Source: an optimization exercise on an open RTL-to-GDS flow (aim: small area). Production flows keep margins and buffers that such runs may drop.
RTL that was checked went through simulation tests only; none was proved equivalent to the original.
Some runs may be left out. An edit can pass the tests and still lose a function that they never use.
The RTL of runs 3, 4 and 6 was laid out without a check of its function.

Fig. 1: run 1, routing congestion map
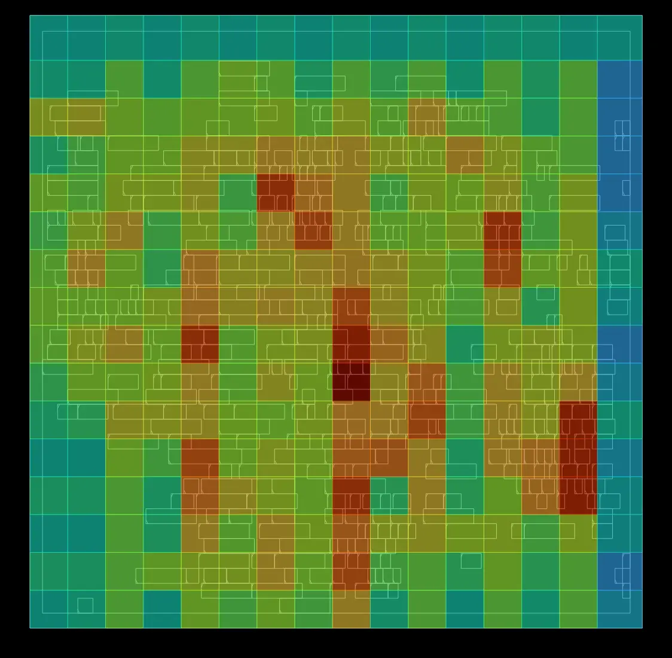
Fig. 2: run 1, placed cells, one color a class
(4 px per micron)
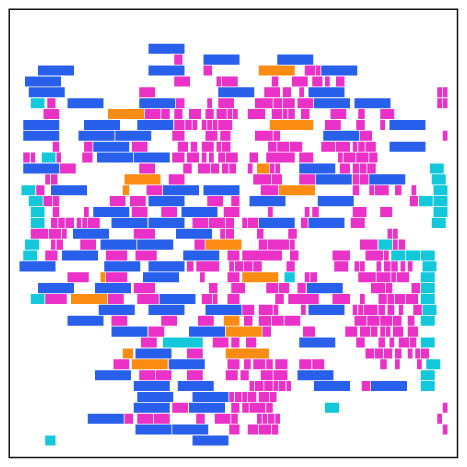
Fig. 3: run 1, close-up of the layout
Region (18, 18) to (38, 38) microns. Cells in gray, sequential cells in the stronger gray; small squares are vias.
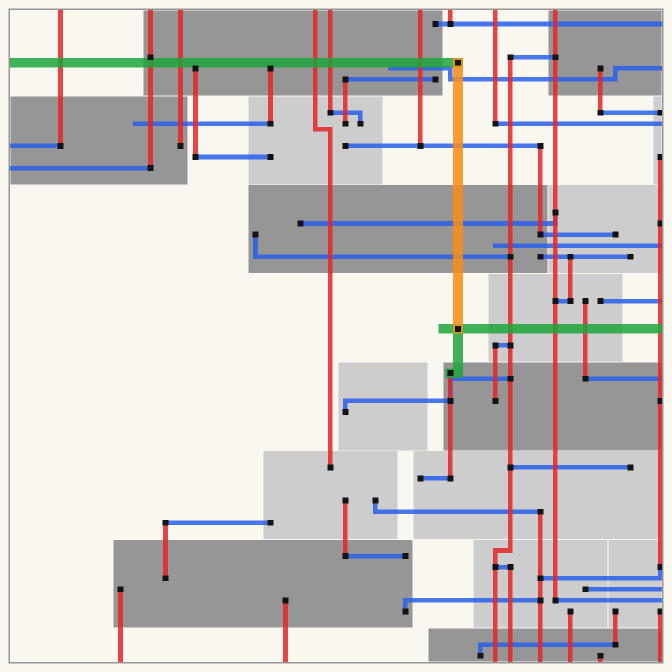
### flow/run.sh
#!/bin/bash
# synth_recipe.tcl (not shown) runs the flow's synth.tcl, then flattens the netlist and writes it again
# the make line also repeats each setting of config.mk as NAME=value (left out here)
make -C /OpenROAD-flow-scripts/flow DESIGN_CONFIG=/design/flow/config.mk WORK_HOME=/design/flow/orfs CLKGATE_MAP_FILE= SYNTH_SCRIPT=/design/flow/synth_recipe.tcl finish
### flow/constraint.sdc
create_clock -name core_clock -period 10.0 [get_ports {clock}]
set_input_delay 2.0000 -clock core_clock [delete_from_list [all_inputs] [get_ports {clock}]]
set_output_delay 2.0000 -clock core_clock [all_outputs]
set_load 0.01 [all_outputs]
### flow/config.mk
export PLATFORM = sky130hd
export DESIGN_NAME = task2
export DESIGN_NICKNAME = task2
export VERILOG_FILES = /design/flow/design.v
export SDC_FILE = /design/flow/constraint.sdc
export NUM_CORES = 4
export LEC_CHECK = 0
export CAP_MARGIN = 20
export CORE_MARGIN = 2
export CORE_UTILIZATION = 40
export SLEW_MARGIN = 20
### flow/design.v
`timescale 1ns / 1ps
module task2 (clock, reset_neg, PS2_clock, PS2_data, finish_flag, neg_edge, overflow, bit_counter, output_data, output_data_2, Seven_Segment_display, Seven_Segment_display_1);
input clock, reset_neg, PS2_clock, PS2_data;
output logic finish_flag, neg_edge, overflow; output logic [3:0] bit_counter; output logic [6:0] Seven_Segment_display, Seven_Segment_display_1; output logic [7:0] output_data, output_data_2;
logic PS2_clock_delay, packet_detect, filter_PS2_clock_current, filter_PS2_clock_next, first_digit_detect, second_digit_detect, enter_detect_1, enter_detect_2, sum_detected; 
logic [1:0] current_state, next_state; 
logic [7:0] filter_current, filter_next, first_digit_temp, second_digit_temp, first_digit, second_digit, first_digit_converted, second_digit_converted, decimal_0_output, 
decimal_1_output, final_sum;
logic [10:0] current_register, next_register;
parameter IDLE_STATE = 2'b00; parameter RX_STATE = 2'b01;
always_ff @ (posedge clock, negedge reset_neg)
begin
if (!reset_neg)
begin
filter_current <= 8'b0;
filter_PS2_clock_current <= 1'b0;
end
else
begin
filter_current <= filter_next;
filter_PS2_clock_current <= filter_PS2_clock_next;
end
end
assign filter_next = {PS2_clock, filter_current[7:1]};
assign filter_PS2_clock_next = (filter_current == 8'b11111111) ? 1'b1 : ((filter_current == 8'b00000000) ? 1'b0 : filter_PS2_clock_current);
assign neg_edge = (~filter_PS2_clock_next) & (filter_PS2_clock_current);
always_ff @ (posedge clock, negedge reset_neg)
begin
if (!reset_neg)
bit_counter <= 4'b0;
else if (bit_counter == 4'b1010)
bit_counter <= 4'b0;
else if ((current_state == RX_STATE) & (neg_edge))
bit_counter <= bit_counter + 4'b1;
end
assign overflow = (bit_counter == 4'b1010) ? 1'b1 : 1'b0;
always_ff @ (posedge clock, negedge reset_neg)
begin
if (!reset_neg)
begin
current_state <= IDLE_STATE;
current_register <= 11'b0;
end
else
begin
current_state <= next_state;
current_register <= next_register;
end
end
always_comb
begin
next_state = current_state;
next_register = current_register;
finish_flag = 1'b0;
case (current_state)
IDLE_STATE:
if (neg_edge)
begin
next_state = RX_STATE;
end
RX_STATE:
begin
if (neg_edge)
begin
next_register = {PS2_data, current_register[10:1]};
end
if (overflow)
begin
finish_flag = 1'b1;
next_state = IDLE_STATE;
end
end
endcase
end
always_ff @ (posedge clock, negedge reset_neg)
begin
if (!reset_neg)
begin
output_data <= 8'b0;
output_data_2 <= 8'b0;
packet_detect <= 1'b0;
first_digit_detect <= 1'b0;
second_digit_detect <= 1'b0;
first_digit_temp <= 8'b0;
second_digit_temp <= 8'b0;
first_digit <= 8'b0;
second_digit <= 8'b0;
enter_detect_1 <= 1'b0;
enter_detect_2 <= 1'b0;
sum_detected <= 1'b0;
final_sum <= 8'b0;
end
else if ((overflow) & (current_register[8:1] == 8'hF0))
begin
packet_detect <= 1'b1;
sum_detected <= 1'b0;
end
else if ((overflow) & ((current_register[8:1] == 8'h45) || (current_register[8:1] == 8'h16) || (current_register[8:1] == 8'h1E) || (current_register[8:1] == 8'h26) ||
(current_register[8:1] == 8'h25) || (current_register[8:1] == 8'h2E) || (current_register[8:1] == 8'h36) || (current_register[8:1] == 8'h3D) || (current_register[8:1] == 8'h3E) ||
(current_register[8:1] == 8'h46)) & (packet_detect) & (!second_digit_detect) & (!enter_detect_1) & (!enter_detect_2))
begin
output_data <= current_register[8:1];
packet_detect <= 1'b0;
first_digit_detect <= 1'b1;
first_digit_temp <= current_register[8:1];
sum_detected <= 1'b0;
output_data_2 <= 8'h45;
end
else if ((overflow) & (current_register[8:1] == 8'h5A) & (packet_detect) & (first_digit_detect) & (!second_digit_detect) & (!enter_detect_2))
begin
packet_detect <= 1'b0;
first_digit_detect <= 1'b0;
first_digit <= first_digit_temp;
enter_detect_1 <= 1'b1;
sum_detected <= 1'b0;
end
else if ((overflow) & ((current_register[8:1] == 8'h45) || (current_register[8:1] == 8'h16) || (current_register[8:1] == 8'h1E) || (current_register[8:1] == 8'h26) ||
(current_register[8:1] == 8'h25) || (current_register[8:1] == 8'h2E) || (current_register[8:1] == 8'h36) || (current_register[8:1] == 8'h3D) || (current_register[8:1] == 8'h3E) ||
(current_register[8:1] == 8'h46)) & (packet_detect) & (!first_digit_detect) & (enter_detect_1) & (!enter_detect_2))
begin
output_data <= current_register[8:1];
packet_detect <= 1'b0;
second_digit_detect <= 1'b1;
second_digit_temp <= current_register[8:1];
enter_detect_1 <= 1'b0;
sum_detected <= 1'b0;
output_data_2 <= 8'h45;
end
else if ((overflow) & (current_register[8:1] == 8'h5A) & (packet_detect) & (!first_digit_detect) & (second_digit_detect) & (!enter_detect_1))
begin
packet_detect <= 1'b0;
second_digit_detect <= 1'b0;
second_digit <= second_digit_temp;
enter_detect_2 <= 1'b1;
sum_detected <= 1'b0;
end
else if (enter_detect_2)
begin
enter_detect_2 <= 1'b0;
sum_detected <= 1'b1;
end
else if (sum_detected)
begin
final_sum <= first_digit_converted + second_digit_converted;
output_data <= decimal_0_output;
output_data_2 <= decimal_1_output;
end
end
Seven_Segment_display digit (.output_data (output_data), .Seven_Segment_display_output (Seven_Segment_display), .sum_detected_flag (sum_detected));
Seven_Segment_display digit_1 (.output_data (output_data_2), .Seven_Segment_display_output (Seven_Segment_display_1), .sum_detected_flag (sum_detected));
PS2_Binary sum_digit_1 (.output_data_conversion (first_digit), .binary_output (first_digit_converted));
PS2_Binary sum_digit_2 (.output_data_conversion (second_digit), .binary_output (second_digit_converted));
Binary_Decimal sum_to_digits (.sum_input (final_sum), .decimal_0 (decimal_0_output), .decimal_1 (decimal_1_output));
endmodule
module Seven_Segment_display (output_data, Seven_Segment_display_output, sum_detected_flag);
input logic sum_detected_flag; input logic [7:0] output_data;
output logic [6:0] Seven_Segment_display_output;
always_comb
begin
if (sum_detected_flag)
begin
case (output_data)
8'd0: Seven_Segment_display_output = 7'b1000000;
8'd1: Seven_Segment_display_output = 7'b1111001;
8'd2: Seven_Segment_display_output = 7'b0100100;
8'd3: Seven_Segment_display_output = 7'b0110000;
8'd4: Seven_Segment_display_output = 7'b0011001;
8'd5: Seven_Segment_display_output = 7'b0010010;
8'd6: Seven_Segment_display_output = 7'b0000010;
8'd7: Seven_Segment_display_output = 7'b1111000;
8'd8: Seven_Segment_display_output = 7'b0000000;
8'd9: Seven_Segment_display_output = 7'b0010000;
default: Seven_Segment_display_output = 7'b1000000;
endcase
end
else 
begin
case (output_data)
8'h45: Seven_Segment_display_output = 7'b1000000;
8'h16: Seven_Segment_display_output = 7'b1111001;
8'h1E: Seven_Segment_display_output = 7'b0100100;
8'h26: Seven_Segment_display_output = 7'b0110000;
8'h25: Seven_Segment_display_output = 7'b0011001;
8'h2E: Seven_Segment_display_output = 7'b0010010;
8'h36: Seven_Segment_display_output = 7'b0000010;
8'h3D: Seven_Segment_display_output = 7'b1111000;
8'h3E: Seven_Segment_display_output = 7'b0000000;
8'h46: Seven_Segment_display_output = 7'b0010000;
default: Seven_Segment_display_output = 7'b1000000;
endcase
end
end
endmodule
module PS2_Binary (output_data_conversion, binary_output);
input logic [7:0] output_data_conversion;
output logic [7:0] binary_output;
always_comb
begin
case (output_data_conversion)
8'h45: binary_output = 8'b00000000;
8'h16: binary_output = 8'b00000001;
8'h1E: binary_output = 8'b00000010;
8'h26: binary_output = 8'b00000011;
8'h25: binary_output = 8'b00000100;
8'h2E: binary_output = 8'b00000101;
8'h36: binary_output = 8'b00000110;
8'h3D: binary_output = 8'b00000111;
8'h3E: binary_output = 8'b00001000;
8'h46: binary_output = 8'b00001001;
default: binary_output = 8'b11111111;
endcase
end
endmodule
module Binary_Decimal (sum_input, decimal_0, decimal_1);
input logic [7:0] sum_input;
output logic [7:0] decimal_0, decimal_1;
always_comb
begin
case (sum_input)
8'b00000000:
begin
decimal_0 = 8'd0;
decimal_1 = 8'd0;
end
8'b00000001:
begin
decimal_0 = 8'd1;
decimal_1 = 8'd0;
end
8'b00000010:
begin
decimal_0 = 8'd2;
decimal_1 = 8'd0;
end
8'b00000011:
begin
decimal_0 = 8'd3;
decimal_1 = 8'd0;
end
8'b00000100:
begin
decimal_0 = 8'd4;
decimal_1 = 8'd0;
end
8'b00000101:
begin
decimal_0 = 8'd5;
decimal_1 = 8'd0;
end
8'b00000110:
begin
decimal_0 = 8'd6;
decimal_1 = 8'd0;
end
8'b00000111:
begin
decimal_0 = 8'd7;
decimal_1 = 8'd0;
end
8'b00001000:
begin
decimal_0 = 8'd8;
decimal_1 = 8'd0;
end
8'b00001001:
begin
decimal_0 = 8'd9;
decimal_1 = 8'd0;
end
8'b00001010:
begin
decimal_0 = 8'd0;
decimal_1 = 8'd1;
end
8'b00001011:
begin
decimal_0 = 8'd1;
decimal_1 = 8'd1;
end
8'b00001100:
begin
decimal_0 = 8'd2;
decimal_1 = 8'd1;
end
8'b00001101:
begin
decimal_0 = 8'd3;
decimal_1 = 8'd1;
end
8'b00001110:
begin
decimal_0 = 8'd4;
decimal_1 = 8'd1;
end
8'b00001111:
begin
decimal_0 = 8'd5;
decimal_1 = 8'd1;
end
8'b00010000:
begin
decimal_0 = 8'd6;
decimal_1 = 8'd1;
end
8'b00010001:
begin
decimal_0 = 8'd7;
decimal_1 = 8'd1;
end
8'b00010010:
begin
decimal_0 = 8'd8;
decimal_1 = 8'd1;
end
default: 
begin
decimal_0 = 8'd0;
decimal_1 = 8'd0;
end
endcase
end
endmodule
==> impl_metrics.yaml, run 1 <==
outcome:
  status: "finished clean"
cells_and_area:
  n_fill_cell: 1074
  drive_gt1_frac: 0.1247
  multiInputGateArea_sq_mm: 0.002355
  final-nonclk-buf-share: 0.06653
  num-multi-input-gates: 310
  nClkBuffers: 10
  nNetsFinal: 475
  n_all_buffers: 34
  inverters: 25
  clk_share: 0.06063
  multi_input_area_share: 0.4440
  nFlopsAndLatches: 80
  diodes: 0
  syn_to_final_growth_pct: 14.32
  dominant_cells: "multi-input combinational cells"
  final_common_cell: "dfrtp_1"
logic_synthesis:
  synth_enable_flop_cells: 0
  yosysSeqAreaShare: 0.4315
  synth_compound_area_frac: 0.1354
  ys_warn_count: 4
  synth-adder-area-share: 0.03128
  yosysTopAreaCellShare: 0.4315
  muxShareOfSynthArea: 0.1324
  synth_cells: 444
  ys_ff_latch: 80
  synth_area_leaders: "dfrtp_1 (43%), mux2_1 (4.6%), mux2_2 (3.9%), ha_1 (2.7%), mux2_4 (2.6%)"
clock_network:
  cts_root_buf: "clkbuf_16"
  cts_setup_buffers: 0
  postCtsResizedCells: 0
  clock_latency_ns: 0.34
  ctsHoldBuffers: 0
  cts_tree: "done"
worst_setup_path:
  cpMostUsedCell: "inv_1"
  critPathMaxStageDelay_ns: 0.55
  critPathKind: "reg2out"
  crit_arrival_ns: 2.47
  start_kind: "flip-flop"
  crit_required_ns: 8.00
  path_delay_family: "buffers and inverters"
route:
  finalWirelength_mm: 9.258
  via_per_inst: 5.368
  drtPass1Iterations: 4
  wl_met2_mm: 4.457
  met1Wirelength_mm: 4.351
  initialDrtViolationCount: 226
  antenna_left: 0
placement:
  gp_congestion: 0.8458
  port_buffers: 32
  dp_hpwl_mm: 6.333
sta:
  slew_viol_final: 0
  final_hold_viol_count: 0
  fmax_mhz: 223.5
  maxSlewHeadroom: 0.2757
  setup_viol: 0
  holdWs_ns: 0.3917
die:
  dieHeight_microns: 111.7
  std_cell_rows: 39
  die_width_microns: 111.7
  start_util: 0.4081
grt:
  gr-usage-met3: 0.04137
  grt_start_max_net_pins: 81
  overflow: 0
  grt_util_all_layers: 0.1539
hold_path:
  hold_path_class: "reg2reg"
run:
  drv_cap: 0
## Picture notes: Fig. 1
wire per inst: 15.23 microns
GR Util met1: 0.2005
global routing's busiest layer: met2

## Picture notes: Fig. 2
| class | color | cells |
|---|---|---|
| other buffers and delay cells | cyan | 34 |
| all other logic | magenta | 335 |
| flops | blue | 80 |
| clock drivers and dummy loads | orange | 16 |
Seq/total area: 0.3774
Layout Utilization: 0.4665
final instance area: 0.005304 sq mm
core area: 0.01137 sq mm

## Picture notes: Fig. 3
| layer | color |
|---|---|
| met1 | blue |
| met3 | green |
| met2 | red |
| met4 | orange |
cells with their middle in the window: 12
most frequent: dfrtp_1 (5), mux2_2 (3), mux2_1 (2)
sequential cells in the window: 5
netlist names of flops here include: `current_register` (2), `first_digit_temp` (2)

[run 1: registers in the layout, indices dropped and copies added, names as in the netlist]
register / cells
enter_detect_1: 1
second_digit: 8
sum_detected: 1
first_digit_temp: 8
output_data: 8
current_state: 1
second_digit_detect: 1
first_digit_detect: 1
packet_detect: 1
output_data_2: 2
enter_detect_2: 1
filter_current: 8
filter_PS2_clock_current: 1
final_sum: 8
current_register: 10
first_digit: 8
second_digit_temp: 8
bit_counter: 4
[run 1: final timing paths]
path                            depth (start not counted)               from                  endpoint
worst min-delay path                                    0  filter_current[1]         filter_current[0]
max in group asynchronous                               2          reset_neg  filter_PS2_clock_current
worst min register to register                          0  filter_current[1]         filter_current[0]
worst max register to register                         13     first_digit[3]              final_sum[4]
worst max-delay path                                    8     output_data[0]  Seven_Segment_display[6]
min in group asynchronous                               1          reset_neg       first_digit_temp[7]
[run 1: per-stage QoR]
stage          setup slack [ns]  instance area, sq um  std cells
4_1_cts                   5.526                  5276        607
2_1_floorplan             6.475                  4662        450
6_report                  5.526                  5304        608
3_3_place_gp              5.972                  4955        591
5_1_grt                   5.352                  5304        608
3_5_place_dp              5.896                  4955        591
## Run 2: files that changed since run 1, shown whole
==> flow/design.v <==
`timescale 1ns / 1ps
module task2 (clock, reset_neg, PS2_clock, PS2_data, finish_flag, neg_edge, overflow, bit_counter, output_data, output_data_2, Seven_Segment_display, Seven_Segment_display_1);
input clock, reset_neg, PS2_clock, PS2_data;
output logic finish_flag, neg_edge, overflow;
output logic [3:0] bit_counter;
output logic [6:0] Seven_Segment_display, Seven_Segment_display_1;
output logic [7:0] output_data, output_data_2;
logic filt;
logic [3:0] run;
logic run_inc;
assign run_inc = PS2_clock ^ filt ^ run[3];
always_ff @(posedge clock, negedge reset_neg)
if (!reset_neg) begin
  filt <= 1'b0;
  run <= 4'd0;
end else begin
  filt <= filt ^ run[3];
  run[2:0] <= run_inc ? run[2:0] + 3'd1 : 3'd0;
  run[3] <= run_inc & (&run[2:0]);
end
assign neg_edge = filt & run[3];
localparam [3:0] CS_IDLE = 4'b1100;
logic [3:0] cs;
logic idle;
assign idle = cs[3] & cs[2];
assign bit_counter = {cs[3] & ~cs[2], cs[2] & ~cs[3], cs[1:0]};
assign overflow = cs[3] & ~cs[2] & cs[1] & ~cs[0];
assign finish_flag = overflow;
always_ff @(posedge clock, negedge reset_neg)
if (!reset_neg)
  cs <= CS_IDLE;
else if (overflow)
  cs <= CS_IDLE;
else if (neg_edge)
  cs <= idle ? 4'd0 : cs + 4'd1;
logic [7:0] rx;
always_ff @(posedge clock)
if (neg_edge & ~cs[3])
  rx <= {PS2_data, rx[7:1]};
logic is_f0, is_5a, is_dig;
logic [3:0] dig;
always_comb begin
  is_dig = 1'b1;
  dig = 4'd0;
  case (rx)
    8'h45: dig = 4'd0;
    8'h16: dig = 4'd1;
    8'h1E: dig = 4'd2;
    8'h26: dig = 4'd3;
    8'h25: dig = 4'd4;
    8'h2E: dig = 4'd5;
    8'h36: dig = 4'd6;
    8'h3D: dig = 4'd7;
    8'h3E: dig = 4'd8;
    8'h46: dig = 4'd9;
    default: begin is_dig = 1'b0; dig = 4'bxxxx; end
  endcase
end
assign is_f0 = rx == 8'hF0;
assign is_5a = rx == 8'h5A;
localparam [2:0] ST_N  = 3'd0;   
localparam [2:0] ST_F1 = 3'd1;   
localparam [2:0] ST_E1 = 3'd2;   
localparam [2:0] ST_F2 = 3'd3;   
localparam [2:0] ST_E2 = 3'd4;   
localparam [2:0] ST_S1 = 3'd5;   
localparam [2:0] ST_S2 = 3'd6;   
localparam [2:0] ST_S3 = 3'd7;   
logic [2:0] st;
logic pd;
logic [3:0] d1, d2;
logic [3:0] ones;
logic tens;
logic sd;
assign sd = (st == ST_S1) | (st == ST_S2) | (st == ST_S3);
logic [4:0] bsum;
logic [3:0] s_ones;
logic s_tens;
assign bsum = d1 + d2;
assign s_tens = bsum >= 5'd10;
assign s_ones = s_tens ? bsum[3:0] - 4'd10 : bsum[3:0];
always_ff @(posedge clock, negedge reset_neg)
if (!reset_neg) begin
  st <= ST_N;
  pd <= 1'b0;
  ones <= 4'd0;
  tens <= 1'b0;
end else if (overflow & is_f0) begin
  pd <= 1'b1;
  if (sd) st <= ST_N;
end else if (overflow & is_dig & pd & ((st == ST_N) | (st == ST_F1) | sd)) begin
  pd <= 1'b0;
  st <= ST_F1;
end else if (overflow & is_5a & pd & (st == ST_F1)) begin
  pd <= 1'b0;
  st <= ST_E1;
end else if (overflow & is_dig & pd & (st == ST_E1)) begin
  pd <= 1'b0;
  st <= ST_F2;
end else if (overflow & is_5a & pd & (st == ST_F2)) begin
  pd <= 1'b0;
  st <= ST_E2;
end else if (st == ST_E2) begin
  st <= ST_S1;
end else if (st == ST_S1) begin
  st <= ST_S2;
end else if (st == ST_S2) begin
  st <= ST_S3;
  ones <= s_ones;
  tens <= s_tens;
end
always_ff @(posedge clock)
if (overflow & ~is_f0 & is_dig & pd & ((st == ST_N) | (st == ST_F1) | sd))
  d1 <= dig;
always_ff @(posedge clock)
if (overflow & ~is_f0 & is_dig & pd & (st == ST_E1))
  d2 <= dig;
logic show1, show2, showsum;
assign show1 = (st == ST_F1) | (st == ST_E1);
assign show2 = (st == ST_F2) | (st == ST_E2) | (st == ST_S1);
assign showsum = (st == ST_S2) | (st == ST_S3);
logic [3:0] dsel;
assign dsel = show1 ? d1 : d2;
logic [7:0] scan;
always_comb
case (dsel)
  4'd0: scan = 8'h45;
  4'd1: scan = 8'h16;
  4'd2: scan = 8'h1E;
  4'd3: scan = 8'h26;
  4'd4: scan = 8'h25;
  4'd5: scan = 8'h2E;
  4'd6: scan = 8'h36;
  4'd7: scan = 8'h3D;
  4'd8: scan = 8'h3E;
  4'd9: scan = 8'h46;
  default: scan = 8'hxx;
endcase
assign output_data = (show1 | show2) ? scan : {4'd0, ones};
assign output_data_2 = (show1 | show2) ? 8'h45 : {7'd0, tens};
logic [3:0] segv;
assign segv = (show1 | (show2 & ~sd)) ? dsel : showsum ? ones : 4'd0;
always_comb
case (segv)
  4'd0: Seven_Segment_display = 7'b1000000;
  4'd1: Seven_Segment_display = 7'b1111001;
  4'd2: Seven_Segment_display = 7'b0100100;
  4'd3: Seven_Segment_display = 7'b0110000;
  4'd4: Seven_Segment_display = 7'b0011001;
  4'd5: Seven_Segment_display = 7'b0010010;
  4'd6: Seven_Segment_display = 7'b0000010;
  4'd7: Seven_Segment_display = 7'b1111000;
  4'd8: Seven_Segment_display = 7'b0000000;
  4'd9: Seven_Segment_display = 7'b0010000;
  default: Seven_Segment_display = 7'bxxxxxxx;
endcase
assign Seven_Segment_display_1 = (showsum & tens) ? 7'b1111001 : 7'b1000000;
endmodule
Fig. 4: run 2, nets reached from selected ports
(6 px per micron)
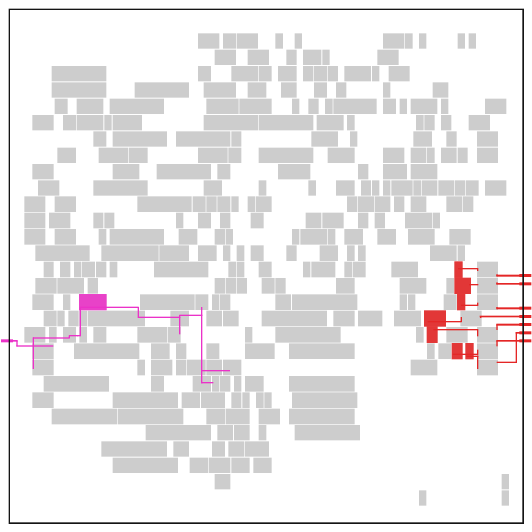
| port | color | direction | end cells | buffers | wire |
|---|---|---|---|---|---|
| `Seven_Segment_display` | red | output | 7 | 7 | 68.8 microns |
| `finish_flag` | magenta | output | 1 | 1 | 69.6 microns |
I/O pin count: 41
port bufs: 31

==> run 2 against run 1 <==
  * Sequential cell count decreased by 46
  * Synthesized cell count decreased by 37%
  * Sequential share of layout area decreased by 6.4 points
  * Maximum frequency decreased by 15%
  * Routed wire length decreased by 43%
  * Setup slack got worse by 0.77 ns
==> impl_metrics.yaml, run 2 <==
cells_and_area:
  final-nonclk-buf-share: 0.1041
  drive_gt1_frac: 0.08333
  clk_share: 0.03023
  nFlopsAndLatches: 34
  n_all_buffers: 31
  num-multi-input-gates: 211
  diodes: 0
  nNetsFinal: 322
  seq_area_frac: 0.3132
  regMostFlops: "rx"
  nClkBuffers: 8
  dominant_cells: "multi-input combinational cells"
  inverters: 16
  seq_area_sq_um: 933.4
  largest_reg_flops: 8
  final_common_cell: "clkdlybuf4s50_1"
  multi_input_area_share: 0.5000
  syn_to_final_growth_pct: 12.41
  multiInputGateArea_sq_mm: 0.001490
logic_synthesis:
  synth_cells: 280
  yosysTopAreaCellShare: 0.1812
  synth_area_leaders: "edfxtp_1 (18%), dfrtp_1 (15%), ha_1 (8.5%), buf_4 (4.5%), nand2_1 (3.5%)"
  ys_ff_latch: 34
  ys_warn_count: 1
  yosysMostFrequentCell: "nand2_1"
sta:
  holdWs_ns: 0.4440
  setup_viol: 0
  worst_slack_ns: 4.753
  slew_viol_final: 0
  final_hold_viol_count: 0
  fmax_mhz: 190.6
  maxSlewHeadroom: 0.4795
route:
  finalWirelength_mm: 5.231
  wl_met2_mm: 2.385
  via_per_inst: 5.485
  antenna_left: 0
  met1Wirelength_mm: 2.504
  initialDrtViolationCount: 93
die:
  dieHeight_microns: 85.42
  start_util: 0.4152
  std_cell_rows: 29
  die_width_microns: 85.42
worst_setup_path:
  crit_required_ns: 8.00
  crit_arrival_ns: 3.25
  path_delay_family: "compound AO/OA/AOI/OAI gates"
  start_kind: "flip-flop"
  critPathKind: "reg2out"
grt:
  grt_util_all_layers: 0.1527
  busiest_layer: "met2"
  grt_start_max_net_pins: 20
  overflow: 0
placement:
  gp_congestion: 0.8703
  dp_hpwl_mm: 3.956
  dpl.cell_count: 369
  preCtsSetupSlack_ns: 5.077
  place_area_sq_mm: 0.002890
hold_path:
  hold_path_class: "reg2reg"
clock_network:
  clock_latency_ns: 0.28
  cts_setup_buffers: 0
  ctsHoldBuffers: 0
  cts_tree: "done"
  postCtsResizedCells: 0
outcome:
  status: "finished clean"
run:
  drv_cap: 0
Fig. 5: run 2, routing congestion map
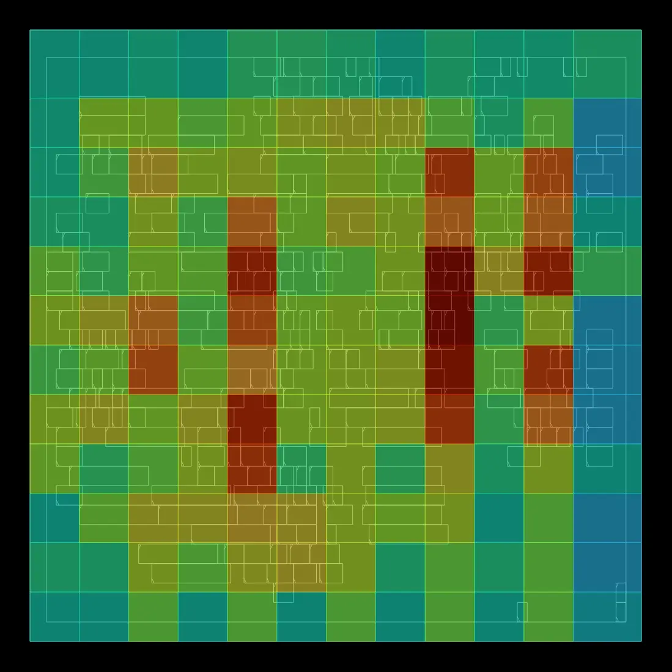
grt met3 use: 0.02432
GR Util met1: 0.2045
Layout Utilization: 0.4667
wire per inst: 13.88 microns

-- run 2: changes by cell type after synthesis, sizes merged, moves of 5 or more --
cell	before	now
and2	8	2
nor2b	16	10
nor2	27	15
or3	7	1
clkbuf	13	6
mux2	43	8
o21ai	19	13
inv	25	16
dfrtp	80	16
edfxtp	0	16
a21oi	22	17
ha	10	18
-- run 2: path summary, 6_finish.rpt --
check	startpoint	endpoint	slack, ns	depth (start not counted)
worst max-delay path	st[1]	Seven_Segment_display[3]	4.75	7
min in group asynchronous	reset_neg	run[2]	2.18	1
worst min-delay path	run[0]	run[0]	0.44	1
worst max register to register	d1[0]	ones[2]	7.30	9
worst min register to register	run[0]	run[0]	0.44	1
max in group asynchronous	reset_neg	st[0]	7.34	1
-- run 2: logic make-up after synthesis --
| family | after synthesis | share of synthesized area |
|---|---|---|
| buffers and inverters | 42 | 0.09579 |
| AND/OR/NAND/NOR | 96 | 0.2010 |
| flip-flops | 34 | 0.3521 |
| XOR/XNOR | 8 | 0.02643 |
| AO/OA/AOI/OAI | 63 | 0.1595 |
| adder cells (fa/ha/maj) | 19 | 0.09250 |
| other | 2 | 0.002833 |
| multiplexers | 16 | 0.06985 |
## Run 3: files that changed since run 2, shown whole
==> flow/design.v <==
`timescale 1ns / 1ps
module task2 (clock, reset_neg, PS2_clock, PS2_data, finish_flag, neg_edge, overflow, bit_counter, output_data, output_data_2, Seven_Segment_display, Seven_Segment_display_1);
input clock, reset_neg, PS2_clock, PS2_data;
output logic finish_flag, neg_edge, overflow;
output logic [3:0] bit_counter;
output logic [6:0] Seven_Segment_display, Seven_Segment_display_1;
output logic [7:0] output_data, output_data_2;
logic filt;
logic [3:0] run;
logic run_inc;
assign run_inc = PS2_clock ^ filt ^ run[3];
always_ff @(posedge clock, negedge reset_neg)
if (!reset_neg) begin
  filt <= 1'b0;
  run <= 4'd0;
end else begin
  filt <= filt ^ run[3];
  run[0] <= run_inc & ~run[0];
  run[1] <= run_inc & (run[1] ^ run[0]);
  run[2] <= run_inc & (run[2] ^ (run[1] & run[0]));
  run[3] <= run_inc & run[2] & run[1] & run[0];
end
assign neg_edge = filt & run[3];
logic [3:0] cs;
logic idle;
assign idle = cs[3] & cs[2];
assign bit_counter = {cs[3] & ~cs[2], cs[2] & ~cs[3], cs[1:0]};
assign overflow = cs[3] & cs[1];
assign finish_flag = overflow;
always_ff @(posedge clock, negedge reset_neg)
if (!reset_neg)
  cs <= 4'b1100;
else if (overflow)
  cs <= 4'b1100;
else if (neg_edge)
  cs <= idle ? 4'd0 : cs + 4'd1;
logic [7:0] rx;
always_ff @(posedge clock)
if (neg_edge & ~cs[3])
  rx <= {PS2_data, rx[7:1]};
logic is_f0, is_5a, is_dig;
logic [3:0] dig;
assign is_f0 = rx == 8'hF0;
assign is_5a = rx == 8'h5A;
assign is_dig = (rx == 8'h45) | (rx == 8'h16) | (rx == 8'h1E) | (rx == 8'h26) | (rx == 8'h25) |
                (rx == 8'h2E) | (rx == 8'h36) | (rx == 8'h3D) | (rx == 8'h3E) | (rx == 8'h46);
localparam [2:0] ST_N  = 3'b000;   
localparam [2:0] ST_S1 = 3'b001;   
localparam [2:0] ST_S2 = 3'b010;   
localparam [2:0] ST_S3 = 3'b011;   
localparam [2:0] ST_F2 = 3'b100;   
localparam [2:0] ST_E2 = 3'b101;   
localparam [2:0] ST_F1 = 3'b110;   
localparam [2:0] ST_E1 = 3'b111;   
logic [2:0] st;
logic pd;
logic [3:0] d1, d2;
logic [3:0] ones;
logic tens;
logic ev_f0, ev_dig, ev_5a;
assign ev_f0 = overflow & is_f0;
assign ev_dig = overflow & pd & is_dig;
assign ev_5a = overflow & pd & is_5a;
logic ld1, ld2;
assign ld1 = ev_dig & ((st == ST_N) | (st == ST_F1));
assign ld2 = ev_dig & (st == ST_E1);
logic [4:0] bsum;
logic s_c;
logic [3:0] s_ones;
assign bsum = d1 + d2;
assign s_c = bsum[4] | (bsum[3] & (bsum[2] | bsum[1]));
assign s_ones = {(bsum[3] & ~s_c) | (bsum[4] & bsum[1]), bsum[2] ^ (s_c & ~bsum[1]), bsum[1] ^ s_c, bsum[0]};
always_ff @(posedge clock, negedge reset_neg)
if (!reset_neg) begin
  st <= ST_N;
  pd <= 1'b0;
end else begin
  if (ev_f0)
    pd <= 1'b1;
  else if (ld1 | ld2 | (ev_5a & ((st == ST_F1) | (st == ST_F2))))
    pd <= 1'b0;
  case (st)
    ST_N:  if (ev_dig) st <= ST_F1;
    ST_F1: if (ev_5a) st <= ST_E1;
    ST_E1: if (ev_dig) st <= ST_F2;
    ST_F2: if (ev_5a) st <= ST_E2;
    ST_E2: st <= ST_S1;
    ST_S1: st <= ST_S2;
    ST_S2: st <= ST_S3;
    ST_S3: if (ev_f0) st <= ST_N;
  endcase
end
always_ff @(posedge clock, negedge reset_neg)
if (!reset_neg) begin
  ones <= 4'd0;
  tens <= 1'b0;
end else if (st == ST_S2) begin
  ones <= s_ones;
  tens <= s_c;
end
always_ff @(posedge clock)
if (ld1)
  d1 <= dig;
always_ff @(posedge clock)
if (ld2)
  d2 <= dig;
logic scanmode, showsum;
assign scanmode = st[2] | (~st[1] & st[0]);
assign showsum = ~st[2] & st[1];
logic [3:0] dsel, segv;
logic [6:0] scan, seg;
assign dsel = st[1] ? d1 : d2;
assign segv = st[2] ? dsel : (st[1] ? ones : 4'd0);
assign output_data = scanmode ? {1'b0, scan} : {4'd0, ones};
assign output_data_2 = {1'b0, scanmode, 3'b000, scanmode, 1'b0, scanmode | tens};
assign Seven_Segment_display = seg;
assign Seven_Segment_display_1 = {1'b1, {3{showsum & tens}}, 2'b00, showsum & tens};
assign dig[0] = (~rx[4] & rx[1]) | (rx[4] & rx[0]) | (~rx[5] & ~rx[3] & rx[1]);
assign dig[1] = (~rx[5] & rx[3]) | (rx[5] & ~rx[3] & rx[1]) | (rx[4] & rx[0]);
assign dig[2] = (rx[5] & rx[4] & ~rx[3]) | (~rx[4] & rx[3]) | (rx[5] & rx[0]);
assign dig[3] = (rx[6] & rx[1]) | (rx[5] & rx[4] & rx[3] & rx[1]);
assign scan[0] = (~dsel[3] & ~dsel[1] & ~dsel[0]) | (dsel[2] & dsel[1] & dsel[0]);
assign scan[1] = ~((~dsel[3] & ~dsel[1] & ~dsel[0]) | (dsel[2] & dsel[1] & dsel[0]));
assign scan[2] = 1'b1;
assign scan[3] = (dsel[3] & ~dsel[0]) | (~dsel[2] & dsel[1] & ~dsel[0]) | (dsel[2] & dsel[0]);
assign scan[4] = (~dsel[3] & ~dsel[2] & ~dsel[1] & dsel[0]) | (dsel[3] & ~dsel[0]) | (dsel[1] & ~dsel[0]) | (dsel[2] & dsel[1]);
assign scan[5] = (dsel[1] & dsel[0]) | (dsel[3] & ~dsel[0]) | (dsel[2]);
assign scan[6] = (~dsel[3] & ~dsel[2] & ~dsel[1] & ~dsel[0]) | (dsel[3] & dsel[0]);
assign seg[0] = (~segv[3] & ~segv[2] & ~segv[1] & segv[0]) | (segv[2] & ~segv[1] & ~segv[0]);
assign seg[1] = (segv[2] & ~segv[1] & segv[0]) | (segv[2] & segv[1] & ~segv[0]);
assign seg[2] = (~segv[2] & segv[1] & ~segv[0]);
assign seg[3] = (~segv[3] & ~segv[2] & ~segv[1] & segv[0]) | (segv[2] & ~segv[1] & ~segv[0]) | (segv[2] & segv[1] & segv[0]);
assign seg[4] = (segv[0]) | (segv[2] & ~segv[1]);
assign seg[5] = (~segv[3] & ~segv[2] & segv[0]) | (~segv[2] & segv[1]) | (segv[1] & segv[0]);
assign seg[6] = (~segv[3] & ~segv[2] & ~segv[1]) | (segv[2] & segv[1] & segv[0]);
endmodule
Fig. 6: run 3, routing congestion map
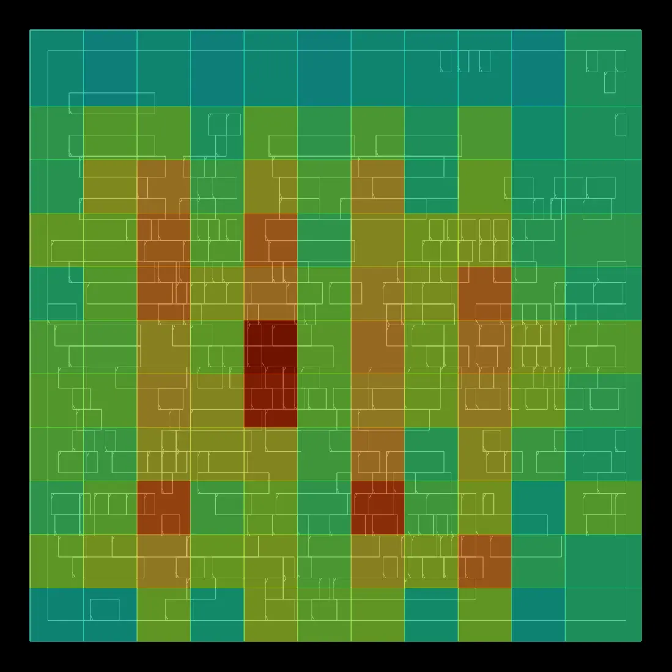
Total GRT Usage: 0.1435
grt met3 use: 0.03750
met2 Use GR: 0.2333
GR Util met1: 0.1872

==> run 3 against run 2 <==
  * Still clean on timing, DRC and antenna
  * Maximum frequency rose by 11%
  * Critical path depth fell by 2
  * Clock-buffer cell count fell by 1
  * Final area fell by 13%
  * Global-route usage fell by 0.92 points
  * Highest routed layer unchanged
==> impl_metrics.yaml, run 3 <==
grt:
  busiest_layer: "met2"
  overflow: 0
clock_network:
  ctsHoldBuffers: 0
  cts_tree: "done"
cells_and_area:
  fin_area_sq_mm: 0.002591
  n_all_buffers: 31
  multi_input_area_share: 0.4341
  nNetsFinal: 260
  final-nonclk-buf-share: 0.1197
  largest_reg_flops: 8
  nClkBuffers: 7
  multiInputGateArea_sq_mm: 0.001125
  diodes: 0
  syn_to_final_growth_pct: 15.70
  n_fill_cell: 540
  regMostFlops: "rx"
  dominant_cells: "multi-input combinational cells"
  clk_share: 0.03525
logic_synthesis:
  synth_enable_flop_cells: 16
  synth_top_family_by_area: "compound AO/OA/AOI/OAI gates"
  ys_ff_latch: 34
  ys_warn_count: 1
  yosysTopAreaCellShare: 0.2145
  synth-simple-area-share: 0.1598
  muxShareOfSynthArea: 0.04358
  synthXorXnorAreaFrac: 0.03911
  synth_area_leaders: "edfxtp_1 (21%), dfrtp_1 (18%), buf_4 (5.7%), ha_1 (4.5%), a21oi_1 (3.6%)"
  synth_cells: 228
  yosysSeqAreaShare: 0.4168
sta:
  holdWs_ns: 0.4660
  final_hold_viol_count: 0
  fmax_mhz: 211.2
  slew_viol_final: 0
route:
  initialDrtViolationCount: 41
  antenna_left: 0
  via_per_inst: 5.091
  drtPass1Iterations: 4
  finalWirelength_mm: 4.112
  wire_per_inst_microns: 12.85
  wl_met2_mm: 1.902
worst_setup_path:
  crit_required_ns: 8.00
  critPathMaxStageDelay_ns: 0.73
  crit_arrival_ns: 2.74
  timing.reg2reg.setup_slack_ns: 7.76
  worstReg2RegEnd: "ones[2]"
  reg2reg_depth: 8
  path_delay_family: "flip-flops"
  r2r-start: "d1[0]"
  start_kind: "flip-flop"
  critPathKind: "reg2out"
hold_path:
  hold-path-endpoint: "run[0]"
  hold_path_class: "reg2reg"
  holdPathStages: 1
  hold_start: "run[0]"
placement:
  dp_hpwl_mm: 3.127
  port_buffers: 31
  place_area_sq_mm: 0.002500
die:
  io_pins: 41
  start_util: 0.4092
outcome:
  status: "finished clean"
Fig. 7: run 3, nets reached from selected ports
(8 px per micron)
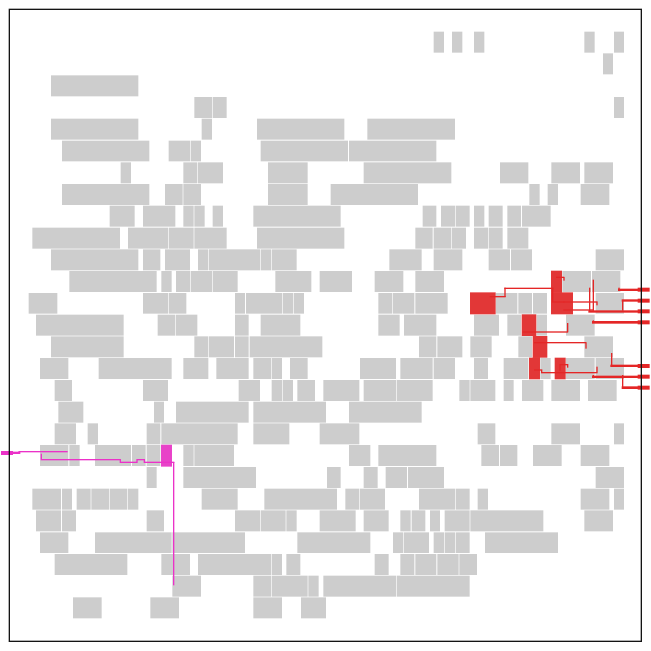
| port | color | direction | end cells | buffers | wire |
|---|---|---|---|---|---|
| `finish_flag` | magenta | output | 1 | 1 | 40.4 microns |
| `Seven_Segment_display` | red | output | 7 | 7 | 85.0 microns |

-- run 3: metrics by stage --
stage / utilization / setup WS, ns / instances
floorplan: - / 6.329 / 235
global placement: 0.4568 / 5.641 / 312
detailed placement: 0.4568 / 5.583 / 312
CTS: 0.4735 / 5.271 / 320
global route: 0.4735 / 5.067 / 320
finish: 0.4735 / 5.264 / 320
-- run 3: logic make-up (layout without fill, tap and decap cells) --
kind of cell | after synthesis | after routing
flops | 34 | 34
simple gates | 65 | 65
mux | 9 | 9
compound gates | 62 | 62
other cells | 2 | 9
xor+xnor | 10 | 10
fa+ha+maj | 9 | 9
buf+inv | 37 | 50
-- run 3: how the worst max path moves through the flow --
stage	slack, ns	startpoint	end	cells past startpoint
floorplan	6.33	st[1]	Seven_Segment_display[3]	5
global placement	5.64	st[1]	Seven_Segment_display[3]	5
detailed placement	5.58	st[1]	Seven_Segment_display[3]	5
CTS	5.27	st[1]	Seven_Segment_display[3]	5
global route	5.07	st[2]	Seven_Segment_display[3]	5
finish	5.26	st[1]	Seven_Segment_display[3]	5
==> run 3 -> run 4 <==
==> flow/flow/run.sh (new file) <==
#!/bin/bash
set -o pipefail
export BUFFER_PORTS_ARGS="-buffer_cell sky130_fd_sc_hd__buf_1"
export CTS_ARGS="-sink_clustering_enable -repair_clock_nets -dont_use_dummy_load -buf_list sky130_fd_sc_hd__clkbuf_4 -sink_clustering_size 40 -sink_clustering_max_diameter 300"
bash standard.sh > standard.log 2>&1
==> flow/standard.sh (new file) <==
#!/bin/bash
# synth_recipe.tcl (not shown) runs the flow's synth.tcl, then flattens the netlist and writes it again
# the make line also repeats each setting of config.mk as NAME=value (left out here)
make -C /OpenROAD-flow-scripts/flow DESIGN_CONFIG=/design/flow/config.mk WORK_HOME=/design/flow/orfs CLKGATE_MAP_FILE= SYNTH_SCRIPT=/design/flow/synth_recipe.tcl "${@:-finish}"
removed: flow/run.sh
Fig. 8: run 4, placed cells, one color a class
(8 px per micron)
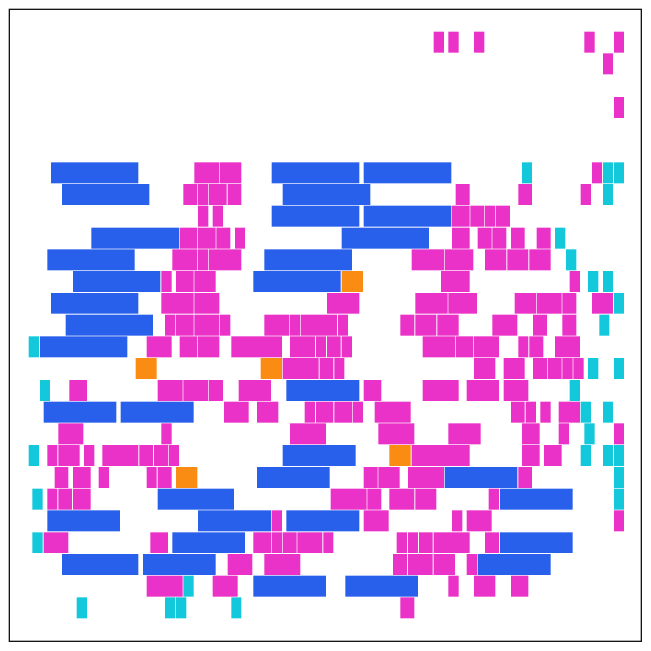
| class | color | cells |
|---|---|---|
| all other logic | magenta | 175 |
| cells driving clock nets | orange | 5 |
| flops | blue | 34 |
| other buffers and delay cells | cyan | 31 |
final instance area: 0.002344 sq mm
Layout Utilization: 0.4282

==> run 4 against run 3 <==
  * Worst hold slack got worse by 0.0041 ns
  * Non-clock buffer count did not move
  * Clock skew rose by 0.012 ns
==> impl_metrics.yaml, run 4 <==
placement:
  port_buffers: 31
  preCtsSetupSlack_ns: 5.986
  gp_congestion: 0.7600
  dp_hpwl_mm: 3.056
worst_setup_path:
  reg2reg_depth: 8
  timing.reg2reg.setup_slack_ns: 7.74
  path_delay_family: "flip-flops"
  worstReg2RegEnd: "ones[2]"
  start_kind: "flip-flop"
  r2r-start: "d1[0]"
  critPathKind: "reg2out"
hold_path:
  hold_start: "run[0]"
  hold_path_class: "reg2reg"
  hold-path-endpoint: "run[0]"
  holdPathStages: 1
die:
  std_cell_rows: 27
  start_util: 0.4092
  io_pins: 41
  coreArea_sq_mm: 0.005473
  dieHeight_microns: 78.83
route:
  drtPass1Iterations: 4
  finalWirelength_mm: 4.063
  met1Wirelength_mm: 1.991
  antenna_left: 0
  wl_met2_mm: 1.781
  wire_per_inst_microns: 12.82
cells_and_area:
  diodes: 0
  regMostFlops: "rx"
  nNetsFinal: 260
  seq_area_sq_um: 933.4
  largest_reg_flops: 8
  drive_gt1_frac: 0.1020
  n_fill_cell: 539
  syn_to_final_growth_pct: 4.637
sta:
  worst_slack_ns: 5.601
  setup_viol: 0
  slew_viol_final: 0
  fmax_mhz: 227.3
  holdWs_ns: 0.4618
  final_hold_viol_count: 0
  maxSlewHeadroom: 0.3598
logic_synthesis:
  synthXorXnorAreaFrac: 0.03911
  synth-simple-area-share: 0.1598
  yosysSeqAreaShare: 0.4168
  yosysMostFrequentCell: "nor2_1"
  synth-adder-area-share: 0.05363
  yosysTopAreaCellShare: 0.2145
  synth_area_leaders: "edfxtp_1 (21%), dfrtp_1 (18%), buf_4 (5.7%), ha_1 (4.5%), a21oi_1 (3.6%)"
  ys_ff_latch: 34
  synth_top_family_by_area: "compound AO/OA/AOI/OAI gates"
clock_network:
  cts_tree: "done"
  clock_latency_ns: 0.33
  ctsHoldBuffers: 0
  cts_root_buf: "clkbuf_4"
grt:
  grt_start_max_net_pins: 20
  use_met2: 0.2291
  gr-usage-met3: 0.02841
outcome:
  status: "finished clean"
Fig. 9: run 4, nets reached from selected ports
(8 px per micron)
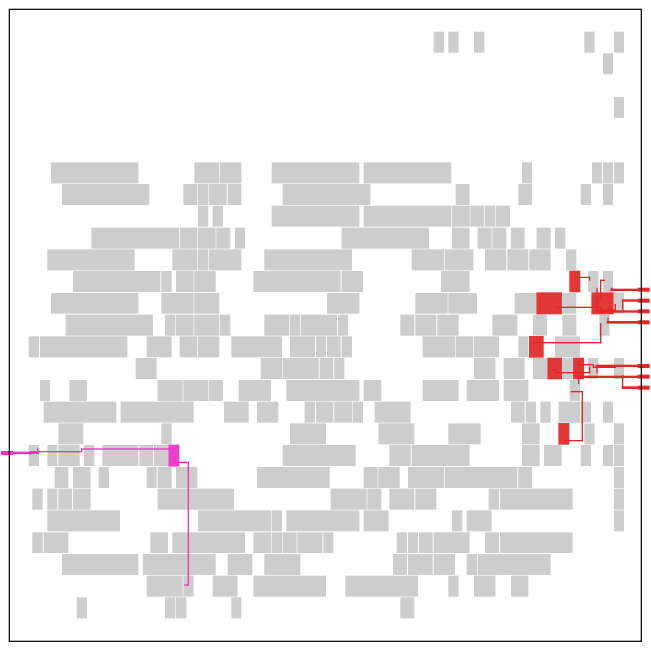
| port | color | direction | end cells | buffers | wire |
|---|---|---|---|---|---|
| `Seven_Segment_display` | red | output | 7 | 7 | 83.3 microns |
| `finish_flag` | magenta | output | 1 | 1 | 39.7 microns |

-- run 4: cell counts after synthesis --
Identical to the previous run, type by type.
-- run 4: how the worst max path moves through the flow --
stage / start / end / slack [ns] / depth (start not counted)
after detailed placement: st[1] / Seven_Segment_display[3] / 5.99 / 5
after CTS: st[1] / Seven_Segment_display[3] / 5.63 / 5
final: st[1] / Seven_Segment_display[3] / 5.60 / 5
after global placement: st[1] / Seven_Segment_display[3] / 6.04 / 5
after global routing: st[1] / Seven_Segment_display[3] / 5.44 / 5
after floorplan: st[1] / Seven_Segment_display[3] / 6.33 / 5
-- run 4: metrics by stage --
step,instances,area (sq um)
after global placement,312,2306
after CTS,317,2344
after global routing,317,2344
after detailed placement,312,2306
after floorplan,235,2266
final,317,2344
-- run 4: cell type report --
type,count,share of cell area
flip-flops and latches,34,0.3983
repair buffers,31,0.04965
inverters,11,0.01762
well taps,72,0.03844
clock buffers,5,0.01602
multi-input cells,164,0.4800
==> run 4 -> run 5 <==
--- a/flow/design.v
+++ b/flow/design.v
@@ -54,7 +54,7 @@
 localparam [2:0] ST_E1 = 3'b111;   
 logic [2:0] st;
 logic pd;
-logic [3:0] d1, d2;
+logic [3:0] ds, dp;   
 logic [3:0] ones;
 logic tens;
 logic ev_f0, ev_dig, ev_5a;
@@ -67,7 +67,7 @@
 logic [4:0] bsum;
 logic s_c;
 logic [3:0] s_ones;
-assign bsum = d1 + d2;
+assign bsum = ds + dp;
 assign s_c = bsum[4] | (bsum[3] & (bsum[2] | bsum[1]));
 assign s_ones = {(bsum[3] & ~s_c) | (bsum[4] & bsum[1]), bsum[2] ^ (s_c & ~bsum[1]), bsum[1] ^ s_c, bsum[0]};
 always_ff @(posedge clock, negedge reset_neg)
@@ -99,17 +99,17 @@
   tens <= s_c;
 end
 always_ff @(posedge clock)
-if (ld1)
-  d1 <= dig;
+if (ld1 | ld2)
+  ds <= dig;
 always_ff @(posedge clock)
 if (ld2)
-  d2 <= dig;
+  dp <= ds;
 logic scanmode, showsum;
 assign scanmode = st[2] | (~st[1] & st[0]);
 assign showsum = ~st[2] & st[1];
 logic [3:0] dsel, segv;
 logic [6:0] scan, seg;
-assign dsel = st[1] ? d1 : d2;
+assign dsel = ds;
 assign segv = st[2] ? dsel : (st[1] ? ones : 4'd0);
 assign output_data = scanmode ? {1'b0, scan} : {4'd0, ones};
 assign output_data_2 = {1'b0, scanmode, 3'b000, scanmode, 1'b0, scanmode | tens};
Fig. 10: run 5, placed cells, one color a class
(8 px per micron)
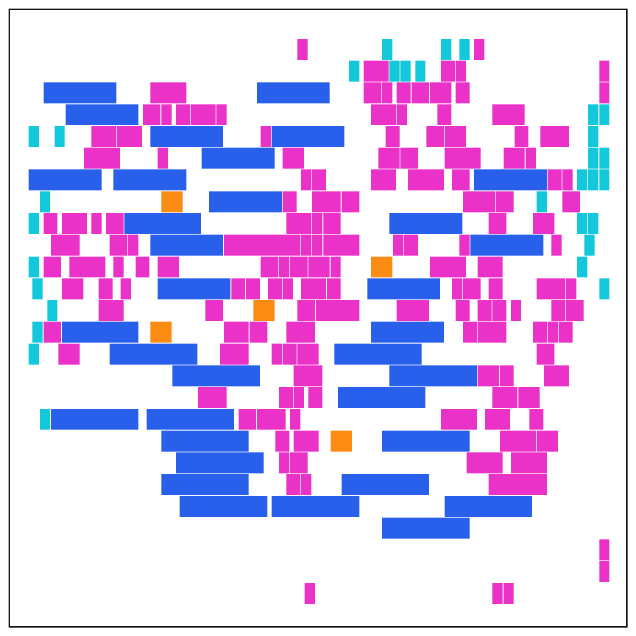
| class | color | cells |
|---|---|---|
| cells driving clock nets | orange | 5 |
| flops | blue | 34 |
| all other logic | magenta | 156 |
| other buffers and delay cells | cyan | 31 |
Seq/total area: 0.4189
final instance area: 0.002228 sq mm
Core Rows: 26

==> run 5 against run 4 <==
  * Sequential cell count stayed put
  * Worst hold slack improved by 0.0050 ns
  * Area after synthesis shrank 4.8%
  * Setup slack improved by 0.18 ns
  * Die area fell by 4.6%
  * Maximum frequency is 4.2% higher
  * Utilization rose by 0.53 points
  * Critical path type unchanged
  * Still clean on timing, DRC and antenna
==> impl_metrics.yaml, run 5 <==
logic_synthesis:
  synth_top_family_by_area: "compound AO/OA/AOI/OAI gates"
  synthXorXnorAreaFrac: 0.02876
  synth_compound_area_frac: 0.1819
  yosysSeqAreaShare: 0.4378
  synth-adder-area-share: 0.05634
  muxShareOfSynthArea: 0.03462
  synth_cells: 210
  synth.distinct_cells: 57
  syn_area_per_cell_sq_um: 10.15
  yosysTopAreaCell: "edfxtp_1"
  ys_ff_latch: 34
  synth_enable_flop_cells: 16
  yosysMostFrequentCell: "buf_4"
  yosysTopAreaCellShare: 0.2254
  ys_warn_count: 1
  ys_async_sr_fraction: 0.5294
  synth-simple-area-share: 0.1585
  ys.flop_type: "edfxtp_1"
  yosys-top-cells-count: "buf_4 (17), dfrtp_1 (16), edfxtp_1 (16)"
  synth_area_leaders: "edfxtp_1 (23%), dfrtp_1 (19%), buf_4 (6.0%), ha_1 (4.7%), a21oi_1 (3.1%)"
run:
  drv_cap: 0
sta:
  period_needed_ns: 4.222
  post-route-period-util: 0.4222
  slew_viol_final: 0
  clock_skew_ns: 0.005302
  worst_slack_ns: 5.778
  rsz0062_at_grt: "no"
  tns_ns: 0
  fmax_mhz: 236.8
  holdWs_ns: 0.4669
  setup_viol: 0
  worst_slew_pin_slew_ns: 1.007
  maxSlewHeadroom: 0.3287
  final_hold_viol_count: 0
worst_setup_path:
  r2r-start: "ds[0]"
  reg2reg_depth: 8
  path_delay_family: "simple AND/OR/NAND/NOR gates"
  start_kind: "flip-flop"
  timing.reg2reg.setup_slack_ns: 7.47
  critPathMaxStageDelay_ns: 0.56
  critPathKind: "reg2out"
  worstReg2RegEnd: "ones[2]"
  crit_path_max_fanout: 15
  path_cells: "nor2b_1 > a22oi_2 > and3_1 > o31a_1 > buf_1"
  cp_slowest_cell: "dfrtp_1"
  endpoint_kind: "output port"
  crit_buf_inv: 1
  crit_arrival_ns: 2.22
  crit_required_ns: 8.00
hold_path:
  hold-path-endpoint: "run[0]"
  hold_start: "run[0]"
  holdPathStages: 1
  hold_path_class: "reg2reg"
grt:
  busiest_layer: "met2"
  grt_pass1_vias: 1433
  grt_first_pass_wirelength_mm: 6.472
  overflow: 0
  gr-usage-met3: 0.03294
  grt_start_max_net_pins: 19
  antenna_found_initial: 0
placement:
  dp_hpwl_mm: 2.835
  port_buffers: 31
  place_area_sq_mm: 0.002186
  preCtsSetupSlack_ns: 6.149
  gp_congestion: 0.7918
  dpl.cell_count: 291
clock_network:
  htreeDepth: 2
  clock_latency_ns: 0.32
  numCtsBuffers: 5
  cts_tree: "done"
  postCtsResizedCells: 0
  ctsHoldBuffers: 0
  clk_pin_slew_ns: 0.09
  cts_root_buf: "clkbuf_4"
  cts_setup_buffers: 0
  cts.sink_count: 34
cells_and_area:
  regMostFlops: "rx"
  largest_reg_flops: 8
  nNetsFinal: 241
  final_common_cell: "buf_1"
  final_cell_mix: "buf_1 (31), dfrtp_1 (16), edfxtp_1 (16), a21oi_1 (13), nor2_1 (12)"
  syn_to_final_growth_pct: 4.519
  stdcell_count: 296
  drive_gt1_frac: 0.07080
  diodes: 0
die:
  die_width_microns: 77.01
  coreArea_sq_mm: 0.005140
  io_pins: 41
  dieHeight_microns: 77.01
  start_util: 0.4148
outcome:
  status: "finished clean"
route:
  finalWirelength_mm: 3.860
  initialDrtViolationCount: 47
  wl_met2_mm: 1.826
  wl_met3_microns: 161
  vias: 1557
  via_per_inst: 5.260
  drc: 0
  topRoutingLayerUsed: "met4"
  antenna_left: 0
  met1Wirelength_mm: 1.831
  drtPass1Iterations: 4
Fig. 11: run 5, routing congestion map
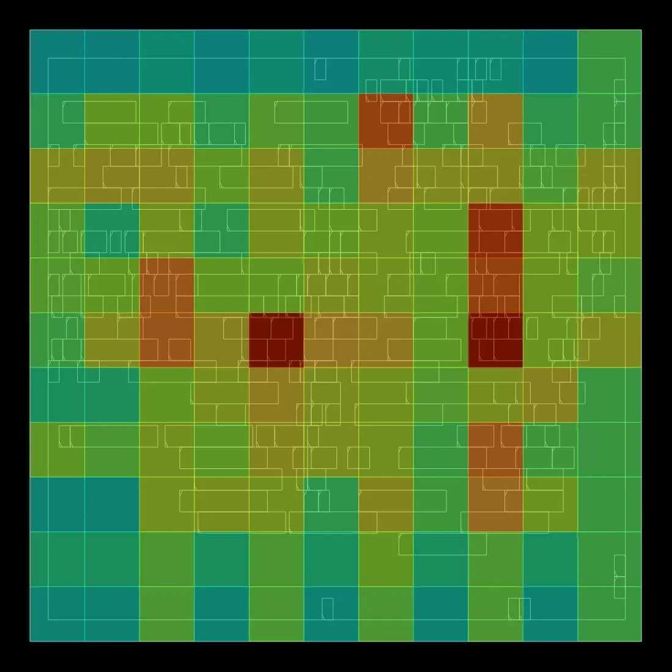
GR Util met1: 0.1742
wire per inst: 13.04 microns
Total GRT Usage: 0.1355
met2 Use GR: 0.2211
Layout Utilization: 0.4335

run 5: cell type report:
class	count	area (sq um)
Sequential cell	34	933.4
Clock buffer	5	37.54
Fill cell	527	2912
Tap cell	70	87.58
Timing Repair Buffer	31	116.4
Multi-Input combinational cell	147	1020
Inverter	9	33.78
run 5: how the worst max path moves through the flow:
stage           from                  endpoint  slack [ns]  cells after the start
3_5_place_dp   st[2]  Seven_Segment_display[3]        6.15                      5
5_1_grt        st[2]  Seven_Segment_display[3]        5.58                      5
6_report       st[2]  Seven_Segment_display[3]        5.78                      5
4_1_cts        st[2]  Seven_Segment_display[3]        5.77                      5
2_1_floorplan  st[1]  Seven_Segment_display[3]        6.49                      6
3_3_place_gp   st[2]  Seven_Segment_display[3]        6.21                      5
run 5: worst reg2reg max path, delay by kind of cell (launching register included):
family          cells  cell delay (ns)
compound gates      3             0.49
mux                 1             0.27
xor+xnor            1             0.16
flops               1             0.57
fa+ha+maj           3             0.93
==> run 5 -> run 6 <==
--- a/flow/design.v
+++ b/flow/design.v
@@ -54,7 +54,7 @@
 localparam [2:0] ST_E1 = 3'b111;   
 logic [2:0] st;
 logic pd;
-logic [3:0] ds, dp;   
+logic [3:0] d1, d2;
 logic [3:0] ones;
 logic tens;
 logic ev_f0, ev_dig, ev_5a;
@@ -67,7 +67,7 @@
 logic [4:0] bsum;
 logic s_c;
 logic [3:0] s_ones;
-assign bsum = ds + dp;
+assign bsum = d1 + d2;
 assign s_c = bsum[4] | (bsum[3] & (bsum[2] | bsum[1]));
 assign s_ones = {(bsum[3] & ~s_c) | (bsum[4] & bsum[1]), bsum[2] ^ (s_c & ~bsum[1]), bsum[1] ^ s_c, bsum[0]};
 always_ff @(posedge clock, negedge reset_neg)
@@ -99,17 +99,17 @@
   tens <= s_c;
 end
 always_ff @(posedge clock)
-if (ld1 | ld2)
-  ds <= dig;
+if (ld1)
+  d1 <= dig;
 always_ff @(posedge clock)
 if (ld2)
-  dp <= ds;
+  d2 <= dig;
 logic scanmode, showsum;
 assign scanmode = st[2] | (~st[1] & st[0]);
 assign showsum = ~st[2] & st[1];
 logic [3:0] dsel, segv;
 logic [6:0] scan, seg;
-assign dsel = ds;
+assign dsel = st[1] ? d1 : d2;
 assign segv = st[2] ? dsel : (st[1] ? ones : 4'd0);
 assign output_data = scanmode ? {1'b0, scan} : {4'd0, ones};
 assign output_data_2 = {1'b0, scanmode, 3'b000, scanmode, 1'b0, scanmode | tens};
==> flow/flow/run.sh (replaced) <==
#!/bin/bash
set -o pipefail
export BUFFER_PORTS_ARGS="-buffer_cell sky130_fd_sc_hd__buf_1"
export CTS_ARGS="-sink_clustering_enable -repair_clock_nets -dont_use_dummy_load -buf_list sky130_fd_sc_hd__clkbuf_8"
bash standard.sh > standard.log 2>&1
Fig. 12: run 6, routing congestion map
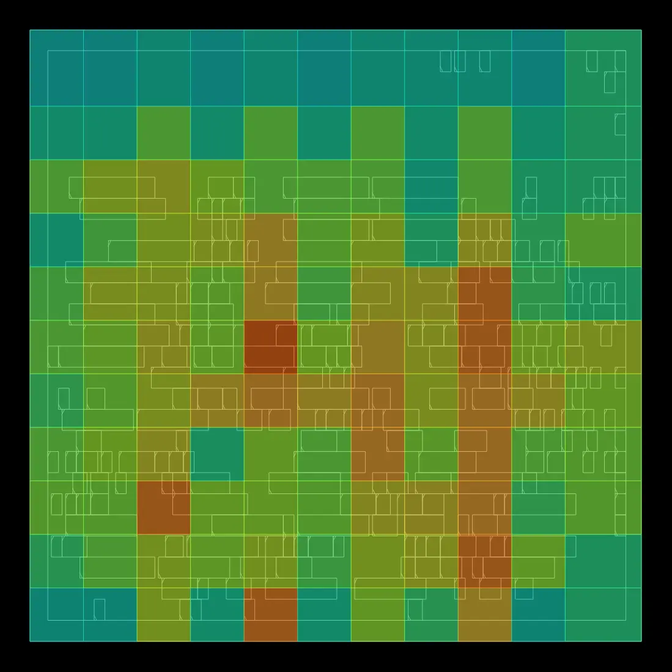
wire per inst: 12.89 microns
Total GRT Usage: 0.1392
Layout Utilization: 0.4339

==> run 6 against run 5 <==
  * Still clean
  * Highest routed layer unchanged
  * Final area increased by 6.6%
  * Routed wire length increased by 5.8%
  * Largest cell class unchanged
  * Critical path type unchanged
  * Setup slack got worse by 0.12 ns
==> impl_metrics.yaml, run 6 <==
route:
  vias: 1625
  initialDrtViolationCount: 52
  drc: 0
  via_per_inst: 5.126
die:
  dieHeight_microns: 78.83
  die_width_microns: 78.83
  io_pins: 41
  std_cell_rows: 27
grt:
  overflow: 0
  grt_pass1_vias: 1450
  grt_start_max_net_pins: 20
  grt_first_pass_wirelength_mm: 6.782
  antenna_found_initial: 0
sta:
  fmax_mhz: 230.4
  worst_slack_ns: 5.659
  final_hold_viol_count: 0
  worst_slew_pin_slew_ns: 0.9608
  maxSlewHeadroom: 0.3595
  period_needed_ns: 4.341
  clock_skew_ns: 0.01388
  slew_viol_final: 0
clock_network:
  clk_pin_slew_ns: 0.06
  postCtsResizedCells: 0
  ctsHoldBuffers: 0
  cts_setup_buffers: 0
  clock_latency_ns: 0.28
  cts_tree: "done"
  htreeDepth: 2
cells_and_area:
  final_common_cell: "buf_1"
  final_cell_mix: "buf_1 (31), nor2_1 (19), a21oi_1 (16), dfrtp_1 (16), edfxtp_1 (16)"
  largest_reg_flops: 8
  diodes: 0
  fin_area_sq_mm: 0.002375
  nNetsFinal: 260
  stdcell_count: 317
  syn_to_final_growth_pct: 6.034
placement:
  dp_hpwl_mm: 3.056
  dpl.cell_count: 312
  gp_congestion: 0.7600
  port_buffers: 31
  preCtsSetupSlack_ns: 5.986
logic_synthesis:
  synth_enable_flop_cells: 16
  yosys-top-cells-count: "nor2_1 (19), buf_4 (17), a21oi_1 (16), dfrtp_1 (16), edfxtp_1 (16)"
  ys.flop_type: "edfxtp_1"
  synth_area_leaders: "edfxtp_1 (21%), dfrtp_1 (18%), buf_4 (5.7%), ha_1 (4.5%), a21oi_1 (3.6%)"
  yosysSeqAreaShare: 0.4168
  syn_area_per_cell_sq_um: 9.823
  synth.distinct_cells: 57
  synth_cells: 228
  ys_warn_count: 1
hold_path:
  hold_path_class: "reg2reg"
  holdPathStages: 1
  hold_start: "run[0]"
worst_setup_path:
  path_cells: "mux2_2 > a22o_1 > nand3b_1 > a21boi_1 > buf_1"
  timing.reg2reg.setup_slack_ns: 7.75
  start_kind: "flip-flop"
  r2r-start: "d1[0]"
  endpoint_kind: "output port"
  critPathMaxStageDelay_ns: 0.73
  critPathKind: "reg2out"
  worstSetupStartpoint: "st[1]"
  reg2reg_depth: 8
outcome:
  status: "finished clean"
Fig. 13: run 6, nets reached from selected ports
(8 px per micron)
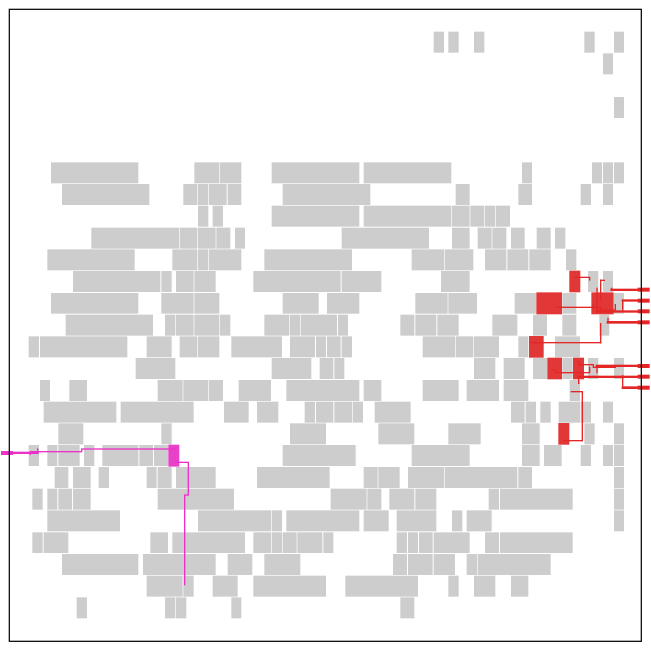
| port | color | direction | end cells | buffers | wire |
|---|---|---|---|---|---|
| `Seven_Segment_display` | red | output | 7 | 7 | 83.3 microns |
| `finish_flag` | magenta | output | 1 | 1 | 39.7 microns |

## run 6: final cells by class
type / count / area (sq um) / area share
well taps: 72 / 90.09 / 0.03793
inverters: 11 / 41.29 / 0.01739
repair buffers: 31 / 116.4 / 0.04900
multi-input cells: 164 / 1125 / 0.4737
clock buffers: 5 / 68.82 / 0.02898
flip-flops and latches: 34 / 933.4 / 0.3930
## run 6: kinds of logic (layout without fill, tap and decap cells)
kind of cell / count (synthesis) / in the layout / synth area share
AOI/OAI and AO/OA: 62 / 62 / 0.1911
muxes: 9 / 9 / 0.04357
adders and majority gates: 9 / 9 / 0.05363
xor gates and xnor gates: 10 / 10 / 0.03910
DFF: 34 / 34 / 0.4168
other: 2 / 9 / 0.003353
and+or+nand+nor: 65 / 65 / 0.1598
buffers and inverters: 37 / 47 / 0.09274
## run 6: critical path: cells and delay by family, from the launching register on
kind	cells	cell delay, ns
AOI/OAI and AO/OA	2	0.49
buffers and inverters	1	0.16
DFF	1	0.73
muxes	1	0.46
and+or+nand+nor	1	0.22
## run 6: layer usage
layer  global-route usage  share of wire  up-vias
met4              0.05172          0.017        0
met3              0.03523          0.050        7
met2               0.2308           0.45       41
li1                     -              -      838
met5                    0              0        -
met1               0.1757           0.48      739
==> run 6 -> run 7 <==
--- a/flow/design.v
+++ b/flow/design.v
@@ -54,7 +54,7 @@
 localparam [2:0] ST_E1 = 3'b111;   
 logic [2:0] st;
 logic pd;
-logic [3:0] d1, d2;
+logic [3:0] ds, dp;   
 logic [3:0] ones;
 logic tens;
 logic ev_f0, ev_dig, ev_5a;
@@ -67,7 +67,7 @@
 logic [4:0] bsum;
 logic s_c;
 logic [3:0] s_ones;
-assign bsum = d1 + d2;
+assign bsum = ds + dp;
 assign s_c = bsum[4] | (bsum[3] & (bsum[2] | bsum[1]));
 assign s_ones = {(bsum[3] & ~s_c) | (bsum[4] & bsum[1]), bsum[2] ^ (s_c & ~bsum[1]), bsum[1] ^ s_c, bsum[0]};
 always_ff @(posedge clock, negedge reset_neg)
@@ -99,17 +99,17 @@
   tens <= s_c;
 end
 always_ff @(posedge clock)
-if (ld1)
-  d1 <= dig;
+if (ld1 | ld2)
+  ds <= dig;
 always_ff @(posedge clock)
 if (ld2)
-  d2 <= dig;
+  dp <= ds;
 logic scanmode, showsum;
 assign scanmode = st[2] | (~st[1] & st[0]);
 assign showsum = ~st[2] & st[1];
 logic [3:0] dsel, segv;
 logic [6:0] scan, seg;
-assign dsel = st[1] ? d1 : d2;
+assign dsel = ds;
 assign segv = st[2] ? dsel : (st[1] ? ones : 4'd0);
 assign output_data = scanmode ? {1'b0, scan} : {4'd0, ones};
 assign output_data_2 = {1'b0, scanmode, 3'b000, scanmode, 1'b0, scanmode | tens};
==> flow/flow/run.sh (replaced) <==
#!/bin/bash
# Layout flow: the standard synthesis, then the combinational logic is
# re-mapped for area by ABC (flip-flops untouched), then the standard
# layout with the port buffers made from buf_1 and a clock tree without
# dummy loads. Each tool writes its own log in this folder.
set -euo pipefail
here=$(pwd)
res=$here/orfs/results/$FLOW_PLATFORM/task2/base
export BUFFER_PORTS_ARGS="-buffer_cell sky130_fd_sc_hd__buf_1"
export CTS_ARGS="-sink_clustering_enable -repair_clock_nets -dont_use_dummy_load -buf_list sky130_fd_sc_hd__clkbuf_4"
bash standard.sh $res/1_2_yosys.v > standard_synth.log 2>&1
cp $res/1_2_yosys.v $here/synth_standard.v
REOPT_LIB=$FLOW_HOME/platforms/sky130hd/lib/sky130_fd_sc_hd__tt_025C_1v80.lib \
REOPT_IN=$here/synth_standard.v REOPT_OUT=$here/synth_reopt.v REOPT_TOP=$FLOW_TOP \
REOPT_SCRIPT=$here/flow/area.abc \
  $FLOW_HOME/../tools/install/yosys/bin/yosys -c $here/flow/reopt.tcl > reopt.log 2>&1
cp $here/synth_reopt.v $res/1_2_yosys.v
bash standard.sh finish > standard_finish.log 2>&1
==> flow/flow/area.abc (new file) <==
strash
&get -n
&deepsyn -T 30
&put
amap
topo
==> flow/flow/reopt.tcl (new file) <==
# Re-map the combinational logic of the standard synthesis for area.
# Flip-flops are kept as they are (same instances, names and cell types).
yosys -import
set lib $::env(REOPT_LIB)
set dont_use {sky130_fd_sc_hd__fill_1 sky130_fd_sc_hd__fill_2 sky130_fd_sc_hd__fill_4 sky130_fd_sc_hd__fill_8 sky130_fd_sc_hd__lpflow_bleeder_1 sky130_fd_sc_hd__lpflow_clkbufkapwr_1 sky130_fd_sc_hd__lpflow_clkbufkapwr_16 sky130_fd_sc_hd__lpflow_clkbufkapwr_2 sky130_fd_sc_hd__lpflow_clkbufkapwr_4 sky130_fd_sc_hd__lpflow_clkbufkapwr_8 sky130_fd_sc_hd__lpflow_clkinvkapwr_1 sky130_fd_sc_hd__lpflow_clkinvkapwr_16 sky130_fd_sc_hd__lpflow_clkinvkapwr_2 sky130_fd_sc_hd__lpflow_clkinvkapwr_4 sky130_fd_sc_hd__lpflow_clkinvkapwr_8 sky130_fd_sc_hd__lpflow_decapkapwr_12 sky130_fd_sc_hd__lpflow_decapkapwr_3 sky130_fd_sc_hd__lpflow_decapkapwr_4 sky130_fd_sc_hd__lpflow_decapkapwr_6 sky130_fd_sc_hd__lpflow_decapkapwr_8 sky130_fd_sc_hd__lpflow_inputiso0n_1 sky130_fd_sc_hd__lpflow_inputiso0p_1 sky130_fd_sc_hd__lpflow_inputiso1n_1 sky130_fd_sc_hd__lpflow_inputiso1p_1 sky130_fd_sc_hd__lpflow_inputisolatch_1 sky130_fd_sc_hd__lpflow_isobufsrc_1 sky130_fd_sc_hd__lpflow_isobufsrc_16 sky130_fd_sc_hd__lpflow_isobufsrc_2 sky130_fd_sc_hd__lpflow_isobufsrc_4 sky130_fd_sc_hd__lpflow_isobufsrc_8 sky130_fd_sc_hd__lpflow_isobufsrckapwr_16 sky130_fd_sc_hd__lpflow_lsbuf_lh_hl_isowell_tap_1 sky130_fd_sc_hd__lpflow_lsbuf_lh_hl_isowell_tap_2 sky130_fd_sc_hd__lpflow_lsbuf_lh_hl_isowell_tap_4 sky130_fd_sc_hd__lpflow_lsbuf_lh_isowell_4 sky130_fd_sc_hd__lpflow_lsbuf_lh_isowell_tap_1 sky130_fd_sc_hd__lpflow_lsbuf_lh_isowell_tap_2 sky130_fd_sc_hd__lpflow_lsbuf_lh_isowell_tap_4 sky130_fd_sc_hd__probe_p_8 sky130_fd_sc_hd__probec_p_8 }
set du_args {}
foreach c $dont_use { lappend du_args -dont_use $c }
read_liberty -ignore_miss_func $lib
read_verilog $::env(REOPT_IN)
hierarchy -top $::env(REOPT_TOP)
setattr -mod -set keep_hierarchy 1 sky130_fd_sc_hd__df* sky130_fd_sc_hd__edf* sky130_fd_sc_hd__sdf* sky130_fd_sc_hd__conb*
flatten
delete {t:$scopeinfo}
opt_clean -purge
select -module $::env(REOPT_TOP)
tee -o $::env(REOPT_OUT).before_stat.txt stat -liberty $lib
select -clear
abc -liberty $lib {*}$du_args -script $::env(REOPT_SCRIPT)
opt_clean -purge
splitnets
opt_clean -purge
hilomap -singleton -hicell sky130_fd_sc_hd__conb_1 HI -locell sky130_fd_sc_hd__conb_1 LO
insbuf -buf sky130_fd_sc_hd__buf_4 A X
opt_clean -purge
select -module $::env(REOPT_TOP)
tee -o $::env(REOPT_OUT).after_stat.txt stat -liberty $lib
write_verilog -noattr -nohex -nodec -selected $::env(REOPT_OUT)
Fig. 14: run 7, close-up of the layout
Region (8, 8) to (28, 28) microns. Cells in gray, sequential cells in the stronger gray; small squares are vias.
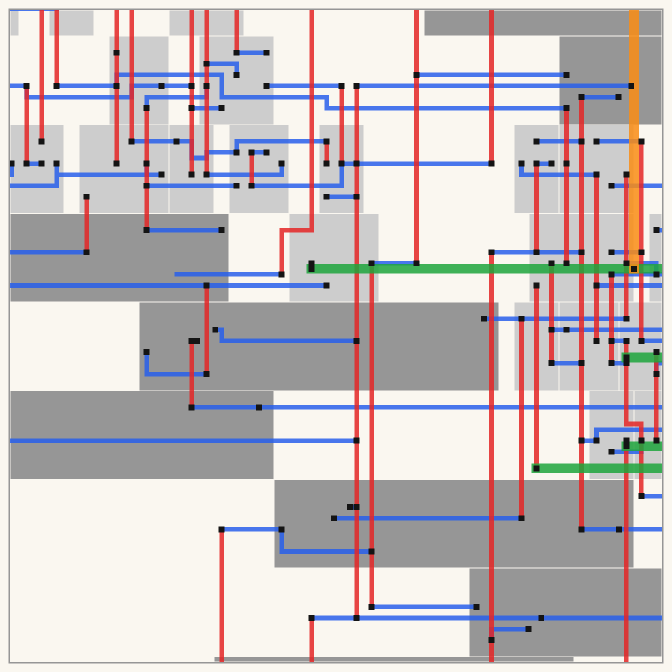
| layer | color |
|---|---|
| met4 | orange |
| met2 | red |
| met3 | green |
| met1 | blue |
cells with their middle in the window: 21
most frequent: nor2_1 (4), edfxtp_1 (4)
netlist names of flops here include: `rx` (4), `cs` (1)
sequential cells in the window: 5

==> run 7 against run 6 <==
  * Maximum frequency increased by 5.4%
  * Die area decreased by 16%
  * Critical endpoint unchanged
  * Critical path depth increased by 4
  * Final cell count decreased by 8.2%
  * Clock-buffer cell count unchanged
  * First-iteration DRC count increased by 37%
  * Via count decreased by 7.8%
  * Sequential cell count unchanged
==> impl_metrics.yaml, run 7 <==
clock_network:
  cts_setup_buffers: 0
  clk_pin_slew_ns: 0.09
  numCtsBuffers: 5
  cts_tree: "done"
die:
  io_pins: 41
  dieHeight_microns: 72.13
  n_tap_cell: 52
grt:
  grt_util_all_layers: 0.1523
  busiest_layer: "met2"
  grt_first_pass_wirelength_mm: 6.113
  overflow: 0
  grt_start_max_net_pins: 19
  antenna_found_initial: 0
outcome:
  status: "finished clean"
cells_and_area:
  nFlopsAndLatches: 34
  regMostFlops: "rx"
  n_all_buffers: 31
  final-nonclk-buf-share: 0.05931
  diodes: 0
  multiInputGateArea_sq_um: 720.7
  nNetsFinal: 245
  inverters: 29
  n_fill_cell: 435
  seq_area_frac: 0.4707
  largest_reg_flops: 8
worst_setup_path:
  path_cells: "clkinv_1 > o22ai_1 > clkinv_1 > nor2_1 > nor3_1 > clkinv_1 > nor2_1 > or3_1 > buf_1"
  timing.reg2reg.setup_slack_ns: 7.39
  crit_required_ns: 8.00
  crit_path_max_fanout: 10
  critPathMaxStageDelay_ns: 0.50
  worstSetupStartpoint: "st[2]"
  start_kind: "flip-flop"
  r2r-start: "cs[3]"
  reg2reg_depth: 7
  crit_arrival_ns: 2.12
placement:
  dp_hpwl_mm: 2.711
  place_area_sq_mm: 0.001944
  gp_congestion: 0.9063
  port_buffers: 31
sta:
  slew_viol_final: 0
  holdWs_ns: 0.4502
  final_hold_viol_count: 0
  maxSlewHeadroom: 0.5743
  post-route-period-util: 0.4118
  period_needed_ns: 4.118
  rsz0062_at_grt: "no"
  worst_slew_pin_slew_ns: 0.6362
  tns_ns: 0
route:
  topRoutingLayerUsed: "met4"
  wl_met3_microns: 279
  finalWirelength_mm: 3.556
  drtPass1Iterations: 4
  vias: 1498
  drc: 0
hold_path:
  holdPathStages: 1
  hold_path_class: "reg2reg"
run:
  drv_cap: 0
logic_synthesis:
  synth_cells: 212
Fig. 15: run 7, routing congestion map
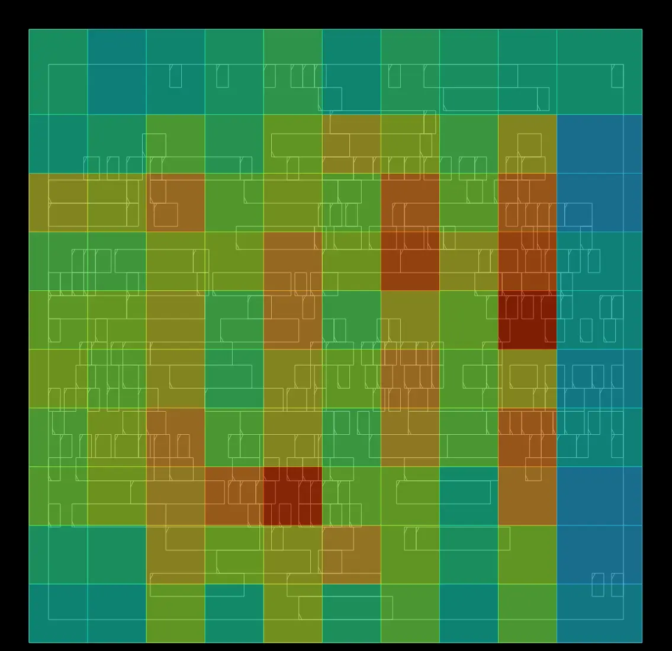
Layout Utilization: 0.4493
GR Util met1: 0.2045
met2 Use GR: 0.2283

## run 7: cell types whose count changed in the layout (fill, tap and decap cells not counted), moves of 6 or more
cell      delta
xnor2_1      -6
inv_1       -10
clkinv_1    +29
ha_1         -8
a21oi_1      -6
nor2_1      +22
mux2_2       -6
## run 7: worst min path at each step
stage	startpoint	endpoint	slack (ns)
2_1_floorplan	run[0]	run[0]	0.42
3_3_place_gp	run[0]	run[0]	0.44
3_5_place_dp	run[0]	run[0]	0.44
4_1_cts	run[0]	run[0]	0.45
5_1_grt	run[0]	run[0]	0.48
6_report	run[0]	run[0]	0.45
## run 7: worst max-delay path, delay by kind of cell, from the launching register on
kind / cells / cell delay, ns
buffers and inverters: 4 / 0.49
AO/OA/AOI/OAI: 1 / 0.25
flip-flops: 1 / 0.50
AND/OR/NAND/NOR: 4 / 0.56
## run 7: stage by stage
| stage | util | std cells |
|---|---|---|
| finish | 0.4493 | 291 |
| detailed placement | 0.4405 | 286 |
| floorplan | - | 219 |
| global placement | 0.4405 | 286 |
| global route | 0.4493 | 291 |
| CTS | 0.4490 | 291 |
==> run 7 -> run 8 <==
--- a/flow/design.v
+++ b/flow/design.v
@@ -44,32 +44,31 @@
 assign is_5a = rx == 8'h5A;
 assign is_dig = (rx == 8'h45) | (rx == 8'h16) | (rx == 8'h1E) | (rx == 8'h26) | (rx == 8'h25) |
                 (rx == 8'h2E) | (rx == 8'h36) | (rx == 8'h3D) | (rx == 8'h3E) | (rx == 8'h46);
-localparam [2:0] ST_N  = 3'b000;   
-localparam [2:0] ST_S1 = 3'b001;   
-localparam [2:0] ST_S2 = 3'b010;   
-localparam [2:0] ST_S3 = 3'b011;   
-localparam [2:0] ST_F2 = 3'b100;   
-localparam [2:0] ST_E2 = 3'b101;   
-localparam [2:0] ST_F1 = 3'b110;   
-localparam [2:0] ST_E1 = 3'b111;   
+assign dig[0] = (~rx[4] & rx[1]) | (rx[4] & rx[0]) | (~rx[5] & ~rx[3] & rx[1]);
+assign dig[1] = (~rx[5] & rx[3]) | (rx[5] & ~rx[3] & rx[1]) | (rx[4] & rx[0]);
+assign dig[2] = (rx[5] & rx[4] & ~rx[3]) | (~rx[4] & rx[3]) | (rx[5] & rx[0]);
+assign dig[3] = (rx[6] & rx[1]) | (rx[5] & rx[4] & rx[3] & rx[1]);
+localparam [2:0] ST_N = 3'd0;
+localparam [2:0] ST_S1 = 3'd1;
+localparam [2:0] ST_S2 = 3'd3;
+localparam [2:0] ST_S3 = 3'd4;
+localparam [2:0] ST_F2 = 3'd7;
+localparam [2:0] ST_E2 = 3'd5;
+localparam [2:0] ST_F1 = 3'd6;
+localparam [2:0] ST_E1 = 3'd2;
 logic [2:0] st;
 logic pd;
-logic [3:0] ds, dp;   
+logic [3:0] ds, dp;
 logic [3:0] ones;
 logic tens;
 logic ev_f0, ev_dig, ev_5a;
 assign ev_f0 = overflow & is_f0;
 assign ev_dig = overflow & pd & is_dig;
 assign ev_5a = overflow & pd & is_5a;
-logic ld1, ld2;
+logic ld1, ld2, ldsum;
 assign ld1 = ev_dig & ((st == ST_N) | (st == ST_F1));
 assign ld2 = ev_dig & (st == ST_E1);
-logic [4:0] bsum;
-logic s_c;
-logic [3:0] s_ones;
-assign bsum = ds + dp;
-assign s_c = bsum[4] | (bsum[3] & (bsum[2] | bsum[1]));
-assign s_ones = {(bsum[3] & ~s_c) | (bsum[4] & bsum[1]), bsum[2] ^ (s_c & ~bsum[1]), bsum[1] ^ s_c, bsum[0]};
+assign ldsum = st == ST_S2;
 always_ff @(posedge clock, negedge reset_neg)
 if (!reset_neg) begin
   st <= ST_N;
@@ -90,42 +89,47 @@
     ST_S3: if (ev_f0) st <= ST_N;
   endcase
 end
-always_ff @(posedge clock, negedge reset_neg)
-if (!reset_neg) begin
-  ones <= 4'd0;
-  tens <= 1'b0;
-end else if (st == ST_S2) begin
-  ones <= s_ones;
-  tens <= s_c;
-end
 always_ff @(posedge clock)
 if (ld1 | ld2)
   ds <= dig;
 always_ff @(posedge clock)
 if (ld2)
   dp <= ds;
-logic scanmode, showsum;
-assign scanmode = st[2] | (~st[1] & st[0]);
-assign showsum = ~st[2] & st[1];
-logic [3:0] dsel, segv;
+logic [3:0] vs, vp;
+assign vs = ds;
+assign vp = dp;
+logic [4:0] bsum;
+logic s_c;
+logic [3:0] s_ones;
+assign bsum = vs + vp;
+assign s_c = bsum[4] | (bsum[3] & (bsum[2] | bsum[1]));
+assign s_ones = {(bsum[3] & ~s_c) | (bsum[4] & bsum[1]), bsum[2] ^ (s_c & ~bsum[1]), bsum[1] ^ s_c, bsum[0]};
+always_ff @(posedge clock, negedge reset_neg)
+if (!reset_neg) begin
+  ones <= 4'd0;
+  tens <= 1'b0;
+end else if (ldsum) begin
+  ones <= s_ones;
+  tens <= s_c;
+end
+logic scanmode, showdig, showsum;
+assign scanmode = (st == ST_F1) | (st == ST_E1) | (st == ST_F2) | (st == ST_E2) | (st == ST_S1);
+assign showdig = (st == ST_F1) | (st == ST_E1) | (st == ST_F2) | (st == ST_E2);
+assign showsum = (st == ST_S2) | (st == ST_S3);
 logic [6:0] scan, seg;
-assign dsel = ds;
-assign segv = st[2] ? dsel : (st[1] ? ones : 4'd0);
+logic [3:0] segv;
+assign scan[0] = (~ds[3] & ~ds[1] & ~ds[0]) | (ds[2] & ds[1] & ds[0]);
+assign scan[1] = ~((~ds[3] & ~ds[1] & ~ds[0]) | (ds[2] & ds[1] & ds[0]));
+assign scan[2] = 1'b1;
+assign scan[3] = (ds[3] & ~ds[0]) | (~ds[2] & ds[1] & ~ds[0]) | (ds[2] & ds[0]);
+assign scan[4] = (~ds[3] & ~ds[2] & ~ds[1] & ds[0]) | (ds[3] & ~ds[0]) | (ds[1] & ~ds[0]) | (ds[2] & ds[1]);
+assign scan[5] = (ds[1] & ds[0]) | (ds[3] & ~ds[0]) | (ds[2]);
+assign scan[6] = (~ds[3] & ~ds[2] & ~ds[1] & ~ds[0]) | (ds[3] & ds[0]);
+assign segv = showdig ? vs : (showsum ? ones : 4'd0);
 assign output_data = scanmode ? {1'b0, scan} : {4'd0, ones};
 assign output_data_2 = {1'b0, scanmode, 3'b000, scanmode, 1'b0, scanmode | tens};
 assign Seven_Segment_display = seg;
 assign Seven_Segment_display_1 = {1'b1, {3{showsum & tens}}, 2'b00, showsum & tens};
-assign dig[0] = (~rx[4] & rx[1]) | (rx[4] & rx[0]) | (~rx[5] & ~rx[3] & rx[1]);
-assign dig[1] = (~rx[5] & rx[3]) | (rx[5] & ~rx[3] & rx[1]) | (rx[4] & rx[0]);
-assign dig[2] = (rx[5] & rx[4] & ~rx[3]) | (~rx[4] & rx[3]) | (rx[5] & rx[0]);
-assign dig[3] = (rx[6] & rx[1]) | (rx[5] & rx[4] & rx[3] & rx[1]);
-assign scan[0] = (~dsel[3] & ~dsel[1] & ~dsel[0]) | (dsel[2] & dsel[1] & dsel[0]);
-assign scan[1] = ~((~dsel[3] & ~dsel[1] & ~dsel[0]) | (dsel[2] & dsel[1] & dsel[0]));
-assign scan[2] = 1'b1;
-assign scan[3] = (dsel[3] & ~dsel[0]) | (~dsel[2] & dsel[1] & ~dsel[0]) | (dsel[2] & dsel[0]);
-assign scan[4] = (~dsel[3] & ~dsel[2] & ~dsel[1] & dsel[0]) | (dsel[3] & ~dsel[0]) | (dsel[1] & ~dsel[0]) | (dsel[2] & dsel[1]);
-assign scan[5] = (dsel[1] & dsel[0]) | (dsel[3] & ~dsel[0]) | (dsel[2]);
-assign scan[6] = (~dsel[3] & ~dsel[2] & ~dsel[1] & ~dsel[0]) | (dsel[3] & dsel[0]);
 assign seg[0] = (~segv[3] & ~segv[2] & ~segv[1] & segv[0]) | (segv[2] & ~segv[1] & ~segv[0]);
 assign seg[1] = (segv[2] & ~segv[1] & segv[0]) | (segv[2] & segv[1] & ~segv[0]);
 assign seg[2] = (~segv[2] & segv[1] & ~segv[0]);
Fig. 16: run 8, placed cells, one color a class
(8 px per micron)
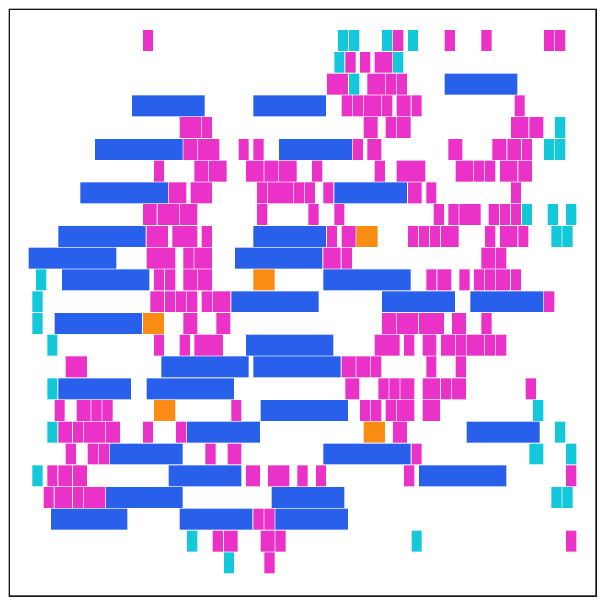
| class | color | cells |
|---|---|---|
| flops | blue | 34 |
| other buffers and delay cells | cyan | 31 |
| cells driving clock nets | orange | 5 |
| all other logic | magenta | 186 |
Seq/total area: 0.4568
Core Rows: 25

==> run 8 against run 7 <==
  * Area after synthesis rose by 3.1%
  * Register-to-register slack improved by 0.06 ns
  * Sequential share of layout area fell by 1.4 points
  * Maximum frequency down 20%
  * Final area is 3.0% higher
  * Via count increased by 4.9%
  * Critical path type unchanged
  * Highest routed layer unchanged
==> impl_metrics.yaml, run 8 <==
worst_setup_path:
  path_cells: "clkinv_1 > nor2_1 > clkinv_1 > nor2_1 > nor2_1 > clkinv_1 > o32a_1 > o21ai_0 > nor2_1 > or3_1 > buf_1"
  crit_arrival_ns: 3.16
  crit_buf_inv: 4
  crit_cells: 11
  crit_required_ns: 8.00
  critPathKind: "reg2out"
  critPathMaxStageDelay_ns: 0.49
  start_kind: "flip-flop"
  reg2reg_depth: 8
  cp_slowest_cell: "nor2_1"
  r2r-start: "rx[4]"
  cpMostUsedCell: "nor2_1"
  worstReg2RegEnd: "dp[1]"
  worstSetupStartpoint: "st[1]"
  path_delay_family: "simple AND/OR/NAND/NOR gates"
  endpoint_kind: "output port"
  timing.reg2reg.setup_slack_ns: 7.45
  cp-endpoint: "Seven_Segment_display[5]"
  crit_path_max_fanout: 10
sta:
  setup_viol: 0
  tns_ns: 0
  period_needed_ns: 5.162
  holdWs_ns: 0.4476
  fmax_mhz: 193.7
  clock_skew_ns: 0.02720
  slew_viol_final: 0
  final_hold_viol_count: 0
  rsz0062_at_grt: "no"
  worst_slew_pin_slew_ns: 0.6136
  maxSlewHeadroom: 0.5894
  worst_slack_ns: 4.838
  post-route-period-util: 0.5162
cells_and_area:
  fin_area_sq_mm: 0.002043
  drive_gt1_frac: 0.03125
  largest_reg_flops: 8
  diodes: 0
  seq_area_sq_um: 933.4
  stdcell_count: 310
  multiInputGateArea_sq_um: 740.7
  n_fill_cell: 479
  syn_to_final_growth_pct: 6.732
  final_cell_mix: "nor2_1 (46), clkinv_1 (39), buf_1 (30), a21oi_1 (18)"
  nNetsFinal: 262
  final_common_cell: "nor2_1"
  regMostFlops: "rx"
die:
  die_width_microns: 73.18
  coreArea_sq_mm: 0.004661
  dieArea_sq_mm: 0.005355
  start_util: 0.4107
  io_pins: 41
  dieHeight_microns: 73.18
clock_network:
  htreeDepth: 2
  clk_pin_slew_ns: 0.10
  numCtsBuffers: 5
  clock_path_buffers: 2
  ctsHoldBuffers: 0
  cts_root_buf: "clkbuf_4"
  cts_setup_buffers: 0
  cts_tree: "done"
  clock_latency_ns: 0.33
  postCtsResizedCells: 0
  cts.sink_count: 34
route:
  drc: 0
  topRoutingLayerUsed: "met4"
  wire_per_inst_microns: 12.11
  vias: 1571
  initialDrtViolationCount: 75
  antenna_left: 0
  finalWirelength_mm: 3.753
  wl_met2_mm: 1.794
  via_per_inst: 5.068
  wl_met3_microns: 178
  met1Wirelength_mm: 1.737
  drtPass1Iterations: 4
hold_path:
  hold_path_class: "reg2reg"
grt:
  antenna_found_initial: 0
  grt_start_max_net_pins: 19
  overflow: 0
  grt_pass1_vias: 1510
  grt_first_pass_wirelength_mm: 6.527
placement:
  dp_hpwl_mm: 2.907
  place_area_sq_mm: 0.002006
  gp_congestion: 0.8255
  dpl.cell_count: 305
  preCtsSetupSlack_ns: 5.215
  port_buffers: 31
logic_synthesis:
  ys_warn_count: 1
  syn_area_per_cell_sq_um: 8.360
  synth_cells: 229
  synth_area_sq_mm: 0.001914
outcome:
  status: "finished clean"
run:
  drv_cap: 0
Fig. 17: run 8, routing congestion map
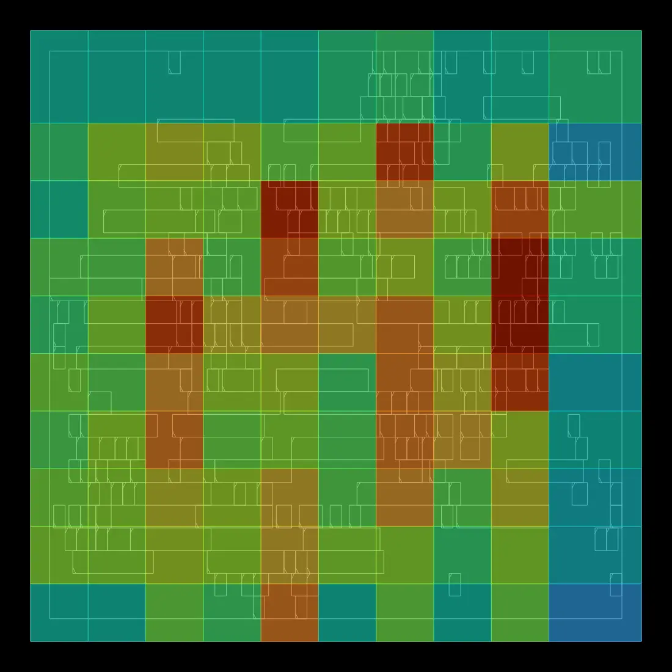
Layout Utilization: 0.4384
grt met3 use: 0.03729
Total GRT Usage: 0.1583

## run 8: cell type report
type / count / share of cell area
Clock buffer: 5 / 0.01837
Inverter: 39 / 0.07165
Multi-Input combinational cell: 147 / 0.3625
Sequential cell: 34 / 0.4568
Tap cell: 54 / 0.03307
Timing Repair Buffer: 31 / 0.05756
## run 8: per-layer routing
layer  vias up  global-route usage
met2        46              0.2603
met5         -                   0
met3         5             0.03729
met1       701              0.1965
li1        819                   -
met4         0             0.07202
## run 8: worst min-delay path by stage
stage	startpoint	to	slack, ns	cells past startpoint
final	run[0]	run[0]	0.45	1
after global routing	run[0]	run[0]	0.47	1
after CTS	run[0]	run[0]	0.45	1
after detailed placement	run[0]	run[0]	0.44	1
after global placement	run[0]	run[0]	0.43	1
after floorplan	run[0]	run[0]	0.42	1
==> run 8 -> run 9 <==
--- a/flow/flow/run.sh
+++ b/flow/flow/run.sh
@@ -7,6 +7,7 @@
 here=$(pwd)
 res=$here/orfs/results/$FLOW_PLATFORM/task2/base
 export BUFFER_PORTS_ARGS="-buffer_cell sky130_fd_sc_hd__buf_1"
+export SKIP_REPAIR_TIE_FANOUT=1
 export CTS_ARGS="-sink_clustering_enable -repair_clock_nets -dont_use_dummy_load -buf_list sky130_fd_sc_hd__clkbuf_4"
 bash standard.sh $res/1_2_yosys.v > standard_synth.log 2>&1
 cp $res/1_2_yosys.v $here/synth_standard.v
Fig. 18: run 9, placed cells, one color a class
(8 px per micron)
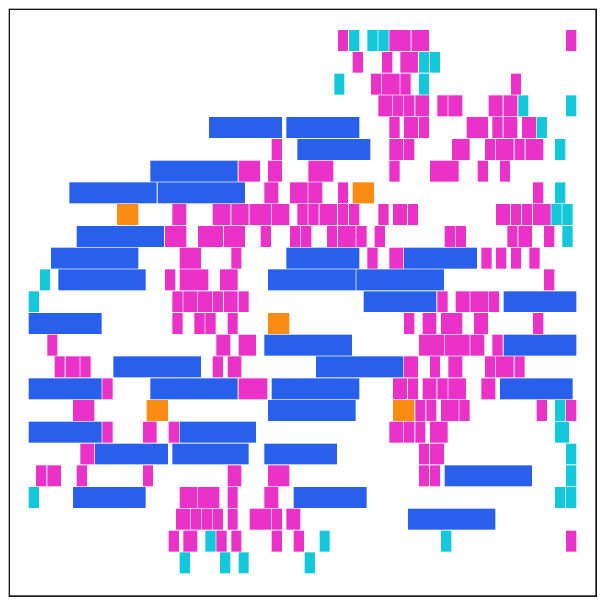
| class | color | cells |
|---|---|---|
| other buffers and delay cells | cyan | 31 |
| flops | blue | 34 |
| cells driving clock nets | orange | 5 |
| all other logic | magenta | 179 |
Layout Utilization: 0.4328
final instance area: 0.002017 sq mm
core area: 0.004661 sq mm

==> run 9 against run 8 <==
  * Final cell count is 2.3% lower
  * Via count decreased by 2.2%
  * Maximum frequency is 0.34% lower
  * Clock-buffer cell count stayed put
  * Highest routed layer unchanged
  * Die area is the same
  * Non-clock buffer count unchanged
  * Clock skew is 0.013 ns lower
  * Sequential cell count stayed put
  * Final area is 1.3% lower
==> impl_metrics.yaml, run 9 <==
outcome:
  status: "finished clean"
logic_synthesis:
  synth_area_sq_mm: 0.001914
  synth_cells: 229
  syn_area_per_cell_sq_um: 8.360
  ys_warn_count: 1
grt:
  grt_util_all_layers: 0.1542
  overflow: 0
  grt_start_max_net_pins: 19
  grt_pass1_vias: 1379
  grt_first_pass_wirelength_mm: 6.279
  antenna_found_initial: 0
placement:
  preCtsSetupSlack_ns: 5.200
  dpl.cell_count: 298
  port_buffers: 31
  dp_hpwl_mm: 2.909
  gp_congestion: 0.8622
  place_area_sq_mm: 0.001978
cells_and_area:
  nClkBuffers: 5
  seq_area_frac: 0.4628
  final_common_cell: "nor2_1"
  num-multi-input-gates: 140
  n_fill_cell: 485
  regMostFlops: "rx"
  nNetsFinal: 255
  drive_gt1_frac: 0.03213
  multi_input_area_share: 0.3542
  largest_reg_flops: 8
  syn_to_final_growth_pct: 5.359
  final-nonclk-buf-share: 0.05831
  final_cell_mix: "nor2_1 (46), clkinv_1 (39), buf_1 (30), a21oi_1 (18)"
  inverters: 39
  diodes: 0
  dominant_cells: "flip-flops and latches"
  nFlopsAndLatches: 34
  stdcell_count: 303
  n_all_buffers: 31
  seq_area_sq_um: 933.4
  multiInputGateArea_sq_um: 714.4
  clk_share: 0.01861
route:
  drc: 0
  drtPass1Iterations: 4
  finalWirelength_mm: 3.772
  vias: 1537
  via_per_inst: 5.073
  initialDrtViolationCount: 60
  antenna_left: 0
  wire_per_inst_microns: 12.45
hold_path:
  hold_start: "run[0]"
  hold_path_class: "reg2reg"
sta:
  tns_ns: 0
  final_hold_viol_count: 0
  fmax_mhz: 193.1
  holdWs_ns: 0.4542
  worst_slack_ns: 4.820
  clock_skew_ns: 0.01467
  worst_slew_pin_slew_ns: 0.6154
  setup_viol: 0
  maxSlewHeadroom: 0.5882
  post-route-period-util: 0.5180
  slew_viol_final: 0
  period_needed_ns: 5.180
  rsz0062_at_grt: "no"
worst_setup_path:
  r2r-start: "rx[4]"
  cpMostUsedCell: "nor2_1"
  cp_slowest_cell: "nor2_1"
  start_kind: "flip-flop"
  crit_required_ns: 8.00
  crit_arrival_ns: 3.18
  critPathKind: "reg2out"
  endpoint_kind: "output port"
  path_cells: "clkinv_1 > nor2_1 > clkinv_1 > nor2_1 > nor2_1 > clkinv_1 > o32a_1 > o21ai_0 > nor2_1 > or3_1 > buf_1"
  crit_path_max_fanout: 10
  worstSetupStartpoint: "st[1]"
  critPathMaxStageDelay_ns: 0.51
clock_network:
  htreeDepth: 2
  postCtsResizedCells: 0
  cts.sink_count: 34
  ctsHoldBuffers: 0
  cts_root_buf: "clkbuf_4"
  clk_pin_slew_ns: 0.09
  numCtsBuffers: 5
  cts_tree: "done"
  cts_setup_buffers: 0
  clock_latency_ns: 0.33
  clock_path_buffers: 2
run:
  drv_cap: 0
die:
  std_cell_rows: 25
  dieArea_sq_mm: 0.005355
  die_width_microns: 73.18
  dieHeight_microns: 73.18
  n_tap_cell: 54
  start_util: 0.4107
  io_pins: 41
Fig. 19: run 9, nets reached from selected ports
(8 px per micron)
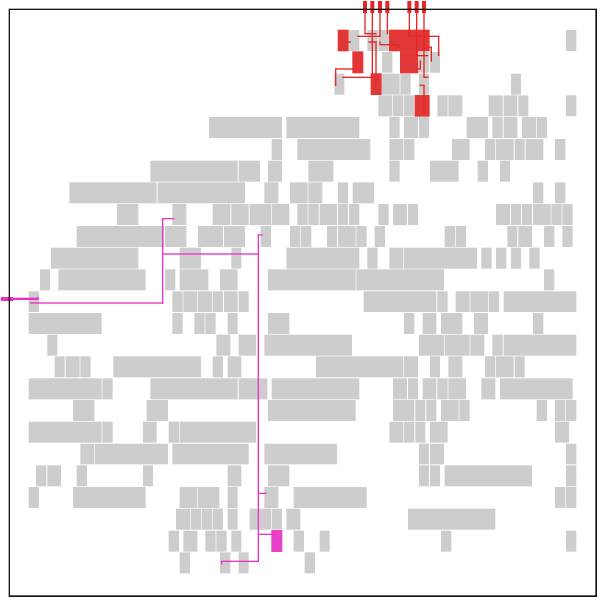
| port | color | direction | end cells | buffers | wire |
|---|---|---|---|---|---|
| `Seven_Segment_display` | red | output | 7 | 7 | 70.4 microns |
| `finish_flag` | magenta | output | 1 | 1 | 93.0 microns |

-- run 9: cell count changes in the layout (fill, tap and decap cells not counted), sizes merged --
cell and delta:
buf -1, clkbuf +1, conb -7
-- run 9: final timing paths --
check | end | slack [ns] | cells after the start
setup / recovery | Seven_Segment_display[5] | 4.82 | 11
hold / removal | run[0] | 0.45 | 1
setup reg to reg | dp[0] | 7.51 | 8
hold reg to reg | run[0] | 0.45 | 1
max in group asynchronous | cs[2] | 8.06 | 1
min in group asynchronous | cs[0] | 1.60 | 1
-- run 9: critical path: cells and delay by family, from the launching register on --
family | cells | cell delay (ns)
AND/OR/NAND/NOR | 5 | 1.14
buffers and inverters | 4 | 0.68
AO/OA/AOI/OAI | 2 | 0.59
flip-flops | 1 | 0.45
-- run 9: metal layers --
metal | global-route usage | routed length (microns)
met2 | 0.2583 | 1850
met5 | 0 | 0
met4 | 0.06790 | 54
met1 | 0.1864 | 1738
met3 | 0.03867 | 129
==> run 9 -> run 10 <==
==> flow/flow/run.sh (replaced) <==
#!/bin/bash
# Layout flow.
#  1. the standard synthesis (kept as synth_standard.v for reference).
#  2. Our own synthesis of the same design (own_synth.tcl): the same front end
#     (flattened, no fsm/share passes, registers named after the wires they
#     drive), no adder extraction and an area-oriented ABC mapping. It is used
#     only if its registers (names and cell types) are exactly those of the
#     standard synthesis; otherwise the standard netlist's logic is re-mapped
#     for area with its flip-flops untouched (reopt.tcl).
#  3. the standard layout of that netlist, with port buffers made from
#     buf_1, tie cells shared between constant outputs, and a clock tree of
#     clkbuf_4 without dummy loads.
# Each tool writes its own log in this folder.
set -euo pipefail
here=$(pwd)
res=$here/orfs/results/$FLOW_PLATFORM/task2/base
lib=$FLOW_HOME/platforms/sky130hd/lib/sky130_fd_sc_hd__tt_025C_1v80.lib
yosys=$FLOW_HOME/../tools/install/yosys/bin/yosys
export BUFFER_PORTS_ARGS="-buffer_cell sky130_fd_sc_hd__buf_1"
export SKIP_REPAIR_TIE_FANOUT=1
export CTS_ARGS="-sink_clustering_enable -repair_clock_nets -dont_use_dummy_load -buf_list sky130_fd_sc_hd__clkbuf_8 -sink_clustering_size 34 -sink_clustering_max_diameter 1000 -sink_clustering_levels 1"

bash standard.sh $res/1_2_yosys.v > standard_synth.log 2>&1
cp $res/1_2_yosys.v $here/synth_standard.v

flops() { grep -E '^ *sky130_fd_sc_hd__[a-z0-9_]+ ' "$1" | awk '{print $2, $1}' | grep -E ' sky130_fd_sc_hd__(df|edf|sdf|dl)' | sort; }

OS_LIB=$lib OS_IN=$here/design.v OS_TOP=$FLOW_TOP OS_OUT=$here/synth_own.v OS_SCRIPT=$here/flow/area.abc \
  $yosys -c $here/flow/own_synth.tcl > own_synth.log 2>&1 || true
if [[ -s $here/synth_own.v ]] && [[ "$(flops $here/synth_own.v)" == "$(flops $here/synth_standard.v)" ]]; then
  echo "using own synthesis" > synth_choice.txt
  cp $here/synth_own.v $res/1_2_yosys.v
else
  echo "registers differ: re-mapping the standard netlist" > synth_choice.txt
  REOPT_LIB=$lib REOPT_IN=$here/synth_standard.v REOPT_OUT=$here/synth_reopt.v REOPT_TOP=$FLOW_TOP \
  REOPT_SCRIPT=$here/flow/area.abc $yosys -c $here/flow/reopt.tcl > reopt.log 2>&1
  cp $here/synth_reopt.v $res/1_2_yosys.v
fi
flops $res/1_2_yosys.v > registers_used.txt
flops $here/synth_standard.v > registers_standard.txt

bash standard.sh finish > standard_finish.log 2>&1
==> flow/flow/own_synth.tcl (new file) <==
# Synthesis of the design for area: the same front end as the standard
# synthesis (flattened, no fsm/share passes, registers named after the wires
# they drive), no adder extraction, and an area-oriented ABC mapping.
yosys -import
set lib $::env(OS_LIB)
set dont_use {sky130_fd_sc_hd__fill_1 sky130_fd_sc_hd__fill_2 sky130_fd_sc_hd__fill_4 sky130_fd_sc_hd__fill_8 sky130_fd_sc_hd__lpflow_bleeder_1 sky130_fd_sc_hd__lpflow_clkbufkapwr_1 sky130_fd_sc_hd__lpflow_clkbufkapwr_16 sky130_fd_sc_hd__lpflow_clkbufkapwr_2 sky130_fd_sc_hd__lpflow_clkbufkapwr_4 sky130_fd_sc_hd__lpflow_clkbufkapwr_8 sky130_fd_sc_hd__lpflow_clkinvkapwr_1 sky130_fd_sc_hd__lpflow_clkinvkapwr_16 sky130_fd_sc_hd__lpflow_clkinvkapwr_2 sky130_fd_sc_hd__lpflow_clkinvkapwr_4 sky130_fd_sc_hd__lpflow_clkinvkapwr_8 sky130_fd_sc_hd__lpflow_decapkapwr_12 sky130_fd_sc_hd__lpflow_decapkapwr_3 sky130_fd_sc_hd__lpflow_decapkapwr_4 sky130_fd_sc_hd__lpflow_decapkapwr_6 sky130_fd_sc_hd__lpflow_decapkapwr_8 sky130_fd_sc_hd__lpflow_inputiso0n_1 sky130_fd_sc_hd__lpflow_inputiso0p_1 sky130_fd_sc_hd__lpflow_inputiso1n_1 sky130_fd_sc_hd__lpflow_inputiso1p_1 sky130_fd_sc_hd__lpflow_inputisolatch_1 sky130_fd_sc_hd__lpflow_isobufsrc_1 sky130_fd_sc_hd__lpflow_isobufsrc_16 sky130_fd_sc_hd__lpflow_isobufsrc_2 sky130_fd_sc_hd__lpflow_isobufsrc_4 sky130_fd_sc_hd__lpflow_isobufsrc_8 sky130_fd_sc_hd__lpflow_isobufsrckapwr_16 sky130_fd_sc_hd__lpflow_lsbuf_lh_hl_isowell_tap_1 sky130_fd_sc_hd__lpflow_lsbuf_lh_hl_isowell_tap_2 sky130_fd_sc_hd__lpflow_lsbuf_lh_hl_isowell_tap_4 sky130_fd_sc_hd__lpflow_lsbuf_lh_isowell_4 sky130_fd_sc_hd__lpflow_lsbuf_lh_isowell_tap_1 sky130_fd_sc_hd__lpflow_lsbuf_lh_isowell_tap_2 sky130_fd_sc_hd__lpflow_lsbuf_lh_isowell_tap_4 sky130_fd_sc_hd__probe_p_8 sky130_fd_sc_hd__probec_p_8 }
set du_args {}
foreach c $dont_use { lappend du_args -dont_use $c }
read_liberty -lib $lib
read_verilog -sv $::env(OS_IN)
synth -flatten -top $::env(OS_TOP) -nofsm -noshare
yosys rename -wire
opt -purge
dfflibmap -liberty $lib {*}$du_args
opt
setundef -zero
abc -liberty $lib {*}$du_args -script $::env(OS_SCRIPT)
splitnets
opt_clean -purge
hilomap -singleton -hicell sky130_fd_sc_hd__conb_1 HI -locell sky130_fd_sc_hd__conb_1 LO
insbuf -buf sky130_fd_sc_hd__buf_4 A X
# left out here: clean up, hide names made inside functions
tee -o $::env(OS_OUT).stat.txt stat -liberty $lib
check -assert -mapped
write_verilog -noattr -nohex -nodec $::env(OS_OUT)
Fig. 20: run 10, placed cells, one color a class
(8 px per micron)
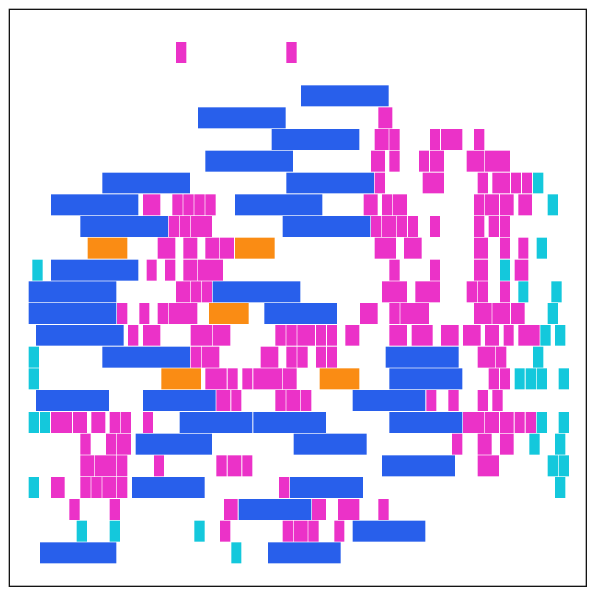
| class | color | cells |
|---|---|---|
| all other logic | magenta | 162 |
| flops | blue | 34 |
| other buffers and delay cells | cyan | 31 |
| cells driving clock nets | orange | 5 |
Core Rows: 24
Seq/total area: 0.4740
final instance area: 0.001969 sq mm

==> run 10 against run 9 <==
  * Still clean
  * Utilization is 1.3 points higher
  * Area after synthesis is 3.5% lower
  * Clock skew is 0.0077 ns higher
  * Final area is 2.4% lower
  * Register-to-register slack worse by 0.17 ns
  * Via count is 3.8% lower
  * Maximum frequency is 13% lower
  * Critical endpoint unchanged
  * Largest cell class unchanged
==> impl_metrics.yaml, run 10 <==
cells_and_area:
  largest_reg_flops: 8
  multiInputGateArea_sq_um: 661.9
  final_cell_mix: "nor2_1 (36), clkinv_1 (33), buf_1 (31), o21ai_0 (19)"
  nNetsFinal: 238
  drive_gt1_frac: 0.03017
  n_fill_cell: 456
  diodes: 0
hold_path:
  hold_path_class: "reg2reg"
clock_network:
  cts.sink_count: 34
  cts_setup_buffers: 0
  clk_pin_slew_ns: 0.07
  cts_root_buf: "clkbuf_8"
  numCtsBuffers: 5
  ctsHoldBuffers: 0
  cts_tree: "done"
  postCtsResizedCells: 0
  htreeDepth: 2
logic_synthesis:
  ys_warn_count: 1
  syn_area_per_cell_sq_um: 8.670
  synth_cells: 213
worst_setup_path:
  path_cells: "clkinv_1 > nor2_1 > clkinv_1 > nor2_1 > clkinv_1 > o21ai_0 > clkinv_1 > o22ai_1 > clkinv_1 > o21ai_0 > o21a_1 > o21ai_0 > o21ai_0 > buf_1"
  crit_arrival_ns: 3.93
  start_kind: "flip-flop"
  critPathKind: "reg2out"
  crit_path_max_fanout: 10
  endpoint_kind: "output port"
  timing.reg2reg.setup_slack_ns: 7.34
  cpMostUsedCell: "clkinv_1"
  crit_buf_inv: 6
  critPathMaxStageDelay_ns: 0.48
sta:
  worst_slew_pin_slew_ns: 0.9592
  final_hold_viol_count: 0
  post-route-period-util: 0.5934
  slew_viol_final: 0
  setup_viol: 0
  tns_ns: 0
  rsz0062_at_grt: "no"
  fmax_mhz: 168.5
  maxSlewHeadroom: 0.3537
  period_needed_ns: 5.934
  clock_skew_ns: 0.02234
placement:
  gp_congestion: 0.8235
  port_buffers: 31
  dp_hpwl_mm: 2.534
grt:
  grt_util_all_layers: 0.1335
  grt_pass1_vias: 1275
  overflow: 0
  antenna_found_initial: 0
  grt_first_pass_wirelength_mm: 5.402
  grt_start_max_net_pins: 19
route:
  initialDrtViolationCount: 58
  finalWirelength_mm: 3.225
  drc: 0
  antenna_left: 0
  via_per_inst: 5.208
  wire_per_inst_microns: 11.36
die:
  die_width_microns: 71.95
  dieHeight_microns: 71.95
  start_util: 0.4184
  io_pins: 41
outcome:
  status: "finished clean"
run:
  drv_cap: 0
Fig. 21: run 10, where the registers sit
(6 px per micron)
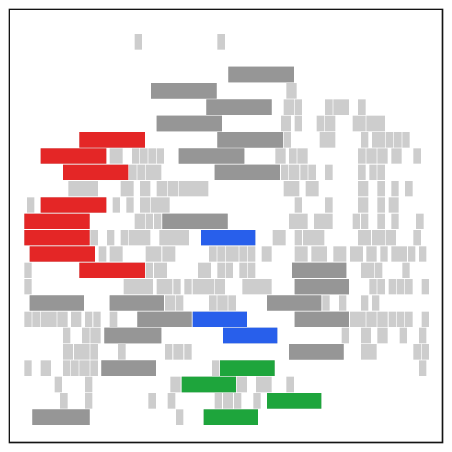
| netlist name | color | flops |
|---|---|---|
| `st` | blue | 3 |
| `run` | green | 4 |
| `rx` | red | 8 |
not colored: 19
register area: 933.4 sq um
Layout Utilization: 0.4461

-- run 10: layer usage --
layer / track usage / routed length [microns] / vias up
met3: 0.03889 / 162 / 2
met2: 0.2212 / 1519 / 37
li1: - / - / 761
met4: 0.04822 / 21 / 0
met1: 0.1670 / 1523 / 679
met5: 0 / 0 / -
-- run 10: final timing paths --
kind	from	to	depth (start not counted)
max in group asynchronous	reset_neg	run[0]	1
worst max register to register	cs[3]	ds[1]	8
min in group asynchronous	reset_neg	st[2]	1
worst min register to register	run[0]	run[0]	1
worst max-delay path	st[1]	Seven_Segment_display[5]	14
worst min-delay path	run[0]	run[0]	1
-- run 10: per-stage QoR --
stage               cells  hold slack (ns)  instance area, sq um  setup slack, ns
CTS                   284           0.4508                  1969            4.092
global placement      279           0.4370                  1901            4.556
floorplan             213           0.4205                  1847            4.852
detailed placement    279           0.4418                  1901            4.394
global route          284           0.4716                  1969            3.621
finish                284           0.4459                  1969            4.066
-- run 10: cell type report --
cell class | count | area share
repair buffers | 31 | 0.05909
multi-input cells | 129 | 0.3361
well taps | 52 | 0.03304
inverters | 33 | 0.06290
clock buffers | 5 | 0.03494
flip-flops and latches | 34 | 0.4740
==> run 10 -> run 11 <==
--- a/flow/flow/run.sh
+++ b/flow/flow/run.sh
@@ -18,7 +18,7 @@
 yosys=$FLOW_HOME/../tools/install/yosys/bin/yosys
 export BUFFER_PORTS_ARGS="-buffer_cell sky130_fd_sc_hd__buf_1"
 export SKIP_REPAIR_TIE_FANOUT=1
-export CTS_ARGS="-sink_clustering_enable -repair_clock_nets -dont_use_dummy_load -buf_list sky130_fd_sc_hd__clkbuf_8 -sink_clustering_size 34 -sink_clustering_max_diameter 1000 -sink_clustering_levels 1"
+export CTS_ARGS="-sink_clustering_enable -repair_clock_nets -dont_use_dummy_load -buf_list sky130_fd_sc_hd__clkbuf_4"
 
 bash standard.sh $res/1_2_yosys.v > standard_synth.log 2>&1
 cp $res/1_2_yosys.v $here/synth_standard.v
Fig. 22: run 11, where the registers sit
(6 px per micron)
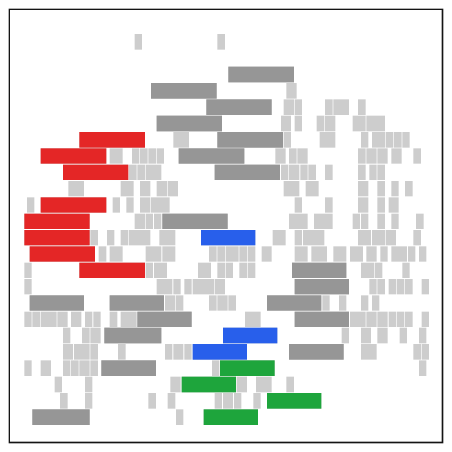
| netlist name | color | flops |
|---|---|---|
| `run` | green | 4 |
| `rx` | red | 8 |
| `st` | blue | 3 |
not colored: 19
Seq/total area: 0.4816
Layout Utilization: 0.4391

==> run 11 against run 10 <==
  * First-iteration DRC count up 40%
  * Sequential share of layout area up 0.76 points
  * Setup slack worse by 0.069 ns
  * Global-route usage up 0.19 points
  * Sequential cell count unchanged
  * Die area unchanged
  * Clock-buffer cell count unchanged
  * Register-to-register slack about the same
  * Clock skew up 0.0076 ns
==> impl_metrics.yaml, run 11 <==
logic_synthesis:
  synth_cells: 213
  syn_area_per_cell_sq_um: 8.670
  ys_warn_count: 1
  synth_area_sq_mm: 0.001847
worst_setup_path:
  cp-endpoint: "Seven_Segment_display[5]"
  crit_arrival_ns: 4.00
  critPathKind: "reg2out"
  timing.reg2reg.setup_slack_ns: 7.34
  start_kind: "flip-flop"
  worstReg2RegEnd: "ds[3]"
  reg2reg_depth: 8
  r2r-start: "cs[3]"
  crit_required_ns: 8.00
  crit_cells: 14
  path_cells: "clkinv_1 > nor2_1 > clkinv_1 > nor2_1 > clkinv_1 > o21ai_0 > clkinv_1 > o22ai_1 > clkinv_1 > o21ai_0 > o21a_1 > o21ai_0 > o21ai_0 > buf_1"
  endpoint_kind: "output port"
  cpMostUsedCell: "clkinv_1"
  worstSetupStartpoint: "st[1]"
  critPathMaxStageDelay_ns: 0.47
  crit_buf_inv: 6
  crit_path_max_fanout: 10
  cp_slowest_cell: "clkinv_1"
  path_delay_family: "compound AO/OA/AOI/OAI gates"
sta:
  worst_slew_pin_slew_ns: 0.9579
  slew_viol_final: 0
  fmax_mhz: 166.6
  period_needed_ns: 6.004
  clock_skew_ns: 0.02995
  final_hold_viol_count: 0
  post-route-period-util: 0.6004
  holdWs_ns: 0.4510
  worst_slack_ns: 3.996
  setup_viol: 0
  maxSlewHeadroom: 0.3547
  rsz0062_at_grt: "no"
  tns_ns: 0
route:
  vias: 1484
  wire_per_inst_microns: 11.50
  finalWirelength_mm: 3.267
  antenna_left: 0
  drtPass1Iterations: 4
  drc: 0
  initialDrtViolationCount: 81
  via_per_inst: 5.225
die:
  std_cell_rows: 24
  die_width_microns: 71.95
  io_pins: 41
  start_util: 0.4184
  dieArea_sq_mm: 0.005176
  dieHeight_microns: 71.95
clock_network:
  clk_pin_slew_ns: 0.11
  cts_root_buf: "clkbuf_4"
  numCtsBuffers: 5
  clock_path_buffers: 2
  postCtsResizedCells: 0
  cts.sink_count: 34
  ctsHoldBuffers: 0
  clock_latency_ns: 0.33
  cts_setup_buffers: 0
  htreeDepth: 2
  cts_tree: "done"
placement:
  place_area_sq_mm: 0.001901
  gp_congestion: 0.8235
  dp_hpwl_mm: 2.534
  preCtsSetupSlack_ns: 4.394
  port_buffers: 31
cells_and_area:
  regMostFlops: "rx"
  final_common_cell: "nor2_1"
  diodes: 0
  n_fill_cell: 456
  nNetsFinal: 238
  syn_to_final_growth_pct: 4.946
  final_cell_mix: "nor2_1 (36), clkinv_1 (33), buf_1 (31), o21ai_0 (19)"
  drive_gt1_frac: 0.03017
  largest_reg_flops: 8
grt:
  overflow: 0
  grt_first_pass_wirelength_mm: 5.430
  grt_util_all_layers: 0.1354
  antenna_found_initial: 0
  grt_pass1_vias: 1274
  grt_start_max_net_pins: 19
hold_path:
  holdPathStages: 1
  hold_start: "run[0]"
  hold_path_class: "reg2reg"
  hold-path-endpoint: "run[0]"
outcome:
  status: "finished clean"
run:
  drv_cap: 0
Fig. 23: run 11, placed cells, one color a class
(8 px per micron)
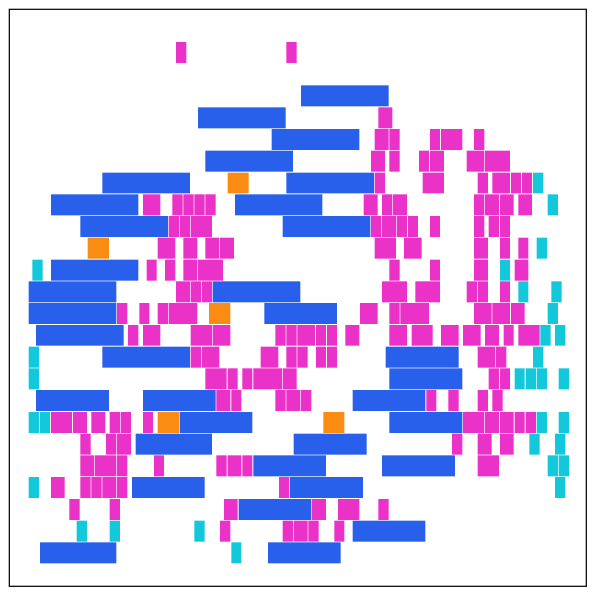
| class | color | cells |
|---|---|---|
| other buffers and delay cells | cyan | 31 |
| all other logic | magenta | 162 |
| cells driving clock nets | orange | 5 |
| flops | blue | 34 |
final instance area: 0.001938 sq mm
core area: 0.004414 sq mm

==> run 11: layer usage <==
layer	global-route usage	up-vias	share of wire
met1	0.1691	677	0.47
met5	0	-	0
li1	-	766	-
met4	0.06080	0	0.016
met3	0.03889	6	0.049
met2	0.2191	35	0.47
==> run 11: area by class of cell <==
| type | instances | area (sq um) | share of cell area |
|---|---|---|---|
| Clock buffer | 5 | 37.54 | 0.01937 |
| Inverter | 33 | 123.9 | 0.06391 |
| Multi-Input combinational cell | 129 | 661.9 | 0.3415 |
| Sequential cell | 34 | 933.4 | 0.4816 |
| Tap cell | 52 | 65.06 | 0.03357 |
| Timing Repair Buffer | 31 | 116.4 | 0.06004 |
==> run 11: stage by stage <==
step	utilization	instances
global route	0.4391	284
CTS	0.4391	284
finish	0.4391	284
floorplan	-	213
detailed placement	0.4306	279
global placement	0.4306	279

## afterwards: timing with drivers on the ports
Ports are ideal in the flow. The routed layouts listed here were re-timed in OpenROAD. Step 1 assumes that a clkbuf_16 drives the clock port and a buf_2 every other input. Step 2, shift: input delay + t, output delay - t, t = (earliest + latest rising clock arrival at the registers) / 2. This alone moves slack from input paths to output paths. Three values: no drivers, after step 1, after step 2; two values: the first two.
run	t, ns	setup WS [ns]	worst setup path after step 2	worst register clock-pin slew, ns
run 1	0.370	5.526 / 5.489 / 5.859	register to output	0.06 / 0.06
run 2	0.301	4.753 / 4.729 / 5.030	register to output	0.07 / 0.07
run 3	0.299	5.264 / 5.238 / 5.537	register to output	0.06 / 0.06
run 4	0.350	5.601 / 5.576 / 5.925	register to output	0.10 / 0.10
run 5	0.339	5.778 / 5.753 / 6.092	register to output	0.09 / 0.09
run 6	0.305	5.659 / 5.630 / 5.935	register to output	0.07 / 0.07
run 7	0.345	5.882 / 5.860 / 6.204	register to output	0.10 / 0.10
run 8	0.337	4.838 / 4.814 / 5.151	register to output	0.10 / 0.10
run 9	0.347	4.820 / 4.797 / 5.143	register to output	0.10 / 0.10
run 10	0.295	4.066 / 4.041 / 4.336	register to output	0.07 / 0.07
run 11	0.342	3.996 / 3.972 / 4.314	register to output	0.11 / 0.11
After both steps every run listed still meets setup and hold.
